Source: an optimization exercise on an open RTL-to-GDS flow (aim: small area). Production flows keep margins and buffers that such runs may drop.
At most, simulation tests tie the RTL to the original design; equivalence was not proved.
The series may have gaps, and a smaller design here may also do less where the tests do not look.
No functional check of the RTL was part of run 2.
Power and IR drop assume default switching activity.

<file path="flow/config.mk">
export PLATFORM = sky130hd
export DESIGN_NAME = Music_App
export DESIGN_NICKNAME = Music_App
export VERILOG_FILES = /design/flow/design.v
export SDC_FILE = /design/flow/constraint.sdc
export NUM_CORES = 4
export LEC_CHECK = 0
export CAP_MARGIN = 20
export CORE_MARGIN = 2
export CORE_UTILIZATION = 40
export SLEW_MARGIN = 20
</file>
<file path="flow/design.v">
`timescale 1ns / 1ps
module Oled_C(input basys_clock, input [12:0] pixel_index, input [3:0] song_state, output reg [15:0] oled_colour
    );
    wire [6:0] x;
    wire [6:0] y;
    pix_convert convert0 (pixel_index, x, y);
    always @ (posedge basys_clock) begin
        if ( y == 11 && ((x>=1 && x<=3) || (x == 6 || x == 10) || (x>=13 && x<=15) || (x>=18 && x<=21) || (x>=24 && x<=26)
             || (x>=30 && x<=32) || (x==36||x==37) || (x==41) || (x==53 || x== 57) || (x==61 || x==62) || (x>=66 && x<=68)
             || (x==73 || x==74) || (x==78 || x==81))) begin
            oled_colour <= 16'b 11111_111111_11111;
          end
        else if (y == 12 && ((x==2) || (x==6||x==7) || (x==9 || x==10) || (x==13 || x==16) || (x==18) || (x==24 || x==27) 
             || (x==31) || (x==35 || x==38) || (x==41) || (x==53 || x==54) || (x==56 || x==57) || (x==60 || x==63) || 
             (x==66 || x==69) || (x==72 || x==75) || (x==78 || x==81))) begin
             oled_colour <= 16'b 11111_111111_11111;
            end
        else if (y == 13 && ((x==2) || (x==6||x==8||x==10) || (x>=13 && x<=15) || (x>=18 && x<=20) || (x>=24 && x<=26) 
             || (x==31) || (x>=35 && x<=38) || (x==41) || (x==53 || x==55 || x==57) || (x>=60 && x<=63) || 
             (x>=66 && x<=68) || (x==72) || (x>=78 && x<=81))) begin
             oled_colour <= 16'b 11111_111111_11111;
            end
        else if (y == 14 && ((x==2) || (x==6||x==10) || (x==13) || (x==18) || (x==24 || x==26) 
             || (x==31) || (x==35 || x==38) || (x==41) || (x==53 || x==57) || (x==60 || x==63) || 
             (x==66 || x==68) || (x==72 || x==75) || (x==78 || x==81))) begin
             oled_colour <= 16'b 11111_111111_11111;
            end  
        else if (y == 15 && ((x>=1 && x<=3) || (x==6||x==10) || (x==13) || (x>=18 && x<=21) || (x==24 || x==27) 
             || (x>=30 && x<=32) || (x==35 || x==38) || (x>=41 && x<=44) || (x==53 || x==57) || (x==60 || x==63) || 
             (x==66 || x==69) || (x==73 || x==74) || (x==78 || x==81))) begin
             oled_colour <= 16'b 11111_111111_11111;
           end 
        else if (y == 26 && ((x>=1 && x<=4) || (x==7 || x==10) || (x>=13 && x<=15) || (x>=23 && x<=26) || (x==29)
             || (x>=35 && x<=37) || (x>=41 && x<=43) || (x>=46 && x<=49))) begin
             oled_colour <= 16'b 11111_111111_11111;
            end
        else if (y == 27 && ((x==1) || (x==7 || x==10) || (x==13 || x==16) || (x== 23) 
             || (x==29) || (x==36) || (x==40)
             || (x==46))) begin
              oled_colour <= 16'b 11111_111111_11111;
            end
        else if (y == 28 && ((x>=1 && x<=3) || (x==7 || x==10) || (x>=13 && x<=15) || (x>=23 && x<=25) || 
             (x==29) || (x==36) || (x>=41 && x<=42) || (x>=46 && x<=48))) begin
             oled_colour <= 16'b 11111_111111_11111;
            end
        else if (y == 29 && ((x==1) || (x==7 || x==10) || (x==13 || x==15) || (x==23) 
              || (x==29) || (x==36) || (x==43)
              || (x==46))) begin
              oled_colour <= 16'b 11111_111111_11111;
             end
        else if (y == 30 && ((x==1) || (x==8 || x==9) || (x==13 || x==16) || (x>=23 && x<=26) 
              || (x>=29 && x<=32) || (x>=35 && x<=37) || (x>=40 && x<=42)
              || (x>=46 && x<=49))) begin
              oled_colour <= 16'b 11111_111111_11111;
              end
        else if (y == 42 && ((x==2 || x==3) || (x>=7 && x<=9) || (x>=13 && x<=16) || (x>=25 && x<=29) || (x==33 || x==34)
             || (x==47) || (x==51 || x==52) || (x==56 || x==60))) begin
             oled_colour <= 16'b 11111_111111_11111;
            end
        else if (y == 43 && ((x==1 || x==4) || (x==7 || x==10) || (x==13) || (x==27) || (x==32 || x==35) || (x==47)
             || (x==50 || x== 53) || (x==56 || x==60))) begin
             oled_colour <= 16'b 11111_111111_11111;
            end
        else if (y == 44 && ((x==1 || x==4) || (x==7 || x==10) || (x>=13 && x<=15) || (x==27) || (x==32 || x==35) || (x==47)
              || (x==50 || x== 53) || (x>=57 && x<=59))) begin
              oled_colour <= 16'b 11111_111111_11111;
             end
        else if (y == 45 && ((x==1 || x==4) || (x==7 || x==10) || (x==13) || (x==27) || (x==32 || x==35) || (x==44) || (x==47)
              || (x==50 || x== 53) || (x==58))) begin
              oled_colour <= 16'b 11111_111111_11111;
             end
        else if (y == 46 && ((x==2 || x==3) || (x>=7 && x<=9) || (x>=13 && x<=16) || (x==27) || (x==33 || x==34)
             || (x==45 || x==46) || (x==51 || x==52) || (x==58))) begin
             oled_colour <= 16'b 11111_111111_11111;
            end
        else if (y == 58 && ((x==1 || x==4) || (x>=7 && x<=10) || (x==13 || x==17) || (x>=20 && x<=23) || (x>=26 && x<=28) 
             || (x==39 || x== 40) || (x==45 || x==46) || (x==50 || x==53) || (x==56 || x==59) || (x==63 || x==64))) begin
             oled_colour <= 16'b 11111_111111_11111;
            end
        else if (y == 59 && ((x==1 || x==2 || x==4) || (x==7) || (x==13 || x==17) || (x==20) || (x==26 || x==29) 
             || (x==38) || (x==44 || x==47) || (x==50 || x==51 || x==53) || (x==56 || x==57 || x==59) || (x==62 || x==65))) begin
             oled_colour <= 16'b 11111_111111_11111;
            end
        else if (y == 60 && ((x==1 || x==3 || x==4) || (x>=7 && x<=9) || (x==14 || x==16) || (x>=20 && x<=22) 
             || (x>=26 && x<=28) || (x==38 || x==40 || x==41) || (x==44 || x==47) || (x==50 || x==52 || x==53) ||
             (x==56 || x==58 || x==59) || (x>= 62 && x<=65))) begin
             oled_colour <= 16'b 11111_111111_11111;        
            end
        else if (y == 61 && ((x==1 || x==4) || (x==7) || (x==14 || x==16) || (x==20) 
              || (x==26 || x==28) || (x==38 || x==41) || (x==44 || x==47) || (x==50 || x==53) ||
              (x==56 || x==59) || (x== 62 || x==65)|| (x==67 || x==69 || x==71 || x==73 || x== 75 || x==77))) begin
              oled_colour <= 16'b 11111_111111_11111;        
             end
        else if (y == 62 && ((x==1 || x==4) || (x>=7 && x<=10) || (x==15) || (x>=20 && x<=23) || (x==26 || x==29) 
              || (x==39 || x== 40) || (x==45 || x==46) || (x==50 || x==53) || (x==56 || x==59) || (x==62 || x==65))) begin
              oled_colour <= 16'b 11111_111111_11111;
             end
        else if (song_state == 0 || song_state == 1 && (y==11) && ((x>=88 && x<=92))) 
              oled_colour <= 16'b 11111_111111_11111;
        else if (song_state == 0 || song_state == 1 && (y==12) && ((x>=87 && x<=92))) 
              oled_colour <= 16'b 11111_111111_11111;
        else if (song_state == 0 || song_state == 1 && (y==13) && ((x>=86 && x<=92))) 
              oled_colour <= 16'b 11111_111111_11111;
        else if (song_state == 0 || song_state == 1 && (y==14) && ((x>=87 && x<=92))) 
              oled_colour <= 16'b 11111_111111_11111;
        else if (song_state == 0 || song_state == 1 && (y==15) && ((x>=88 && x<=92))) 
              oled_colour <= 16'b 11111_111111_11111;
        else if (song_state == 2 && (y==26) && ((x>=56 && x<=60))) 
              oled_colour <= 16'b 11111_111111_11111;
        else if (song_state == 2 && (y==27) && ((x>=55 && x<=60))) 
              oled_colour <= 16'b 11111_111111_11111;
        else if (song_state == 2 && (y==28) && ((x>=54 && x<=60))) 
              oled_colour <= 16'b 11111_111111_11111;
        else if (song_state == 2 && (y==29) && ((x>=55 && x<=60))) 
              oled_colour <= 16'b 11111_111111_11111;  
        else if (song_state == 2 && (y==30) && ((x>=56 && x<=60))) 
              oled_colour <= 16'b 11111_111111_11111;
        else if (song_state == 3 && (y==42) && ((x>=66 && x<=70))) 
               oled_colour <= 16'b 11111_111111_11111;
        else if (song_state == 3 && (y==43) && ((x>=65 && x<=70))) 
               oled_colour <= 16'b 11111_111111_11111;
        else if (song_state == 3 && (y==44) && ((x>=64 && x<=70))) 
               oled_colour <= 16'b 11111_111111_11111;
        else if (song_state == 3 && (y==45) && ((x>=65 && x<=70))) 
               oled_colour <= 16'b 11111_111111_11111;  
        else if (song_state == 3 && (y==46) && ((x>=66 && x<=70))) 
               oled_colour <= 16'b 11111_111111_11111;     
        else if (song_state == 4 && (y==58) && ((x>=84 && x<=88))) 
               oled_colour <= 16'b 11111_111111_11111;
        else if (song_state == 4 && (y==59) && ((x>=83 && x<=88))) 
               oled_colour <= 16'b 11111_111111_11111;
        else if (song_state == 4 && (y==60) && ((x>=82 && x<=88))) 
               oled_colour <= 16'b 11111_111111_11111;
        else if (song_state == 4 && (y==61) && ((x>=83 && x<=88))) 
               oled_colour <= 16'b 11111_111111_11111;
        else if (song_state == 4 && (y==62) && ((x>=84 && x<=88))) 
               oled_colour <= 16'b 11111_111111_11111;
        else
            oled_colour <= 16'b 00000_000000_00000;
    end
endmodule
`timescale 1ns / 1ps
module a_440hz(
    input basys_clock,
    input rst,
    output reg clk_440hz
    );
    reg [31:0] count;
        always @ (posedge basys_clock)
        begin
            if (rst) begin
                count <= 0;
                clk_440hz <= 0;
            end else begin
            count <= (count == 114) ? 0 : count + 1;
            clk_440hz <= (count == 0) ? ~clk_440hz : clk_440hz;
            end
        end
 endmodule
`timescale 1ns / 1ps
module b_494hz(
    input basys_clock,
    input rst,
    output reg clk_659hz
    );
    reg [31:0] count;
        always @ (posedge basys_clock)
        begin
            if (rst) begin
                count <= 0;
                clk_659hz <= 0;
            end else begin
            count <= (count == 101) ? 0 : count + 1;
            clk_659hz <= (count == 0) ? ~clk_659hz : clk_659hz;
            end
        end
 endmodule
`timescale 1ns / 1ps
module cH_523hz(
    input basys_clock,
    input rst,
    output reg clk_523hz
    );
    reg [31:0] count;
        always @ (posedge basys_clock)
        begin
            if (rst) begin
                count <= 0;
                clk_523hz <= 0;
            end else begin
            count <= (count == 96) ? 0 : count + 1;
            clk_523hz <= (count == 0) ? ~clk_523hz : clk_523hz;
            end
        end
 endmodule
`timescale 1ns / 1ps
module c_256hz(
    input basys_clock,
    input rst,
    output reg clk_659hz
    );
    reg [31:0] count;
        always @ (posedge basys_clock)
        begin
            if (rst) begin
                count <= 0;
                clk_659hz <= 0;
            end else begin
            count <= (count == 195) ? 0 : count + 1;
            clk_659hz <= (count == 0) ? ~clk_659hz : clk_659hz;
            end
        end
 endmodule
`timescale 1ns / 1ps
module dH_587hz(
    input basys_clock,
    input rst,
    output reg clk_587hz
    );
    reg [31:0] count;
        always @ (posedge basys_clock)
        begin
            if (rst) begin
                count <= 0;
                clk_587hz <= 0;
            end else begin
            count <= (count == 85) ? 0 : count + 1;
            clk_587hz <= (count == 0) ? ~clk_587hz : clk_587hz;
            end
        end
 endmodule
`timescale 1ns / 1ps
module debouncer_v1(
    input btnC,
    input clk_oled,
    input rst,
    output reset
    );
    wire dff_1_out;
    wire dff_2_out;
    dff dff0 (clk_oled, rst, btnC, dff_1_out);
    dff dff1 (clk_oled, rst, dff_1_out, dff_2_out);
    assign reset = dff_1_out & ~dff_2_out;
endmodule
`timescale 1ns / 1ps
module dff(
    input DFF_CLOCK, rst, D,
    output reg Q
    );
    always @ (posedge DFF_CLOCK)
    begin
        if (rst)
            Q <= 0;
        else
            Q <= D;
    end
endmodule
`timescale 1ns / 1ps
module dsharp(
    input basys_clock,
    input rst,
    output reg clk_622hz
    );
    reg [31:0] count;
        always @ (posedge basys_clock)
        begin
            if (rst) begin
                count <= 0;
                clk_622hz <= 0;
            end else begin
            count <= (count == 80) ? 0 : count + 1;
            clk_622hz <= (count == 0) ? ~clk_622hz : clk_622hz;
            end
        end
 endmodule
`timescale 1ns / 1ps
module eH_659hz(
    input basys_clock,
    input rst,
    output reg clk_659hz
    );
    reg [31:0] count;
        always @ (posedge basys_clock)
        begin
            if (rst) begin
                count <= 0;
                clk_659hz <= 0;
            end else begin
            count <= (count == 76) ? 0 : count + 1;
            clk_659hz <= (count == 0) ? ~clk_659hz : clk_659hz;
            end
        end
 endmodule
`timescale 1ns / 1ps
module e_329hz(
    input basys_clock,
    input rst,
    output reg clk_329hz
    );
    reg [31:0] count;
        always @ (posedge basys_clock)
        begin
            if (rst) begin
                count <= 0;
                clk_329hz <= 0;
            end else begin
            count <= (count == 152) ? 0 : count + 1;
            clk_329hz <= (count == 0) ? ~clk_329hz : clk_329hz;
            end
        end
 endmodule
`timescale 1ns / 1ps
module fH_698hz(
    input basys_clock,
    input rst,
    output reg clk_698hz
    );
    reg [31:0] count;
        always @ (posedge basys_clock)
        begin
            if (rst) begin
                count <= 0;
                clk_698hz <= 0;
            end else begin
            count <= (count == 72) ? 0 : count + 1;
            clk_698hz <= (count == 0) ? ~clk_698hz : clk_698hz;
            end
        end
 endmodule
`timescale 1ns / 1ps
module f_349hz(
    input basys_clock,
    input rst,
    output reg clk_349hz
    );
    reg [31:0] count;
        always @ (posedge basys_clock)
        begin
            if (rst) begin
                count <= 0;
                clk_349hz <= 0;
            end else begin
            count <= (count == 143) ? 0 : count + 1;
            clk_349hz <= (count == 0) ? ~clk_349hz : clk_349hz;
            end
        end
 endmodule
`timescale 1ns / 1ps
module gH_784hz(
    input basys_clock,
    input rst,
    output reg clk_523hz
    );
    reg [31:0] count;
        always @ (posedge basys_clock)
        begin
            if (rst) begin
                count <= 0;
                clk_523hz <= 0;
            end else begin
            count <= (count == 64) ? 0 : count + 1;
            clk_523hz <= (count == 0) ? ~clk_523hz : clk_523hz;
            end
        end
 endmodule
`timescale 1ns / 1ps
module gS_415hz(
    input basys_clock,
    input rst,
    output reg clk_415hz
    );
    reg [31:0] count;
        always @ (posedge basys_clock)
        begin
            if (rst) begin
                count <= 0;
                clk_415hz <= 0;
            end else begin
            count <= (count == 120) ? 0 : count + 1;
            clk_415hz <= (count == 0) ? ~clk_415hz : clk_415hz;
            end
        end
 endmodule
`timescale 1ns / 1ps
module g_392hz(
    input basys_clock,
    input rst,
    output reg clk_392hz
    );
    reg [31:0] count;
        always @ (posedge basys_clock)
        begin
            if (rst) begin
                count <= 0;
                clk_392hz <= 0;
            end else begin
            count <= (count == 128) ? 0 : count + 1;
            clk_392hz <= (count == 0) ? ~clk_392hz : clk_392hz;
            end
        end
 endmodule
`timescale 1ns / 1ps
module note (input basys_clock, input [31:0] note0, input [31:0] note1, input [31:0] note2, 
input [31:0] note3, input [3:0] song_state, output reg [31:0] note_out);
    always @ (posedge basys_clock) begin
    if (song_state == 1)
        note_out <= note0;
    else if (song_state == 2)
        note_out <= note1;
    else if (song_state == 3)
        note_out <= note2;
    else if (song_state == 4)
        note_out <= note3;
    else
        note_out <= 0;
    end
endmodule
`timescale 1ns / 1ps
module pix_convert(
    input [12:0]pix_index,
    output [6:0]x,
    output [6:0]y
    );
    assign x = (pix_index % 96);
    assign y = (pix_index / 96);
endmodule
`timescale 1ns / 1ps
module segment_control_music(input basys_clock, input rst, input [31:0] note, output reg [6:0] seg, output reg [3:0] an
    );
    reg [9:0] counter;
    always @ (posedge basys_clock) begin
        counter <= rst ? 10'd0 : counter + 1;
        if (counter [9:8] == 1) begin
            an <= 4'b 0111;
            case(note)   
                "a": seg <= 7'b 0001000;
                "cH": seg <= 7'b 1000110;
                "eH": seg <= 7'b 0000110;
                "fH": seg <= 7'b 0001110;
                "f": seg <= 7'b 0001110;
                "gS": seg <= 7'b 1000010;
                "dH": seg <= 7'b 0100001;
                "g" : seg <= 7'b 1000010;
                "gH" : seg <= 7'b 1000010;
                "b" : seg <= 7'b 0000011;
                "c" : seg <= 7'b 1000110;
                "e": seg <= 7'b 0000110;
                "eS": seg <= 7'b 0000110;
                default: seg <= 7'b 1111111;    
            endcase
         end
         else begin
            an <= 4'b 1011;
            case(note)
                "a": seg <= 7'b 1111111;
                "cH": seg <= 7'b 0001001;
                "eH": seg <= 7'b 0001001;
                "fH": seg <= 7'b 0001001;
                "f": seg <= 7'b 1111111;
                "gS": seg <= 7'b 0010010;
                "dH": seg <= 7'b 0001001;
                "g" : seg <= 7'b 1111111;
                "gH" : seg <= 7'b 0001001;
                "b" : seg <= 7'b 1111111;
                "c" : seg <= 7'b 1111111;
                "e" : seg <= 7'b 1111111;
                "eS": seg <= 7'b 0010010;                
                default: seg <= 7'b 1111111;
            endcase
      end
    end
endmodule
`timescale 1ns / 1ps
module song_fur_elise (input basys_clock, input rst, input button, input [3:0] song_state, output reg speaker, output reg [31:0] note
    );
   wire eH,dH,b,cH,a,c,e,eS;
   cH_523hz  tone1 (basys_clock, rst, cH);
   a_440hz  tone3 (basys_clock, rst, a);
   c_256hz  tone4 (basys_clock, rst, c);
   eH_659hz tone5 (basys_clock, rst, eH);
   dH_587hz tone6 (basys_clock, rst, dH);
   e_329hz tone7 (basys_clock, rst, e);
   b_494hz ton8 (basys_clock, rst, b);
   dsharp tone9(basys_clock, rst, eS);
   parameter integer basys_freq = 100_000;
   parameter integer delay_500ms = basys_freq * 0.5;
   parameter integer delay_350ms = basys_freq * 0.35;
   parameter integer delay_150ms = basys_freq * 0.15;
   parameter integer delay_650ms = basys_freq * 0.65;
   parameter integer delay_break = basys_freq * 0.1;
   reg [31:0] counter;
   reg counter_clear;
   reg past_500ms;
   reg past_350ms;
   reg past_150ms;
   reg past_650ms;
   reg past_break;
   reg [31:0] state;
   always @ (posedge basys_clock) begin
    speaker <= (state=="t1" || state=="t3" || state=="t5") 
                                 ? eH :  
                                 (state=="t2" || state=="t4" ) ? eS :
                                 (state == "t7") ? dH :                                                 
                                 (state=="t6" || state=="t13" || state=="t16") ? b :                                
                                 (state=="t8" || state=="t17") ? cH :    
                                 (state=="t9" || state=="t12" || state =="t15") ? a :   
                                 (state=="t10") ? c :                                                                                                               
                                 (state=="t11" || state=="t14") ? e : 0;
    note <= (state=="t1" || state=="t3" || state=="t5") 
              ? "eH" :  
              (state=="t2" || state=="t4") ? "eS" :
              (state=="t7")? "dH" :                                                 
              (state=="t6" || state=="t13" || state=="t16") ? "b" :                                
              (state=="t8" || state=="t17") ? "cH" :    
              (state=="t9" || state=="t12" || state =="t15") ? "a" :   
              (state=="t10") ? "c" :                                                                                                               
              (state=="t11" || state=="t14") ? "e" : 0;
    if (counter_clear) begin
        counter <= 0;
        counter_clear <= 0;
        past_500ms <= 0;
        past_350ms <= 0;
        past_150ms <= 0;
        past_650ms <= 0;
        past_break <= 0;
     end
    else begin
        counter <= counter + 1;
        if (counter == delay_500ms) 
            past_500ms <= 1;
        if (counter == delay_350ms)
            past_350ms <= 1;
        if (counter == delay_150ms)
            past_150ms <= 1;
        if (counter == delay_650ms)
            past_650ms <= 1;
        if (counter == delay_break)
            past_break <= 1;
    end
    case(state)
    "ini" : begin counter_clear <= 1; 
                    if (button == 1 && song_state == 2) begin
                        state <= "t1";
                    end
             end
             "t1" : begin 
                    if (past_350ms) begin
                        counter_clear <= 1;
                        state <= "b1";
                     end
             end
             "b1" : begin
                    if (past_break) begin
                        counter_clear <= 1;
                        state <= "t2";
                    end
             end
             "t2" :begin
                    if (past_350ms) begin
                        counter_clear <= 1;
                        state <= "b2";
                    end
             end
             "b2" : begin
                     if (past_break) begin
                         counter_clear <= 1;
                         state <= "t3";
                     end
             end
             "t3" : begin
                      if (past_350ms) begin
                          counter_clear <= 1;
                          state <= "b3";
                      end
             end
             "b3" : begin
                     if (past_break) begin
                         counter_clear <= 1;
                         state <= "t4";
                     end
             end
             "t4" : begin
                      if (past_350ms) begin
                          counter_clear <= 1;
                          state <= "b4";
                      end
              end
              "b4" : begin
                       if (past_break) begin
                           counter_clear <= 1;
                           state <= "t5";
                       end
               end
               "t5" : begin
                        if (past_350ms) begin
                           counter_clear <= 1;
                           state <= "b5";
                        end
                end
                "b5" : begin
                         if (past_break) begin
                             counter_clear <= 1;
                             state <= "t6";
                         end
                end
                "t6" : begin
                          if (past_350ms) begin
                              counter_clear <= 1;
                              state <= "b6";
                          end
                 end
                 "b6" : begin
                           if (past_break) begin
                               counter_clear <= 1;
                               state <= "t7";
                           end
                 end
                 "t7" : begin
                            if (past_350ms) begin
                                counter_clear <= 1;
                                state <= "b7";
                            end
                  end
                  "b7" : begin
                            if (past_break) begin
                                counter_clear <= 1;
                                state <= "t8";
                         end
                  end
                  "t8" : begin
                            if (past_350ms) begin
                                counter_clear <= 1;
                                state <= "b8";
                            end
                   end
                   "b8" : begin
                             if (past_break) begin
                                 counter_clear <= 1;
                                 state <= "t9";
                              end
                   end
                   "t9" : begin
                              if (past_break) begin
                                  counter_clear <= 1;
                                  state <= "b9";
                               end
                    end
                    "b9" : begin
                              if (past_500ms) begin
                                  counter_clear <= 1;
                                  state <= "t10";
                              end
                     end
                     "t10" : begin
                               if (past_350ms) begin
                                   counter_clear <= 1;
                                   state
                                    <= "b10";
                                end
                      end
                      "b10" : begin
                                 if (past_break) begin
                                     counter_clear <= 1;
                                     state <= "t11";
                                 end
                       end
                       "t11" : begin
                                  if (past_350ms) begin
                                      counter_clear <= 1;
                                      state <= "b11";
                                   end
                       end
                       "b11" : begin
                                   if (past_break) begin
                                      counter_clear <= 1;
                                      state <= "t12";
                                   end
                       end
                       "t12" : begin
                                   if (past_350ms) begin
                                     counter_clear <= 1;
                                     state <= "b12";
                                   end                                                                                                   
                        end
                        "b12" : begin
                                  if (past_break) begin
                                      counter_clear <= 1;
                                      state <= "t13";
                                  end
                         end
                         "t13" : begin
                                   if (past_650ms) begin
                                       counter_clear <= 1;
                                       state <= "b13";
                                   end                                                                                                   
                         end
                         "b13" : begin
                                    if (past_break) begin
                                        counter_clear <= 1;
                                        state <= "t14";
                                    end
                         end
                          "t14" : begin
                                    if (past_350ms) begin
                                        counter_clear <= 1;
                                        state <= "b14";
                                    end                                                                                                   
                          end
                         "b14" : begin
                                   if (past_break) begin
                                       counter_clear <= 1;
                                       state <= "t15";
                                   end
                          end 
                         "t15" : begin
                                    if (past_350ms) begin
                                    counter_clear <= 1;
                                    state <= "b15";
                                    end                                                                                                   
                                 end
                         "b15" : begin
                                    if (past_break) begin
                                        counter_clear <= 1;
                                        state <= "t16";
                                    end
                                 end
                         "t16" : begin
                                     if (past_350ms) begin
                                         counter_clear <= 1;
                                         state <= "b16";
                                     end                                                                                                   
                                 end
                         "b16" : begin
                                     if (past_break) begin
                                        counter_clear <= 1;
                                        state <= "t17";
                                     end
                                 end
                         "t17" : begin
                                     if (past_350ms) begin
                                        counter_clear <= 1;
                                        state <= "b17";
                                 end                                                                                                   
                            end      
                        "b17" : begin
                                      if (past_break) begin
                                        counter_clear <= 1;
                                        state <= "ini";
                               end                                                                                                   
                        end    
    endcase
    if (rst) begin
        counter <= 0;
        counter_clear <= 0;
        past_500ms <= 0;
        past_350ms <= 0;
        past_150ms <= 0;
        past_650ms <= 0;
        past_break <= 0;
        state <= "ini";
    end        
 end
endmodule
`timescale 1ns / 1ps
module song_imperial_march (input basys_clock, input rst, input button, input [3:0] song_state, output reg speaker, output reg [31:0] note
    );
   wire a, cH, eH, fH, f, gS;
   a_440hz   tone0 (basys_clock, rst, a);
   cH_523hz  tone1 (basys_clock, rst, cH);
   eH_659hz  tone2 (basys_clock, rst, eH);
   fH_698hz  tone3 (basys_clock, rst, fH);
   f_349hz   tone4 (basys_clock, rst, f);
   gS_415hz  tone5 (basys_clock, rst, gS);
   parameter integer basys_freq = 100_000;
   parameter integer delay_500ms = basys_freq * 0.5;
   parameter integer delay_350ms = basys_freq * 0.35;
   parameter integer delay_150ms = basys_freq * 0.15;
   parameter integer delay_650ms = basys_freq * 0.65;
   parameter integer delay_break = basys_freq * 0.1;
   reg [31:0] counter;
   reg counter_clear;
   reg past_500ms;
   reg past_350ms;
   reg past_150ms;
   reg past_650ms;
   reg past_break;
   reg [31:0] state;
   always @ (posedge basys_clock) begin
    speaker <= (state=="t1" || state=="t2" || state=="t3" || state=="t6" || state=="t9" || state=="t18") 
                                 ? a :  
                                 (state=="t4" || state=="t7" || state=="t16") ? f :                                                 
                                 (state=="t5" || state=="t8" || state=="t14" || state=="t17") ? cH :                                
                                 (state=="t10" || state=="t11" || state=="t12") ? eH :                                              
                                 (state=="t13") ? fH :                                                                              
                                 (state=="t15") ? gS : 0;
     note <= (state=="t1" || state=="t2" || state=="t3" || state=="t6" || state=="t9" || state=="t18") 
                                      ? "a" :  
                                      (state=="t4" || state=="t7" || state=="t16") ? "f" :                                                 
                                      (state=="t5" || state=="t8" || state=="t14" || state=="t17") ? "cH" :                                
                                      (state=="t10" || state=="t11" || state=="t12") ? "eH" :                                              
                                      (state=="t13") ? "fH" :                                                                              
                                      (state=="t15") ? "gS" : 0;
    if (counter_clear) begin
        counter <= 0;
        counter_clear <= 0;
        past_500ms <= 0;
        past_350ms <= 0;
        past_150ms <= 0;
        past_650ms <= 0;
        past_break <= 0;
     end
    else begin
        counter <= counter + 1;
        if (counter == delay_500ms) 
            past_500ms <= 1;
        if (counter == delay_350ms)
            past_350ms <= 1;
        if (counter == delay_150ms)
            past_150ms <= 1;
        if (counter == delay_650ms)
            past_650ms <= 1;
        if (counter == delay_break)
            past_break <= 1;
    end
    case(state)
        "ini" : begin counter_clear <= 1; 
                if (button == 1 && song_state == 1) begin
                    state <= "t1";
                end
         end
         "t1" : begin 
                if (past_500ms) begin
                    counter_clear <= 1;
                    state <= "b1";
                 end
         end
         "b1" : begin
                if (past_break) begin
                    counter_clear <= 1;
                    state <= "t2";
                end
         end
         "t2" :begin
                if (past_500ms) begin
                    counter_clear <= 1;
                    state <= "b2";
                end
         end
         "b2" : begin
                 if (past_break) begin
                     counter_clear <= 1;
                     state <= "t3";
                 end
         end
         "t3" : begin
                  if (past_500ms) begin
                      counter_clear <= 1;
                      state <= "b3";
                  end
         end
         "b3" : begin
                 if (past_break) begin
                     counter_clear <= 1;
                     state <= "t4";
                 end
         end
         "t4" : begin
                  if (past_350ms) begin
                      counter_clear <= 1;
                      state <= "b4";
                  end
          end
          "b4" : begin
                   if (past_break) begin
                       counter_clear <= 1;
                       state <= "t5";
                   end
           end
           "t5" : begin
                    if (past_150ms) begin
                       counter_clear <= 1;
                       state <= "b5";
                    end
            end
            "b5" : begin
                     if (past_break) begin
                         counter_clear <= 1;
                         state <= "t6";
                     end
            end
            "t6" : begin
                      if (past_500ms) begin
                          counter_clear <= 1;
                          state <= "b6";
                      end
             end
             "b6" : begin
                       if (past_break) begin
                           counter_clear <= 1;
                           state <= "t7";
                       end
             end
             "t7" : begin
                        if (past_350ms) begin
                            counter_clear <= 1;
                            state <= "b7";
                        end
              end
              "b7" : begin
                        if (past_break) begin
                            counter_clear <= 1;
                            state <= "t8";
                     end
              end
              "t8" : begin
                        if (past_150ms) begin
                            counter_clear <= 1;
                            state <= "b8";
                        end
               end
               "b8" : begin
                         if (past_break) begin
                             counter_clear <= 1;
                             state <= "t9";
                          end
               end
               "t9" : begin
                          if (past_650ms) begin
                              counter_clear <= 1;
                              state <= "b9";
                           end
                end
                "b9" : begin
                          if (past_650ms) begin
                              counter_clear <= 1;
                              state <= "t10";
                          end
                 end
                 "t10" : begin
                           if (past_500ms) begin
                               counter_clear <= 1;
                               state <= "b10";
                            end
                  end
                  "b10" : begin
                             if (past_break) begin
                                 counter_clear <= 1;
                                 state <= "t11";
                             end
                   end
                   "t11" : begin
                              if (past_500ms) begin
                                  counter_clear <= 1;
                                  state <= "b11";
                               end
                   end
                   "b11" : begin
                               if (past_break) begin
                                  counter_clear <= 1;
                                  state <= "t12";
                               end
                   end
                   "t12" : begin
                               if (past_500ms) begin
                                 counter_clear <= 1;
                                 state <= "b12";
                               end                                                                                                   
                    end
                    "b12" : begin
                              if (past_break) begin
                                  counter_clear <= 1;
                                  state <= "t13";
                              end
                     end
                     "t13" : begin
                               if (past_350ms) begin
                                   counter_clear <= 1;
                                   state <= "b13";
                               end                                                                                                   
                     end
                     "b13" : begin
                                if (past_break) begin
                                    counter_clear <= 1;
                                    state <= "t14";
                                end
                     end
                      "t14" : begin
                                if (past_150ms) begin
                                    counter_clear <= 1;
                                    state <= "b14";
                                end                                                                                                   
                      end
                     "b14" : begin
                               if (past_break) begin
                                   counter_clear <= 1;
                                   state <= "t15";
                               end
                      end 
                      "t15" : begin
                                if (past_500ms) begin
                                    counter_clear <= 1;
                                    state <= "b15";
                                end                                                                                                   
                       end
                      "b15" : begin
                                if (past_break) begin
                                    counter_clear <= 1;
                                    state <= "t16";
                                end
                       end
                      "t16" : begin
                                if (past_350ms) begin
                                    counter_clear <= 1;
                                    state <= "b16";
                                end                                                                                                   
                       end
                      "b16" : begin
                                if (past_break) begin
                                    counter_clear <= 1;
                                    state <= "t17";
                                end
                       end
                      "t17" : begin
                                if (past_150ms) begin
                                    counter_clear <= 1;
                                    state <= "b17";
                                end                                                                                                   
                       end
                      "b17" : begin
                                 if (past_break) begin
                                     counter_clear <= 1;
                                     state <= "t18";
                                 end
                       end
                      "t18" : begin
                                if (past_650ms) begin
                                    counter_clear <= 1;
                                    state <= "ini";
                                end                                                                                                   
                       end
                  endcase
    if (rst) begin
        counter <= 0;
        counter_clear <= 0;
        past_500ms <= 0;
        past_350ms <= 0;
        past_150ms <= 0;
        past_650ms <= 0;
        past_break <= 0;
        state <= "ini";
    end
 end
endmodule
`timescale 1ns / 1ps
module song_never_gonna_give_you_up (input basys_clock, input rst, input button, input [3:0] song_state, output reg speaker, output reg [31:0] note
    );
   wire cH,dH,g,eH,gH,fH;
   cH_523hz  tone1 (basys_clock, rst, cH);
   fH_698hz   tone2 (basys_clock, rst, fH);
   g_392hz  tone3 (basys_clock, rst, g);
   gH_784hz  tone4 (basys_clock, rst, gH);
   eH_659hz tone5 (basys_clock, rst, eH);
   dH_587hz tone6 (basys_clock, rst, dH);
   parameter integer basys_freq = 100_000;
   parameter integer delay_500ms = basys_freq * 0.5;
   parameter integer delay_350ms = basys_freq * 0.35;
   parameter integer delay_150ms = basys_freq * 0.15;
   parameter integer delay_650ms = basys_freq * 0.65;
   parameter integer delay_break = basys_freq * 0.1;
   reg [31:0] counter;
   reg counter_clear;
   reg past_500ms;
   reg past_350ms;
   reg past_150ms;
   reg past_650ms;
   reg past_break;
   reg [31:0] state;
   always @ (posedge basys_clock) begin
    speaker <= (state=="t1" || state=="t9" || state=="t14") 
                                 ? cH :  
                                 (state=="t2" || state=="t4" || state=="t10" || state=="t12" || state=="t13") ? dH :                                                 
                                 (state=="t3" || state=="t11" ) ? g :                                
                                 (state=="t5" || state=="t8") ? eH :                                              
                                 (state=="t6") ? gH :                                                                              
                                 (state=="t7") ? fH: 0;
     note <= (state=="t1" || state=="t9" || state=="t14") 
      ? "cH" :  
      (state=="t2" || state=="t4" || state=="t10" || state=="t12" || state=="t13") ? "dH" :                                                 
      (state=="t3" || state=="t11") ? "g" :                                
      (state=="t5" || state=="t8") ? "eH" :                                              
      (state=="t6") ? "gH" :                                                                              
      (state=="t7") ? "fH" : 0;
    if (counter_clear) begin
        counter <= 0;
        counter_clear <= 0;
        past_500ms <= 0;
        past_350ms <= 0;
        past_150ms <= 0;
        past_650ms <= 0;
        past_break <= 0;
     end
    else begin
        counter <= counter + 1;
        if (counter == delay_500ms) 
            past_500ms <= 1;
        if (counter == delay_350ms)
            past_350ms <= 1;
        if (counter == delay_150ms)
            past_150ms <= 1;
        if (counter == delay_650ms)
            past_650ms <= 1;
        if (counter == delay_break)
            past_break <= 1;
    end
    case(state)
    "ini" : begin counter_clear <= 1; 
                    if (button == 1 && song_state == 4) begin
                        state <= "t1";
                    end
             end
             "t1" : begin 
                    if (past_650ms) begin
                        counter_clear <= 1;
                        state <= "b1";
                     end
             end
             "b1" : begin
                    if (past_break) begin
                        counter_clear <= 1;
                        state <= "t2";
                    end
             end
             "t2" :begin
                    if (past_650ms) begin
                        counter_clear <= 1;
                        state <= "b2";
                    end
             end
             "b2" : begin
                     if (past_break) begin
                         counter_clear <= 1;
                         state <= "t3";
                     end
             end
             "t3" : begin
                      if (past_500ms) begin
                          counter_clear <= 1;
                          state <= "b3";
                      end
             end
             "b3" : begin
                     if (past_break) begin
                         counter_clear <= 1;
                         state <= "t4";
                     end
             end
             "t4" : begin
                      if (past_650ms) begin
                          counter_clear <= 1;
                          state <= "b4";
                      end
              end
              "b4" : begin
                       if (past_break) begin
                           counter_clear <= 1;
                           state <= "t5";
                       end
               end
               "t5" : begin
                        if (past_650ms) begin
                           counter_clear <= 1;
                           state <= "b5";
                        end
                end
                "b5" : begin
                         if (past_break) begin
                             counter_clear <= 1;
                             state <= "t6";
                         end
                end
                "t6" : begin
                          if (past_150ms) begin
                              counter_clear <= 1;
                              state <= "b6";
                          end
                 end
                 "b6" : begin
                           if (past_break) begin
                               counter_clear <= 1;
                               state <= "t7";
                           end
                 end
                 "t7" : begin
                            if (past_150ms) begin
                                counter_clear <= 1;
                                state <= "b7";
                            end
                  end
                  "b7" : begin
                            if (past_break) begin
                                counter_clear <= 1;
                                state <= "t8";
                         end
                  end
                  "t8" : begin
                            if (past_150ms) begin
                                counter_clear <= 1;
                                state <= "b8";
                            end
                   end
                   "b8" : begin
                             if (past_break) begin
                                 counter_clear <= 1;
                                 state <= "t9";
                              end
                   end
                   "t9" : begin
                              if (past_650ms) begin
                                  counter_clear <= 1;
                                  state <= "b9";
                               end
                    end
                    "b9" : begin
                              if (past_650ms) begin
                                  counter_clear <= 1;
                                  state <= "t10";
                              end
                     end
                     "t10" : begin
                               if (past_650ms) begin
                                   counter_clear <= 1;
                                   state <= "b10";
                                end
                      end
                      "b10" : begin
                                 if (past_break) begin
                                     counter_clear <= 1;
                                     state <= "t11";
                                 end
                       end
                       "t11" : begin
                                  if (past_350ms) begin
                                      counter_clear <= 1;
                                      state <= "b11";
                                   end
                       end
                       "b11" : begin
                                   if (past_break) begin
                                      counter_clear <= 1;
                                      state <= "t12";
                                   end
                       end
                       "t12" : begin
                                   if (past_350ms) begin
                                     counter_clear <= 1;
                                     state <= "b12";
                                   end                                                                                                   
                        end
                        "b12" : begin
                                  if (past_break) begin
                                      counter_clear <= 1;
                                      state <= "t13";
                                  end
                         end
                         "t13" : begin
                                   if (past_350ms) begin
                                       counter_clear <= 1;
                                       state <= "b13";
                                   end                                                                                                   
                         end
                         "b13" : begin
                                    if (past_350ms) begin
                                        counter_clear <= 1;
                                        state <= "t14";
                                    end
                         end
                          "t14" : begin
                                    if (past_350ms) begin
                                        counter_clear <= 1;
                                        state <= "b14";
                                    end                                                                                                   
                          end
                         "b14" : begin
                                   if (past_break) begin
                                       counter_clear <= 1;
                                       state <= "ini";
                                   end
                          end 
    endcase
    if (rst) begin
        counter <= 0;
        counter_clear <= 0;
        past_500ms <= 0;
        past_350ms <= 0;
        past_150ms <= 0;
        past_650ms <= 0;
        past_break <= 0;
        state <= "ini";
    end        
 end
endmodule
module song_ode_to_joy (input basys_clock, input rst, input button, input [3:0] song_state, output reg speaker, output reg [31:0] note
    );
   wire cH, dH, eH, fH, gH ;
   cH_523hz  tone1 (basys_clock, rst, cH);
   dH_587hz  tone0 (basys_clock, rst, dH);
   eH_659hz  tone2 (basys_clock, rst, eH);
   fH_698hz  tone3 (basys_clock, rst, fH);
   gH_784hz  tone4 (basys_clock, rst, gH);
   parameter integer basys_freq = 100_000;
   parameter integer delay_500ms = basys_freq * 0.5;
   parameter integer delay_350ms = basys_freq * 0.35;
   parameter integer delay_150ms = basys_freq * 0.15;
   parameter integer delay_650ms = basys_freq * 0.65;
   parameter integer delay_break = basys_freq * 0.1;
   reg [31:0] counter;
   reg counter_clear;
   reg past_500ms;
   reg past_350ms;
   reg past_150ms;
   reg past_650ms;
   reg past_break;
   reg [31:0] state;
   always @ (posedge basys_clock) begin
    speaker <= (state=="t1" || state=="t2" || state=="t7" || state=="t12" || state=="t13") 
          ? eH :  
          (state=="t3" || state=="t6") ? fH :                                                 
          (state=="t5" || state=="t4") ? gH :                                
          (state=="t8" || state=="t11" || state=="t14" || state=="t15") ? dH :                                              
          (state=="t9"  || state=="t10") ? cH : 0;
    note <= (state=="t1" || state=="t2" || state=="t7" || state=="t12" || state=="t13") 
               ? "eH" :  
               (state=="t3" || state=="t6") ? "fH" :                                                 
               (state=="t5" || state=="t4") ? "gH" :                                
               (state=="t8" || state=="t11" || state=="t14" || state=="t15") ? "dH" :                                              
               (state=="t9"  || state=="t10") ? "cH" : 0;
    if (counter_clear) begin
        counter <= 0;
        counter_clear <= 0;
        past_500ms <= 0;
        past_350ms <= 0;
        past_150ms <= 0;
        past_650ms <= 0;
        past_break <= 0;
     end
    else begin
        counter <= counter + 1;
        if (counter == delay_500ms) 
            past_500ms <= 1;
        if (counter == delay_350ms)
            past_350ms <= 1;
        if (counter == delay_150ms)
            past_150ms <= 1;
        if (counter == delay_650ms)
            past_650ms <= 1;
        if (counter == delay_break)
            past_break <= 1;
    end
    case(state)
        "ini" : begin counter_clear <= 1; 
                if (button == 1 && song_state == 3) begin
                    state <= "t1";
                end
         end
         "t1" : begin 
                if (past_500ms) begin
                    counter_clear <= 1;
                    state <= "b1";
                 end
         end
         "b1" : begin
                if (past_break) begin
                    counter_clear <= 1;
                    state <= "t2";
                end
         end
         "t2" :begin
                if (past_500ms) begin
                    counter_clear <= 1;
                    state <= "b2";
                end
         end
         "b2" : begin
                 if (past_break) begin
                     counter_clear <= 1;
                     state <= "t3";
                 end
         end
         "t3" : begin
                  if (past_500ms) begin
                      counter_clear <= 1;
                      state <= "b3";
                  end
         end
         "b3" : begin
                 if (past_break) begin
                     counter_clear <= 1;
                     state <= "t4";
                 end
         end
         "t4" : begin
                  if (past_500ms) begin
                      counter_clear <= 1;
                      state <= "b4";
                  end
          end
          "b4" : begin
                   if (past_break) begin
                       counter_clear <= 1;
                       state <= "t5";
                   end
           end
           "t5" : begin
                    if (past_500ms) begin
                       counter_clear <= 1;
                       state <= "b5";
                    end
            end
            "b5" : begin
                     if (past_break) begin
                         counter_clear <= 1;
                         state <= "t6";
                     end
            end
            "t6" : begin
                      if (past_500ms) begin
                          counter_clear <= 1;
                          state <= "b6";
                      end
             end
             "b6" : begin
                       if (past_break) begin
                           counter_clear <= 1;
                           state <= "t7";
                       end
             end
             "t7" : begin
                        if (past_500ms) begin
                            counter_clear <= 1;
                            state <= "b7";
                        end
              end
              "b7" : begin
                        if (past_break) begin
                            counter_clear <= 1;
                            state <= "t8";
                     end
              end
              "t8" : begin
                        if (past_500ms) begin
                            counter_clear <= 1;
                            state <= "b8";
                        end
               end
               "b8" : begin
                         if (past_break) begin
                             counter_clear <= 1;
                             state <= "t9";
                          end
               end
               "t9" : begin
                          if (past_500ms) begin
                              counter_clear <= 1;
                              state <= "b9";
                           end
                end
                "b9" : begin
                          if (past_break) begin
                              counter_clear <= 1;
                              state <= "t10";
                          end
                 end
                 "t10" : begin
                           if (past_500ms) begin
                               counter_clear <= 1;
                               state <= "b10";
                            end
                  end
                  "b10" : begin
                             if (past_break) begin
                                 counter_clear <= 1;
                                 state <= "t11";
                             end
                   end
                   "t11" : begin
                              if (past_500ms) begin
                                  counter_clear <= 1;
                                  state <= "b11";
                               end
                   end
                   "b11" : begin
                               if (past_break) begin
                                  counter_clear <= 1;
                                  state <= "t12";
                               end
                   end
                   "t12" : begin
                               if (past_500ms) begin
                                 counter_clear <= 1;
                                 state <= "b12";
                               end                                                                                                   
                    end
                    "b12" : begin
                              if (past_break) begin
                                  counter_clear <= 1;
                                  state <= "t13";
                              end
                     end
                     "t13" : begin
                               if (past_500ms) begin
                                   counter_clear <= 1;
                                   state <= "b13";
                               end                                                                                                   
                     end
                     "b13" : begin
                                if (past_350ms) begin
                                    counter_clear <= 1;
                                    state <= "t14";
                                end
                     end
                      "t14" : begin
                                if (past_500ms) begin
                                    counter_clear <= 1;
                                    state <= "b14";
                                end                                                                                                   
                      end
                     "b14" : begin
                               if (past_350ms) begin
                                   counter_clear <= 1;
                                   state <= "t15";
                               end
                      end 
                      "t15" : begin
                                if (past_500ms) begin
                                    counter_clear <= 1;
                                    state <= "b15";
                                end                                                                                                   
                       end
                      "b15" : begin
                                if (past_break) begin
                                    counter_clear <= 1;
                                    state <= "ini";
                                end
                       end
                  endcase
    if (rst) begin
        counter <= 0;
        counter_clear <= 0;
        past_500ms <= 0;
        past_350ms <= 0;
        past_150ms <= 0;
        past_650ms <= 0;
        past_break <= 0;
        state <= "ini";
    end
 end
endmodule
`timescale 1ns / 1ps
module song_state_update(input [2:0] app_state,input basys_clock, input rst, input btnL, btnR,  output reg [3:0] song_state
    );
    wire R_pressed, L_pressed;
    debouncer_v1 d1 (btnR, basys_clock, rst, R_pressed);
    debouncer_v1 d2 (btnL, basys_clock, rst, L_pressed);
    always @ (posedge basys_clock) begin
       if (rst)
           song_state <= 1;
       else if (app_state == 2) begin
           if (song_state == 5)
                    song_state <= 1;
           else if (song_state == 0)
                    song_state <= 4;
           if (R_pressed)
                song_state <= song_state + 1;
            else if (L_pressed) 
                song_state <= song_state - 1;
       end
    end   
endmodule
`timescale 1ns / 1ps
module speaker(input [2:0] app_state, input basys_clock, input rst, input [3:0] speakers, input [3:0] song_state, output reg speaker
    );
    always @ (posedge basys_clock) begin
        if (rst)
            speaker <= 0;
        else if (app_state == 2) begin
            if (song_state == 1)
              speaker <= speakers[0];
            else if (song_state == 2)
              speaker <= speakers[1];
            else if (song_state == 3)
              speaker <= speakers[2];
            else if (song_state == 4)
              speaker <= speakers[3];
            else
              speaker <= 0;
        end      
    end
endmodule
`timescale 1ns / 1ps
module Music_App(
    input [12:0] pixel_index,
    input [2:0] app_state,
    input basys_clock,
    input rst,
    input btnC, btnL, btnR,
    output AIN,
    output [6:0] seg, 
    output [3:0] an,
    output [15:0] oled_color,
    output reg [3:0] led
    );
        wire send_pix;
        wire [15:0] pixel_data;
        wire fb;
        wire samp_pix;
        wire [3:0] song_state;    
    wire [31:0] note0; wire [3:0] speaker;
    wire [31:0] note1; 
    wire [31:0] note2; 
    wire [31:0] note3; 
    wire [31:0] note_out;
    speaker speaker_start (app_state, basys_clock, rst, speaker, song_state, AIN);
    note note_start (basys_clock, note0, note1, note2, note3, song_state, note_out);
    song_imperial_march song0 (basys_clock, rst, btnC, song_state, speaker[0], note0);
    segment_control_music control0(basys_clock, rst, note_out, seg,an);
    song_never_gonna_give_you_up song3(basys_clock, rst, btnC, song_state, speaker[3], note3);
    song_fur_elise song1(basys_clock, rst, btnC, song_state, speaker[1], note1);
    song_ode_to_joy song2 (basys_clock, rst, btnC, song_state, speaker[2], note2);
    Oled_C colour0 (basys_clock, pixel_index, song_state, oled_color);
    song_state_update update0 (app_state, basys_clock, rst, btnL, btnR, song_state);
    always @ (posedge basys_clock) begin
       if (song_state == 1)
           led[0] <= 1;
       else
           led[0] <= 0;
       if (song_state == 2)
          led[1] <= 1;
       else 
          led[1] <= 0;   
       if (song_state == 3)
          led[2] <= 1;
       else 
          led[2] <= 0; 
       if (song_state == 4)
          led[3] <= 1;
       else 
          led[3] <= 0;
    end
endmodule
</file>
<file path="flow/run.sh">
#!/bin/bash
# synth_recipe.tcl (not shown) runs the flow's synth.tcl, then flattens the netlist and writes it again
# the make line also repeats each setting of config.mk as NAME=value (left out here)
make -C /OpenROAD-flow-scripts/flow DESIGN_CONFIG=/design/flow/config.mk WORK_HOME=/design/flow/orfs CLKGATE_MAP_FILE= SYNTH_SCRIPT=/design/flow/synth_recipe.tcl finish
</file>
<file path="flow/constraint.sdc">
create_clock -name core_clock -period 10.0 [get_ports {basys_clock}]
set_input_delay 2.0000 -clock core_clock [delete_from_list [all_inputs] [get_ports {basys_clock}]]
set_output_delay 2.0000 -clock core_clock [all_outputs]
set_load 0.01 [all_outputs]
</file>
==> run_1/met3.png <==
Drawn at 2 px/um.
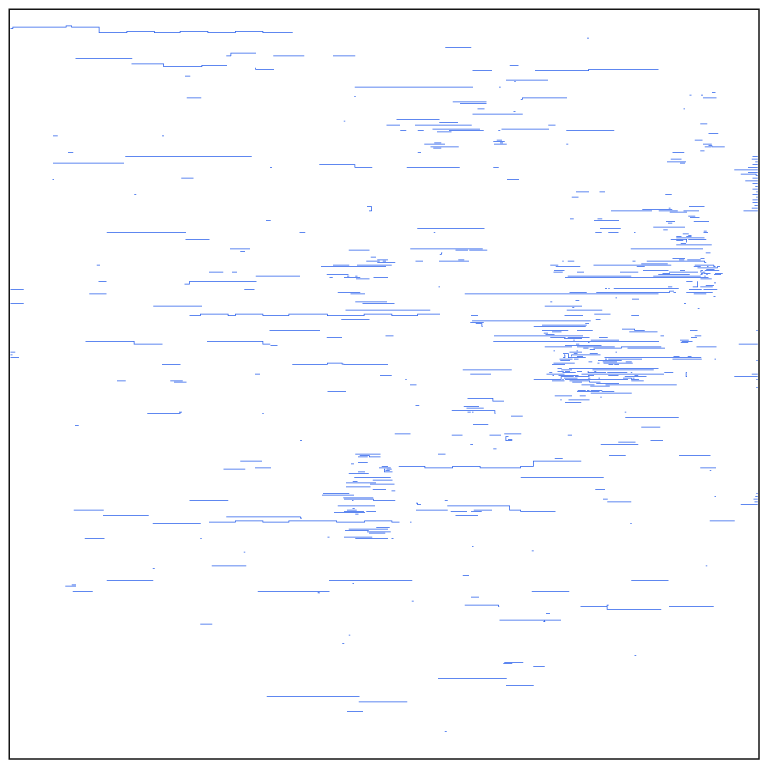
- longest straight run: 96.6 um
- share of all routed wire: 4.4%
- nets with wire on the layer: 323
GR met3 Demand/Resource: 2.71%
drt total wl: 127000 um
Vias: 46078

==> run_1/met2.png <==
Drawn at 1 px/um.
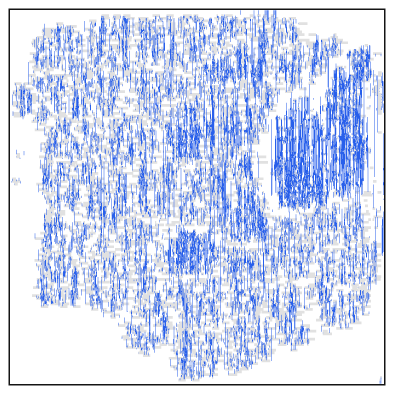
- share of all routed wire: 44%
- nets with wire on the layer: 5415
- longest straight run: 90.6 um
- wire length on this layer: 56.0 mm
met2 Use GR: 28.2%

==> results.yml, run 1 <==
clock_tree:
  numCtsBuffers: 119
  worstSkewPairLatency_ns: 0.73
  cts_max_level: 3
  clock_path_buffers: 3
  clk_pin_slew_ns: 0.07
  cts_setup_buffers: 0
  hold_buffers: 0
  tritoncts: "built"
  cts_sinks: 1110
drt:
  met1Wirelength_um: 61900
  routed_via_density: 5.33
  drc: 0
global_routing:
  antenna_found_initial: 2
  use_met1_pct: 24.4
  grt_pass1_wl_um: 214000
sta:
  tightest_slew_ns: 1.07
  rsz0062_at_grt: "no"
  maxSlewViolCount: 0
  final.min_clock_period_ns: 7.44
  fin_hold_ws_ns: 0.429
  setup_slack_ns: 2.56
  hold_viol: 0
  skew_ns: 0.0224
  fin_tns_setup_ns: 0
  slew_headroom_pct: 26.8
logic_synthesis:
  synthAdderAreaFrac_pct: 1.60
  syn_inst: 6847
  syn_area_sq_um: 54800
  synthTopCellsByArea: "dfxtp_1, xor2_1, nor2_1"
  yosysUniqueCellTypes: 111
  synth-seq-cells: 1110
  synth_top_family_by_area: "simple AND/OR/NAND/NOR gates"
  synth_mux_area_share_pct: 0.269
  synth_warnings: 44
  synth_common_cells: "nor2_1, dfxtp_1, nand2_1"
  synth_area_per_cell_sq_um: 8.00
  synth_top_area_cell: "dfxtp_1"
  synth_xor_xnor_area_share_pct: 13.2
  yosysMostFrequentCell: "nor2_1"
  synth_top_flop_cell: "dfxtp_1"
  synth_top_area_share_pct: 40.6
power_and_ir_drop:
  leakage_uw: 0.0220
  p_comb_uw: 1190
  p_seq_share_pct: 45.0
  intPower_uw: 7710
  power-top-group: "sequential cells"
  p_clk_share_pct: 43.6
  clock_power_uw: 4570
  pg_seq_uw: 4710
worst_setup_path:
  crit_chain: "clkdlybuf4s50_1, ha_1, nand3b_1, nand2_1, a22o_1, a2bb2oi_1, o22ai_2, o21ai_2, xnor2_1, nor2_1, a22oi_2, a31oi_1, a2111oi_2, nand4_1, nor3_1, nand4_1"
  crit_required_ns: 10.61
  reg2reg_from: "song3.state[20]"
  startpoint: "pixel_index[12]"
  start_kind: "primary input"
  crit_fanout: 26
  crit_slowest_cell: "clkdlybuf4s50_1"
  crit_type: "primary input to flip-flop"
  slowest_delay_ns: 0.87
cells_and_area:
  nets: 6854
  nClkBuffers: 181
  final_util_pct: 44.7
  nonClkBufAreaFrac_pct: 1.15
  register_area_sq_um: 22200
  multi_input_area_share_pct: 50.5
  largest_cell_class: "multi-input combinational cells"
  multi_input_cells: 5260
  final_cells: 8644
  area_delta_synth_final_pct: 10.7
  num_antenna_cells: 0
floorplan:
  ios: 53
  n_tap_cell: 1781
  rows: 135
  die_area_sq_um: 140000
worst_hold_path:
  hp-class: "flip-flop to flip-flop"
  worstHoldStart: "song0.note[5]"
placed_design:
  port_buffers: 50
  gp_congestion: 0.951
  pre_cts_ws_ns: 1.95
run_status:
  outcome: "no timing/DRC/antenna violations"
==> run_1/pdn.png <==
Drawn at 1 px/um. Pins as bars on the die edge. Tap cells in grey.
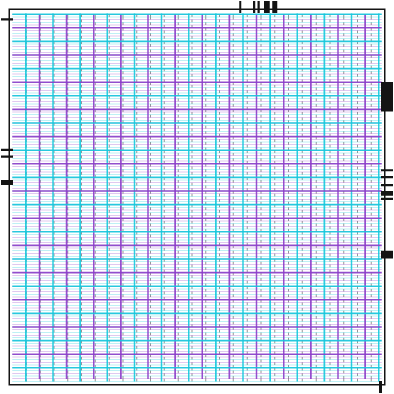
- VSS: cyan
- VDD: purple
- rows: 135
- met5 straps: 27
- met1 rails: 136
- tap cells: 1781
worst vdd ir: 0.000138 V
total core area: 136000 sq um
Die Height: 374 um
die width: 374 um

==> run_1/metal_stack.png <==
Drawn at 1 px/um.
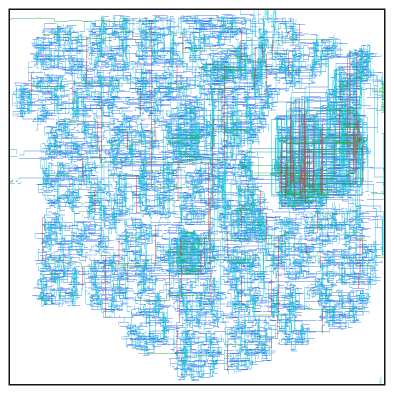
- met2: cyan (wire length 56.0 mm)
- met1: blue (wire length 61.9 mm)
- met3: green (wire length 5650 um)
- met4: red (wire length 3960 um)
GR Util All Layers: 17.7%
Wirelength per Cell: 14.7 um

## Run 2: files that changed since run 1, shown whole
removed: flow/run.sh
==> flow/design.v <==
module Music_App(
    input [12:0] pixel_index,
    input [2:0] app_state,
    input basys_clock,
    input rst,
    input btnC, btnL, btnR,
    output AIN,
    output [6:0] seg,
    output [3:0] an,
    output [15:0] oled_color,
    output reg [3:0] led
    );
    wire clk = basys_clock;
    wire app2 = (app_state == 3'd2);
    reg r1, r2, l1, l2;
    reg [3:0] song_state;
    always @(posedge clk) begin
        r1 <= rst ? 1'b0 : btnR;  r2 <= r1;
        l1 <= rst ? 1'b0 : btnL;  l2 <= l1;
    end
    wire R_pressed = r1 & ~r2, L_pressed = l1 & ~l2;
    always @(posedge clk) begin
        if (rst) song_state <= 4'd1;
        else if (app2) begin
            if (R_pressed) song_state <= song_state + 4'd1;
            else if (L_pressed) song_state <= song_state - 4'd1;
            else if (song_state == 4'd5) song_state <= 4'd1;
            else if (song_state == 4'd0) song_state <= 4'd4;
        end
    end
    wire [3:0] ssel = {song_state == 4'd4, song_state == 4'd3, song_state == 4'd2, song_state == 4'd1};
    always @(posedge clk) led <= ssel;
    reg btnd;
    always @(posedge clk) btnd <= rst ? 1'b0 : btnC;
    reg [9:0] B;
    always @(posedge clk) B <= rst ? 10'h3ff : B + 10'd1;
    wire [9:0] U = B - 10'd1;
    reg [2:0] R5;
    wire R5_w = ((R5 & 3'd3) == 3'd2);
    always @(posedge clk) R5 <= rst ? 3'd7 : {R5[1:0], R5[2] ^ R5[0] ^ R5_w};
    reg [4:0] R23;
    wire R23_w = ((R23 & 5'd15) == 5'd12);
    always @(posedge clk) R23 <= rst ? 5'd22 : {R23[3:0], R23[4] ^ R23[1] ^ R23_w};
    reg [3:0] R13;
    wire R13_w = ((R13 & 4'd7) == 4'd5);
    always @(posedge clk) R13 <= rst ? 4'd14 : {R13[2:0], R13[3] ^ R13[0] ^ R13_w};
    reg [6:0] R97;
    wire R97_w = ((R97 & 7'd59) == 7'd18);
    always @(posedge clk) R97 <= rst ? 7'd105 : {R97[5:0], R97[6] ^ R97[0] ^ R97_w};
    reg [6:0] R73;
    wire R73_w = ((R73 & 7'd47) == 7'd15);
    always @(posedge clk) R73 <= rst ? 7'd47 : {R73[5:0], R73[6] ^ R73[0] ^ R73_w};
    reg [5:0] R43;
    wire R43_w = ((R43 & 6'd39) == 6'd0);
    always @(posedge clk) R43 <= rst ? 6'd4 : {R43[4:0], R43[5] ^ R43[4] ^ R43_w};
    reg [4:0] R17;
    wire R17_w = ((R17 & 5'd7) == 5'd0);
    always @(posedge clk) R17 <= rst ? 5'd4 : {R17[3:0], R17[4] ^ R17[1] ^ R17_w};
    reg [3:0] R9;
    wire R9_w = ((R9 & 4'd9) == 4'd0);
    always @(posedge clk) R9 <= rst ? 4'd1 : {R9[2:0], R9[3] ^ R9[2] ^ R9_w};
    wire m3 = (R9 == 4'd7) | (R9 == 4'd12) | (R9 == 4'd2);
    reg [3:0] R9h;
    wire R9h_w = ((R9h & 4'd9) == 4'd0);
    always @(posedge clk) R9h <= rst ? 4'd2 : R9_w ? {R9h[2:0], R9h[3] ^ R9h[2] ^ R9h_w} : R9h;
    reg [2:0] R7;
    wire R7_w = ((R7 & 3'd6) == 3'd0);
    always @(posedge clk) R7 <= rst ? 3'd4 : {R7[1:0], R7[2] ^ R7[0]};
    reg [2:0] R7h;
    wire R7h_w = ((R7h & 3'd6) == 3'd0);
    always @(posedge clk) R7h <= rst ? 3'd1 : R7_w ? {R7h[1:0], R7h[2] ^ R7h[0]} : R7h;
    reg [3:0] R11;
    wire R11_w = ((R11 & 4'd6) == 4'd0);
    always @(posedge clk) R11 <= rst ? 4'd12 : {R11[2:0], R11[3] ^ R11[0] ^ R11_w};
    reg [3:0] R11h;
    wire R11h_w = ((R11h & 4'd6) == 4'd0);
    always @(posedge clk) R11h <= rst ? 4'd9 : R11_w ? {R11h[2:0], R11h[3] ^ R11h[0] ^ R11h_w} : R11h;
    reg TD_a;
    always @(posedge clk) TD_a <= rst ? 1'b0 : TD_a ^ (R5_w & R23_w);
    reg TD_gH;
    always @(posedge clk) TD_gH <= rst ? 1'b0 : TD_gH ^ (R5_w & R13_w);
    reg TD_cH;
    always @(posedge clk) TD_cH <= rst ? 1'b0 : TD_cH ^ (R97_w);
    reg TD_fH;
    always @(posedge clk) TD_fH <= rst ? 1'b0 : TD_fH ^ (R73_w);
    reg TD_dH;
    always @(posedge clk) TD_dH <= rst ? 1'b0 : TD_dH ^ (~B[0] & R43_w);
    reg TD_g;
    always @(posedge clk) TD_g <= rst ? 1'b0 : TD_g ^ (m3 & R43_w);
    reg TD_eS;
    always @(posedge clk) TD_eS <= rst ? 1'b0 : TD_eS ^ (R9_w & R9h_w);
    reg TD_f;
    always @(posedge clk) TD_f <= rst ? 1'b0 : TD_f ^ ((B[3:0] == 4'd0) & R9_w);
    reg TD_e;
    always @(posedge clk) TD_e <= rst ? 1'b0 : TD_e ^ (R9_w & R17_w);
    reg TD_b;
    always @(posedge clk) TD_b <= rst ? 1'b0 : TD_b ^ (~B[0] & m3 & R17_w);
    reg TD_c;
    always @(posedge clk) TD_c <= rst ? 1'b0 : TD_c ^ ((B[1:0] == 2'd0) & R7_w & R7h_w);
    reg TD_eH;
    always @(posedge clk) TD_eH <= rst ? 1'b0 : TD_eH ^ (R7_w & R11_w);
    reg TD_gS;
    always @(posedge clk) TD_gS <= rst ? 1'b0 : TD_gS ^ (R11_w & R11h_w);
    reg [4:0] i1;
    reg [15:0] c1_q;
    wire [15:0] c1 = c1_q ^ 16'h5555;
    wire n1_0 = (i1==5'd1)|(i1==5'd2)|(i1==5'd4)|(i1==5'd5)|(i1==5'd6)|(i1==5'd13)|(i1==5'd16)|(i1==5'd18)|(i1==5'd20)|(i1==5'd23)|(i1==5'd26)|(i1==5'd29);
    wire n1_1 = (i1==5'd1)|(i1==5'd2)|(i1==5'd5)|(i1==5'd8)|(i1==5'd9)|(i1==5'd11)|(i1==5'd14)|(i1==5'd21);
    wire n1_2 = (i1==5'd4)|(i1==5'd10)|(i1==5'd11)|(i1==5'd20)|(i1==5'd23);
    wire n1_3 = 1'b0;
    wire [3:0] n1 = {n1_3, n1_2, n1_1, n1_0};
    wire k1_0 = (i1==5'd8)|(i1==5'd9)|(i1==5'd14)|(i1==5'd21);
    wire k1_1 = (i1==5'd4)|(i1==5'd10)|(i1==5'd20)|(i1==5'd23);
    wire k1_2 = (i1==5'd0)|(i1==5'd1)|(i1==5'd2)|(i1==5'd3)|(i1==5'd5)|(i1==5'd6)|(i1==5'd7)|(i1==5'd11)|(i1==5'd12)|(i1==5'd13)|(i1==5'd15)|(i1==5'd17)|(i1==5'd18)|(i1==5'd19)|(i1==5'd22)|(i1==5'd24)|(i1==5'd25)|(i1==5'd26)|(i1==5'd27)|(i1==5'd28)|(i1==5'd30)|(i1==5'd31);
    wire k1_3 = (i1==5'd16)|(i1==5'd29);
    wire [3:0] k1 = {k1_3, k1_2, k1_1, k1_0};
    wire idle1 = ((i1 & 5'd21) == 5'd17);
    wire term1 = (k1[0] & ((c1 & 16'h3d7f) == 16'h2023)) | (k1[1] & ((c1 & 16'h77ef) == 16'h300d)) | (k1[2] & ((c1 & 16'hfff9) == 16'h4879)) | (k1[3] & ((c1 & 16'hffff) == 16'he277));
    wire inil1 = idle1 | (((i1 & 5'd26) == 5'd24) & term1);
    wire start1 = btnd & led[0];
    always @(posedge clk) begin
        c1_q <= ((idle1 | term1) ? 16'h0000 : {c1[14:0], ~(c1[15] ^ c1[14] ^ c1[12] ^ c1[3])}) ^ 16'h5555;
        if (rst) i1 <= 5'd27;
        else if (inil1) i1 <= start1 ? 5'd6 : 5'd27;
        else if (term1) i1 <= {i1[3:0], i1[4] ^ i1[1]};
    end
    wire [3:0] disp1 = (idle1 | term1) ? 4'd0 : n1;
    reg [4:0] i2;
    reg [15:0] c2_q;
    wire [15:0] c2 = c2_q ^ 16'h5555;
    wire n2_0 = (i2==5'd7)|(i2==5'd11)|(i2==5'd12)|(i2==5'd14)|(i2==5'd17)|(i2==5'd19)|(i2==5'd23)|(i2==5'd27)|(i2==5'd29)|(i2==5'd30);
    wire n2_1 = (i2==5'd6)|(i2==5'd7)|(i2==5'd11)|(i2==5'd12)|(i2==5'd13)|(i2==5'd14)|(i2==5'd22)|(i2==5'd24)|(i2==5'd27)|(i2==5'd28);
    wire n2_2 = (i2==5'd12)|(i2==5'd23)|(i2==5'd25)|(i2==5'd29)|(i2==5'd31);
    wire n2_3 = (i2==5'd6)|(i2==5'd7)|(i2==5'd22)|(i2==5'd23)|(i2==5'd25)|(i2==5'd28)|(i2==5'd29)|(i2==5'd31);
    wire [3:0] n2 = {n2_3, n2_2, n2_1, n2_0};
    wire k2_0 = (i2==5'd7);
    wire k2_1 = (i2==5'd15);
    wire k2_2 = (i2==5'd17);
    wire k2_3 = (i2==5'd0)|(i2==5'd1)|(i2==5'd2)|(i2==5'd4)|(i2==5'd5)|(i2==5'd6)|(i2==5'd8)|(i2==5'd9)|(i2==5'd10)|(i2==5'd11)|(i2==5'd12)|(i2==5'd13)|(i2==5'd14)|(i2==5'd16)|(i2==5'd18)|(i2==5'd19)|(i2==5'd20)|(i2==5'd21)|(i2==5'd22)|(i2==5'd23)|(i2==5'd24)|(i2==5'd25)|(i2==5'd26)|(i2==5'd27)|(i2==5'd29)|(i2==5'd30)|(i2==5'd31);
    wire k2_4 = (i2==5'd3);
    wire k2_5 = (i2==5'd28);
    wire [5:0] k2 = {k2_5, k2_4, k2_3, k2_2, k2_1, k2_0};
    wire idle2 = ((i2 & 5'd7) == 5'd2);
    wire term2 = (k2[0] & ((c2 & 16'h0001) == 16'h0001)) | (k2[1] & ((c2 & 16'ha8ff) == 16'ha039)) | (k2[2] & ((c2 & 16'hc37f) == 16'h8065)) | (k2[3] & ((c2 & 16'h77ef) == 16'h300d)) | (k2[4] & ((c2 & 16'he7ff) == 16'h421e)) | (k2[5] & ((c2 & 16'hffff) == 16'he277));
    wire inil2 = idle2;
    wire start2 = btnd & led[1];
    always @(posedge clk) begin
        c2_q <= ((idle2 | term2) ? 16'h0000 : {c2[14:0], ~(c2[15] ^ c2[14] ^ c2[12] ^ c2[3])}) ^ 16'h5555;
        if (rst) i2 <= 5'd26;
        else if (inil2) i2 <= start2 ? 5'd11 : 5'd26;
        else if (term2) i2 <= {i2[3:0], i2[4] ^ i2[1]};
    end
    wire [3:0] disp2 = (idle2 | term2) ? 4'd0 : n2;
    reg [3:0] i3;
    reg [15:0] c3_q;
    wire [15:0] c3 = c3_q ^ 16'h5555;
    wire n3_0 = (i3==4'd1)|(i3==4'd2)|(i3==4'd4)|(i3==4'd5)|(i3==4'd7)|(i3==4'd8)|(i3==4'd11)|(i3==4'd12)|(i3==4'd13)|(i3==4'd14)|(i3==4'd15);
    wire n3_1 = (i3==4'd1)|(i3==4'd2)|(i3==4'd7)|(i3==4'd8)|(i3==4'd9)|(i3==4'd10)|(i3==4'd11)|(i3==4'd12)|(i3==4'd13)|(i3==4'd14)|(i3==4'd15);
    wire n3_2 = (i3==4'd3)|(i3==4'd6)|(i3==4'd8)|(i3==4'd11)|(i3==4'd14)|(i3==4'd15);
    wire n3_3 = (i3==4'd4)|(i3==4'd5);
    wire [3:0] n3 = {n3_3, n3_2, n3_1, n3_0};
    wire k3_0 = (i3==4'd0)|(i3==4'd1)|(i3==4'd2)|(i3==4'd3)|(i3==4'd4)|(i3==4'd5)|(i3==4'd6)|(i3==4'd7)|(i3==4'd8)|(i3==4'd9)|(i3==4'd10)|(i3==4'd11)|(i3==4'd12)|(i3==4'd13)|(i3==4'd14)|(i3==4'd15);
    wire [0:0] k3 = {k3_0};
    wire idle3 = (i3 == 4'd0);
    wire term3 = (k3[0] & ((c3 & 16'hfff9) == 16'h4879));
    wire inil3 = idle3;
    wire start3 = btnd & led[2];
    always @(posedge clk) begin
        c3_q <= ((idle3 | term3) ? 16'h0000 : {c3[14:0], ~(c3[15] ^ c3[14] ^ c3[12] ^ c3[3])}) ^ 16'h5555;
        if (rst) i3 <= 4'd0;
        else if (inil3) i3 <= start3 ? 4'd1 : 4'd0;
        else if (term3) i3 <= (i3 == 4'd15) ? 4'd0 : i3 + 4'd1;
    end
    wire [3:0] disp3 = (idle3 | term3) ? 4'd0 : n3;
    reg [3:0] i4;
    reg [15:0] c4_q;
    wire [15:0] c4 = c4_q ^ 16'h5555;
    wire n4_0 = (i4==4'd2)|(i4==4'd3)|(i4==4'd5)|(i4==4'd6)|(i4==4'd9)|(i4==4'd13)|(i4==4'd14)|(i4==4'd15);
    wire n4_1 = (i4==4'd1)|(i4==4'd2)|(i4==4'd3)|(i4==4'd4)|(i4==4'd5)|(i4==4'd6)|(i4==4'd9)|(i4==4'd11)|(i4==4'd14)|(i4==4'd15);
    wire n4_2 = (i4==4'd2)|(i4==4'd3)|(i4==4'd6)|(i4==4'd9)|(i4==4'd10)|(i4==4'd15);
    wire n4_3 = (i4==4'd7)|(i4==4'd12)|(i4==4'd13);
    wire [3:0] n4 = {n4_3, n4_2, n4_1, n4_0};
    wire k4_0 = (i4==4'd5)|(i4==4'd10)|(i4==4'd13);
    wire k4_1 = (i4==4'd2)|(i4==4'd4)|(i4==4'd9)|(i4==4'd12);
    wire k4_2 = (i4==4'd7);
    wire k4_3 = (i4==4'd0)|(i4==4'd1)|(i4==4'd3)|(i4==4'd6)|(i4==4'd8)|(i4==4'd11)|(i4==4'd14)|(i4==4'd15);
    wire [3:0] k4 = {k4_3, k4_2, k4_1, k4_0};
    wire idle4 = ((i4 & 4'd7) == 4'd0);
    wire term4 = (k4[0] & ((c4 & 16'h3d7f) == 16'h2023)) | (k4[1] & ((c4 & 16'h77ef) == 16'h300d)) | (k4[2] & ((c4 & 16'hfff9) == 16'h4879)) | (k4[3] & ((c4 & 16'hffff) == 16'he277));
    wire inil4 = idle4;
    wire start4 = btnd & led[3];
    always @(posedge clk) begin
        c4_q <= ((idle4 | term4) ? 16'h0000 : {c4[14:0], ~(c4[15] ^ c4[14] ^ c4[12] ^ c4[3])}) ^ 16'h5555;
        if (rst) i4 <= 4'd8;
        else if (inil4) i4 <= start4 ? 4'd1 : 4'd8;
        else if (term4) i4 <= {i4[2:0], i4[3] ^ i4[0]};
    end
    wire [3:0] disp4 = (idle4 | term4) ? 4'd0 : n4;
    wire [3:0] nsel = ({4{ssel[0]}} & disp1) | ({4{ssel[1]}} & disp2) | ({4{ssel[2]}} & disp3) | ({4{ssel[3]}} & disp4);
    wire tsel = ((nsel == 4'd1) & TD_a) | ((nsel == 4'd2) & TD_cH) | ((nsel == 4'd3) & TD_eH) | ((nsel == 4'd4) & TD_fH) | ((nsel == 4'd5) & TD_f) | ((nsel == 4'd6) & TD_gS) | ((nsel == 4'd7) & TD_dH) | ((nsel == 4'd8) & TD_g) | ((nsel == 4'd9) & TD_gH) | ((nsel == 4'd10) & TD_b) | ((nsel == 4'd11) & TD_c) | ((nsel == 4'd12) & TD_e) | ((nsel == 4'd13) & TD_eS);
    reg AIN_r;
    always @(posedge clk) AIN_r <= rst ? 1'b0 : app2 ? tsel : AIN_r;
    assign AIN = AIN_r;
    reg [3:0] note_out, note_d;
    always @(posedge clk) begin note_out <= nsel; note_d <= note_out; end
    wire dsel = ~B[9] & B[8];
    wire [4:0] sk = {dsel, note_d};
    wire seg_0 = ~((sk == 5'b1_0001) | (sk == 5'b1_0010) | (sk == 5'b1_0011) | (sk == 5'b1_0100) | (sk == 5'b1_0101) | (sk == 5'b1_0110) | (sk == 5'b0_0110) | (sk == 5'b1_1000) | (sk == 5'b1_1001) | (sk == 5'b1_1011) | (sk == 5'b1_1100) | (sk == 5'b1_1101) | (sk == 5'b0_1101));
    wire seg_1 = ~((sk == 5'b1_0001) | (sk == 5'b0_0010) | (sk == 5'b0_0011) | (sk == 5'b0_0100) | (sk == 5'b1_0111) | (sk == 5'b0_0111) | (sk == 5'b0_1001));
    wire seg_2 = ~((sk == 5'b1_0001) | (sk == 5'b0_0010) | (sk == 5'b0_0011) | (sk == 5'b0_0100) | (sk == 5'b1_0110) | (sk == 5'b0_0110) | (sk == 5'b1_0111) | (sk == 5'b0_0111) | (sk == 5'b1_1000) | (sk == 5'b1_1001) | (sk == 5'b0_1001) | (sk == 5'b1_1010) | (sk == 5'b0_1101));
    wire seg_3 = ~((sk == 5'b1_0010) | (sk == 5'b1_0011) | (sk == 5'b1_0110) | (sk == 5'b0_0110) | (sk == 5'b1_0111) | (sk == 5'b1_1000) | (sk == 5'b1_1001) | (sk == 5'b1_1010) | (sk == 5'b1_1011) | (sk == 5'b1_1100) | (sk == 5'b1_1101) | (sk == 5'b0_1101));
    wire seg_4 = ~((sk == 5'b1_0001) | (sk == 5'b1_0010) | (sk == 5'b0_0010) | (sk == 5'b1_0011) | (sk == 5'b0_0011) | (sk == 5'b1_0100) | (sk == 5'b0_0100) | (sk == 5'b1_0101) | (sk == 5'b1_0110) | (sk == 5'b1_0111) | (sk == 5'b0_0111) | (sk == 5'b1_1000) | (sk == 5'b1_1001) | (sk == 5'b0_1001) | (sk == 5'b1_1010) | (sk == 5'b1_1011) | (sk == 5'b1_1100) | (sk == 5'b1_1101));
    wire seg_5 = ~((sk == 5'b1_0001) | (sk == 5'b1_0010) | (sk == 5'b0_0010) | (sk == 5'b1_0011) | (sk == 5'b0_0011) | (sk == 5'b1_0100) | (sk == 5'b0_0100) | (sk == 5'b1_0101) | (sk == 5'b1_0110) | (sk == 5'b0_0110) | (sk == 5'b0_0111) | (sk == 5'b1_1000) | (sk == 5'b1_1001) | (sk == 5'b0_1001) | (sk == 5'b1_1010) | (sk == 5'b1_1011) | (sk == 5'b1_1100) | (sk == 5'b1_1101) | (sk == 5'b0_1101));
    wire seg_6 = ~((sk == 5'b1_0001) | (sk == 5'b0_0010) | (sk == 5'b1_0011) | (sk == 5'b0_0011) | (sk == 5'b1_0100) | (sk == 5'b0_0100) | (sk == 5'b1_0101) | (sk == 5'b0_0110) | (sk == 5'b1_0111) | (sk == 5'b0_0111) | (sk == 5'b0_1001) | (sk == 5'b1_1010) | (sk == 5'b1_1100) | (sk == 5'b1_1101) | (sk == 5'b0_1101));
    wire [6:0] seg_c = {seg_6, seg_5, seg_4, seg_3, seg_2, seg_1, seg_0};
    assign seg = seg_c;
    assign an = {~dsel, dsel, 2'b11};
    wire [7:0] q = pixel_index[12:5];
    wire [4:0] r = pixel_index[4:0];
    wire [31:0] T33 = 32'hc73ce44e;
    wire [31:0] T34 = 32'h62200231;
    wire [31:0] T35 = 32'h0002461c;
    wire [31:0] A35 = 32'h1f000000;
    wire [31:0] T36 = 32'h890526c4;
    wire [31:0] T37 = 32'h93600248;
    wire [31:0] T38 = 32'h00024924;
    wire [31:0] A38 = 32'h1f800000;
    wire [31:0] T39 = 32'h871ce544;
    wire [31:0] T40 = 32'hf2a00278;
    wire [31:0] T41 = 32'h0003c11c;
    wire [31:0] A41 = 32'h1fc00000;
    wire [31:0] T42 = 32'h85042444;
    wire [31:0] T43 = 32'h92200248;
    wire [31:0] T44 = 32'h00024914;
    wire [31:0] A44 = 32'h1f800000;
    wire [31:0] T45 = 32'hc93c244e;
    wire [31:0] T46 = 32'h92201e49;
    wire [31:0] T47 = 32'h00024624;
    wire [31:0] A47 = 32'h1f000000;
    wire [31:0] T78 = 32'h2780e49e;
    wire [31:0] T79 = 32'h0003ce38;
    wire [31:0] A79 = 32'h1f000000;
    wire [31:0] T81 = 32'h20812482;
    wire [31:0] T82 = 32'h00004110;
    wire [31:0] A82 = 32'h1f800000;
    wire [31:0] T84 = 32'h2380e48e;
    wire [31:0] T85 = 32'h0001c610;
    wire [31:0] A85 = 32'h1fc00000;
    wire [31:0] T87 = 32'h2080a482;
    wire [31:0] T88 = 32'h00004810;
    wire [31:0] A88 = 32'h1f800000;
    wire [31:0] T90 = 32'he7812302;
    wire [31:0] T91 = 32'h0003c739;
    wire [31:0] A91 = 32'h1f000000;
    wire [31:0] T126 = 32'h3e01e38c;
    wire [31:0] T127 = 32'h11188006;
    wire [31:0] A128 = 32'h0000007c;
    wire [31:0] T129 = 32'h08002492;
    wire [31:0] T130 = 32'h11248009;
    wire [31:0] A131 = 32'h0000007e;
    wire [31:0] T132 = 32'h0800e492;
    wire [31:0] T133 = 32'h0e248009;
    wire [31:0] A134 = 32'h0000007f;
    wire [31:0] T135 = 32'h08002492;
    wire [31:0] T136 = 32'h04249009;
    wire [31:0] A137 = 32'h0000007e;
    wire [31:0] T138 = 32'h0801e38c;
    wire [31:0] T139 = 32'h04186006;
    wire [31:0] A140 = 32'h0000007c;
    wire [31:0] T174 = 32'h1cf22792;
    wire [31:0] T175 = 32'h89246180;
    wire [31:0] T176 = 32'h00000001;
    wire [31:0] A176 = 32'h01f00000;
    wire [31:0] T177 = 32'h24122096;
    wire [31:0] T178 = 32'h4b2c9040;
    wire [31:0] T179 = 32'h00000002;
    wire [31:0] A179 = 32'h01f80000;
    wire [31:0] T180 = 32'h1c71439a;
    wire [31:0] T181 = 32'hcd349340;
    wire [31:0] T182 = 32'h00000003;
    wire [31:0] A182 = 32'h01fc0000;
    wire [31:0] T183 = 32'h14114092;
    wire [31:0] T184 = 32'h49249240;
    wire [31:0] T185 = 32'h00002aaa;
    wire [31:0] A185 = 32'h01f80000;
    wire [31:0] T186 = 32'h24f08792;
    wire [31:0] T187 = 32'h49246180;
    wire [31:0] T188 = 32'h00000002;
    wire [31:0] A188 = 32'h01f00000;
    wire txt = ((q == 8'd33) & T33[r]) | ((q == 8'd34) & T34[r]) | ((q == 8'd35) & T35[r]) | ((q == 8'd36) & T36[r]) | ((q == 8'd37) & T37[r]) | ((q == 8'd38) & T38[r]) | ((q == 8'd39) & T39[r]) | ((q == 8'd40) & T40[r]) | ((q == 8'd41) & T41[r]) | ((q == 8'd42) & T42[r]) | ((q == 8'd43) & T43[r]) | ((q == 8'd44) & T44[r]) | ((q == 8'd45) & T45[r]) | ((q == 8'd46) & T46[r]) | ((q == 8'd47) & T47[r]) | ((q == 8'd78) & T78[r]) | ((q == 8'd79) & T79[r]) | ((q == 8'd81) & T81[r]) | ((q == 8'd82) & T82[r]) | ((q == 8'd84) & T84[r]) | ((q == 8'd85) & T85[r]) | ((q == 8'd87) & T87[r]) | ((q == 8'd88) & T88[r]) | ((q == 8'd90) & T90[r]) | ((q == 8'd91) & T91[r]) | ((q == 8'd126) & T126[r]) | ((q == 8'd127) & T127[r]) | ((q == 8'd129) & T129[r]) | ((q == 8'd130) & T130[r]) | ((q == 8'd132) & T132[r]) | ((q == 8'd133) & T133[r]) | ((q == 8'd135) & T135[r]) | ((q == 8'd136) & T136[r]) | ((q == 8'd138) & T138[r]) | ((q == 8'd139) & T139[r]) | ((q == 8'd174) & T174[r]) | ((q == 8'd175) & T175[r]) | ((q == 8'd176) & T176[r]) | ((q == 8'd177) & T177[r]) | ((q == 8'd178) & T178[r]) | ((q == 8'd179) & T179[r]) | ((q == 8'd180) & T180[r]) | ((q == 8'd181) & T181[r]) | ((q == 8'd182) & T182[r]) | ((q == 8'd183) & T183[r]) | ((q == 8'd184) & T184[r]) | ((q == 8'd185) & T185[r]) | ((q == 8'd186) & T186[r]) | ((q == 8'd187) & T187[r]) | ((q == 8'd188) & T188[r]);
    wire arr1 = ((q == 8'd35) & A35[r]) | ((q == 8'd38) & A38[r]) | ((q == 8'd41) & A41[r]) | ((q == 8'd44) & A44[r]) | ((q == 8'd47) & A47[r]);
    wire arr2 = ((q == 8'd79) & A79[r]) | ((q == 8'd82) & A82[r]) | ((q == 8'd85) & A85[r]) | ((q == 8'd88) & A88[r]) | ((q == 8'd91) & A91[r]);
    wire arr3 = ((q == 8'd128) & A128[r]) | ((q == 8'd131) & A131[r]) | ((q == 8'd134) & A134[r]) | ((q == 8'd137) & A137[r]) | ((q == 8'd140) & A140[r]);
    wire arr4 = ((q == 8'd176) & A176[r]) | ((q == 8'd179) & A179[r]) | ((q == 8'd182) & A182[r]) | ((q == 8'd185) & A185[r]) | ((q == 8'd188) & A188[r]);
    wire pix_w = txt | ss0 | (arr1 & ssel[0]) | (arr2 & ssel[1]) | (arr3 & ssel[2]) | (arr4 & ssel[3]);
    wire ss0 = (song_state == 4'd0);
    reg pix_q;
    always @(posedge clk) pix_q <= pix_w;
    assign oled_color = {16{pix_q}};
endmodule
==> flow/flow/run.sh <==
#!/bin/bash
# Own layout flow: the standard layout (standard.sh) with three changes:
#  - synthesis maps the combinational logic with an area-oriented ABC script
#    (mysynth.tcl, abc_area_map.script) and leaves adders to ABC instead of
#    extracting half/full adder cells first; registers are untouched;
#  - port buffers use the smallest buffer cell;
#  - clock tree: settings in cts.args, without dummy loads.
# Every tool's output goes to a log file in the work folder.
set -euo pipefail
W=$(pwd)
export MY_ABC_SCRIPT=$W/flow/abc_area_map.script
ARGS=(SYNTH_SCRIPT=$W/flow/mysynth.tcl ADDER_MAP_FILE=
      "BUFFER_PORTS_ARGS=-buffer_cell sky130_fd_sc_hd__buf_1"
      "CTS_ARGS=$(cat $W/flow/cts.args)")
bash standard.sh "${ARGS[@]}" synth > synth.log 2>&1
grep -q "abc (area mapping)" orfs/logs/*/Music_App/base/1_2_yosys.log
bash standard.sh "${ARGS[@]}" > layout.log 2>&1
test -f out/final.def
==> flow/flow/abc_area_map.script <==
strash
&get -n
&deepsyn -J 300 -T 900
&put
dch -f
amap
topo
==> flow/flow/cts.args <==
-sink_clustering_enable -repair_clock_nets -dont_use_dummy_load -buf_list sky130_fd_sc_hd__clkbuf_4 sky130_fd_sc_hd__clkbuf_8
==> flow/flow/mysynth.tcl <==
# The standard flow's synthesis script (synth_recipe.tcl) with one change: the ABC mapping
# of the combinational logic uses an area-oriented script (abc_area_map.script
# beside this file) instead of ORFS's. Registers are mapped before ABC runs, so
# they are the same as the standard synthesis's.
proc synth {args} { yosys synth -nofsm -noshare {*}$args }

proc abc {args} {
  set i [lsearch -exact $args -script]
  if { $i >= 0 } {
    set args [lreplace $args [expr {$i + 1}] [expr {$i + 1}] $::env(MY_ABC_SCRIPT)]
  }
  set j [lsearch -exact $args -D]
  if { $j >= 0 } {
    set args [lreplace $args $j [expr {$j + 1}]]
  }
  puts "abc (area mapping): $args"
  yosys abc {*}$args
}
source $::env(SCRIPTS_DIR)/synth.tcl
# left out here: clear keep_hierarchy, flatten, clean up, hide names made inside functions, write 1_2_yosys.v
==> flow/standard.sh <==
#!/bin/bash
# synth_recipe.tcl (not shown) runs the flow's synth.tcl, then flattens the netlist and writes it again
# the make line also repeats each setting of config.mk as NAME=value (left out here)
make -C /OpenROAD-flow-scripts/flow DESIGN_CONFIG=/design/flow/config.mk WORK_HOME=/design/flow/orfs CLKGATE_MAP_FILE= SYNTH_SCRIPT=/design/flow/synth_recipe.tcl "${@:-finish}"
==> run 2 against run 1 <==
- the run now fails in clock tree synthesis (4_1_cts)
- synthesized cell count shrank 83%
- area after synthesis fell by 84%
==> results.yml, run 2 <==
logic_synthesis:
  synth_compound_area_share_pct: 19.8
  synth-seq-area-share_pct: 43.3
  synthTopCellsByArea: "dfxtp_1, nor2_1, clkinv_1"
  synth_top_flop_cell: "dfxtp_1"
  synth_mux_area_share_pct: 0
  synth-seq-cells: 187
  synth_top_area_cell: "dfxtp_1"
  synth_top_family_by_area: "simple AND/OR/NAND/NOR gates"
  synth-edff-count: 0
  syn_inst: 1145
  synth_common_cells: "nor2_1, dfxtp_1, clkinv_1"
  synthArstFlopShare_pct: 0
  yosysUniqueCellTypes: 57
  synth_area_per_cell_sq_um: 7.54
  synth_xor_xnor_area_share_pct: 0
  synthAdderAreaFrac_pct: 0
  yosysMostFrequentCell: "nor2_1"
  syn_area_sq_um: 8640
  synth_top_area_share_pct: 43.3
  yosys.area_share.simple_pct: 29.0
  synth_warnings: 1
run_status:
  haltStage: "clock tree synthesis (4_1_cts)"
  error_line: "[ERROR STA-0564] clock_tree_synthesis positional arguments not supported."
  outcome: "stopped before the end"
floorplan:
  initial_utilization_pct: 41.0
  ios: 53
  rows: 53
  die_w_um: 151
  fp.dieH_um: 151
placed_design:
  port_buffers: 50
  dp_hpwl_um: 17500
  pre_cts_ws_ns: 4.56
  gp_congestion: 1.03
  place_inst: 1450
  dpl-instance-area_sq_um: 9020

[re-timing with driven ports]
How much do the figures lean on ideal ports? The routed layout below was timed once more, with nothing changed but the port constraints. Step 1: set_driving_cell puts a clkbuf_16 on basys_clock and a buf_2 on each other input, an assumption about the parent block. Step 2, shift: input delay + t, output delay - t, t = (earliest + latest rising clock arrival at the registers) / 2. This alone moves slack from input paths to output paths. Three values: no drivers, after step 1, after step 2; two values: the first two.
run: run 1
shift t [ns]: 0.794
setup slack, ns: 2.555 / 2.606 / 1.811
latest minus earliest clock arrival (ns): 0.027 / 0.027
worst register clock-pin slew, ns: 0.08 / 0.08
pins driven straight from the clock port: 1
After both steps run 1 still meets setup and hold. For run 1, drivers alone change the setup slack by +0.051 ns; drivers and shift together by -0.744 ns.
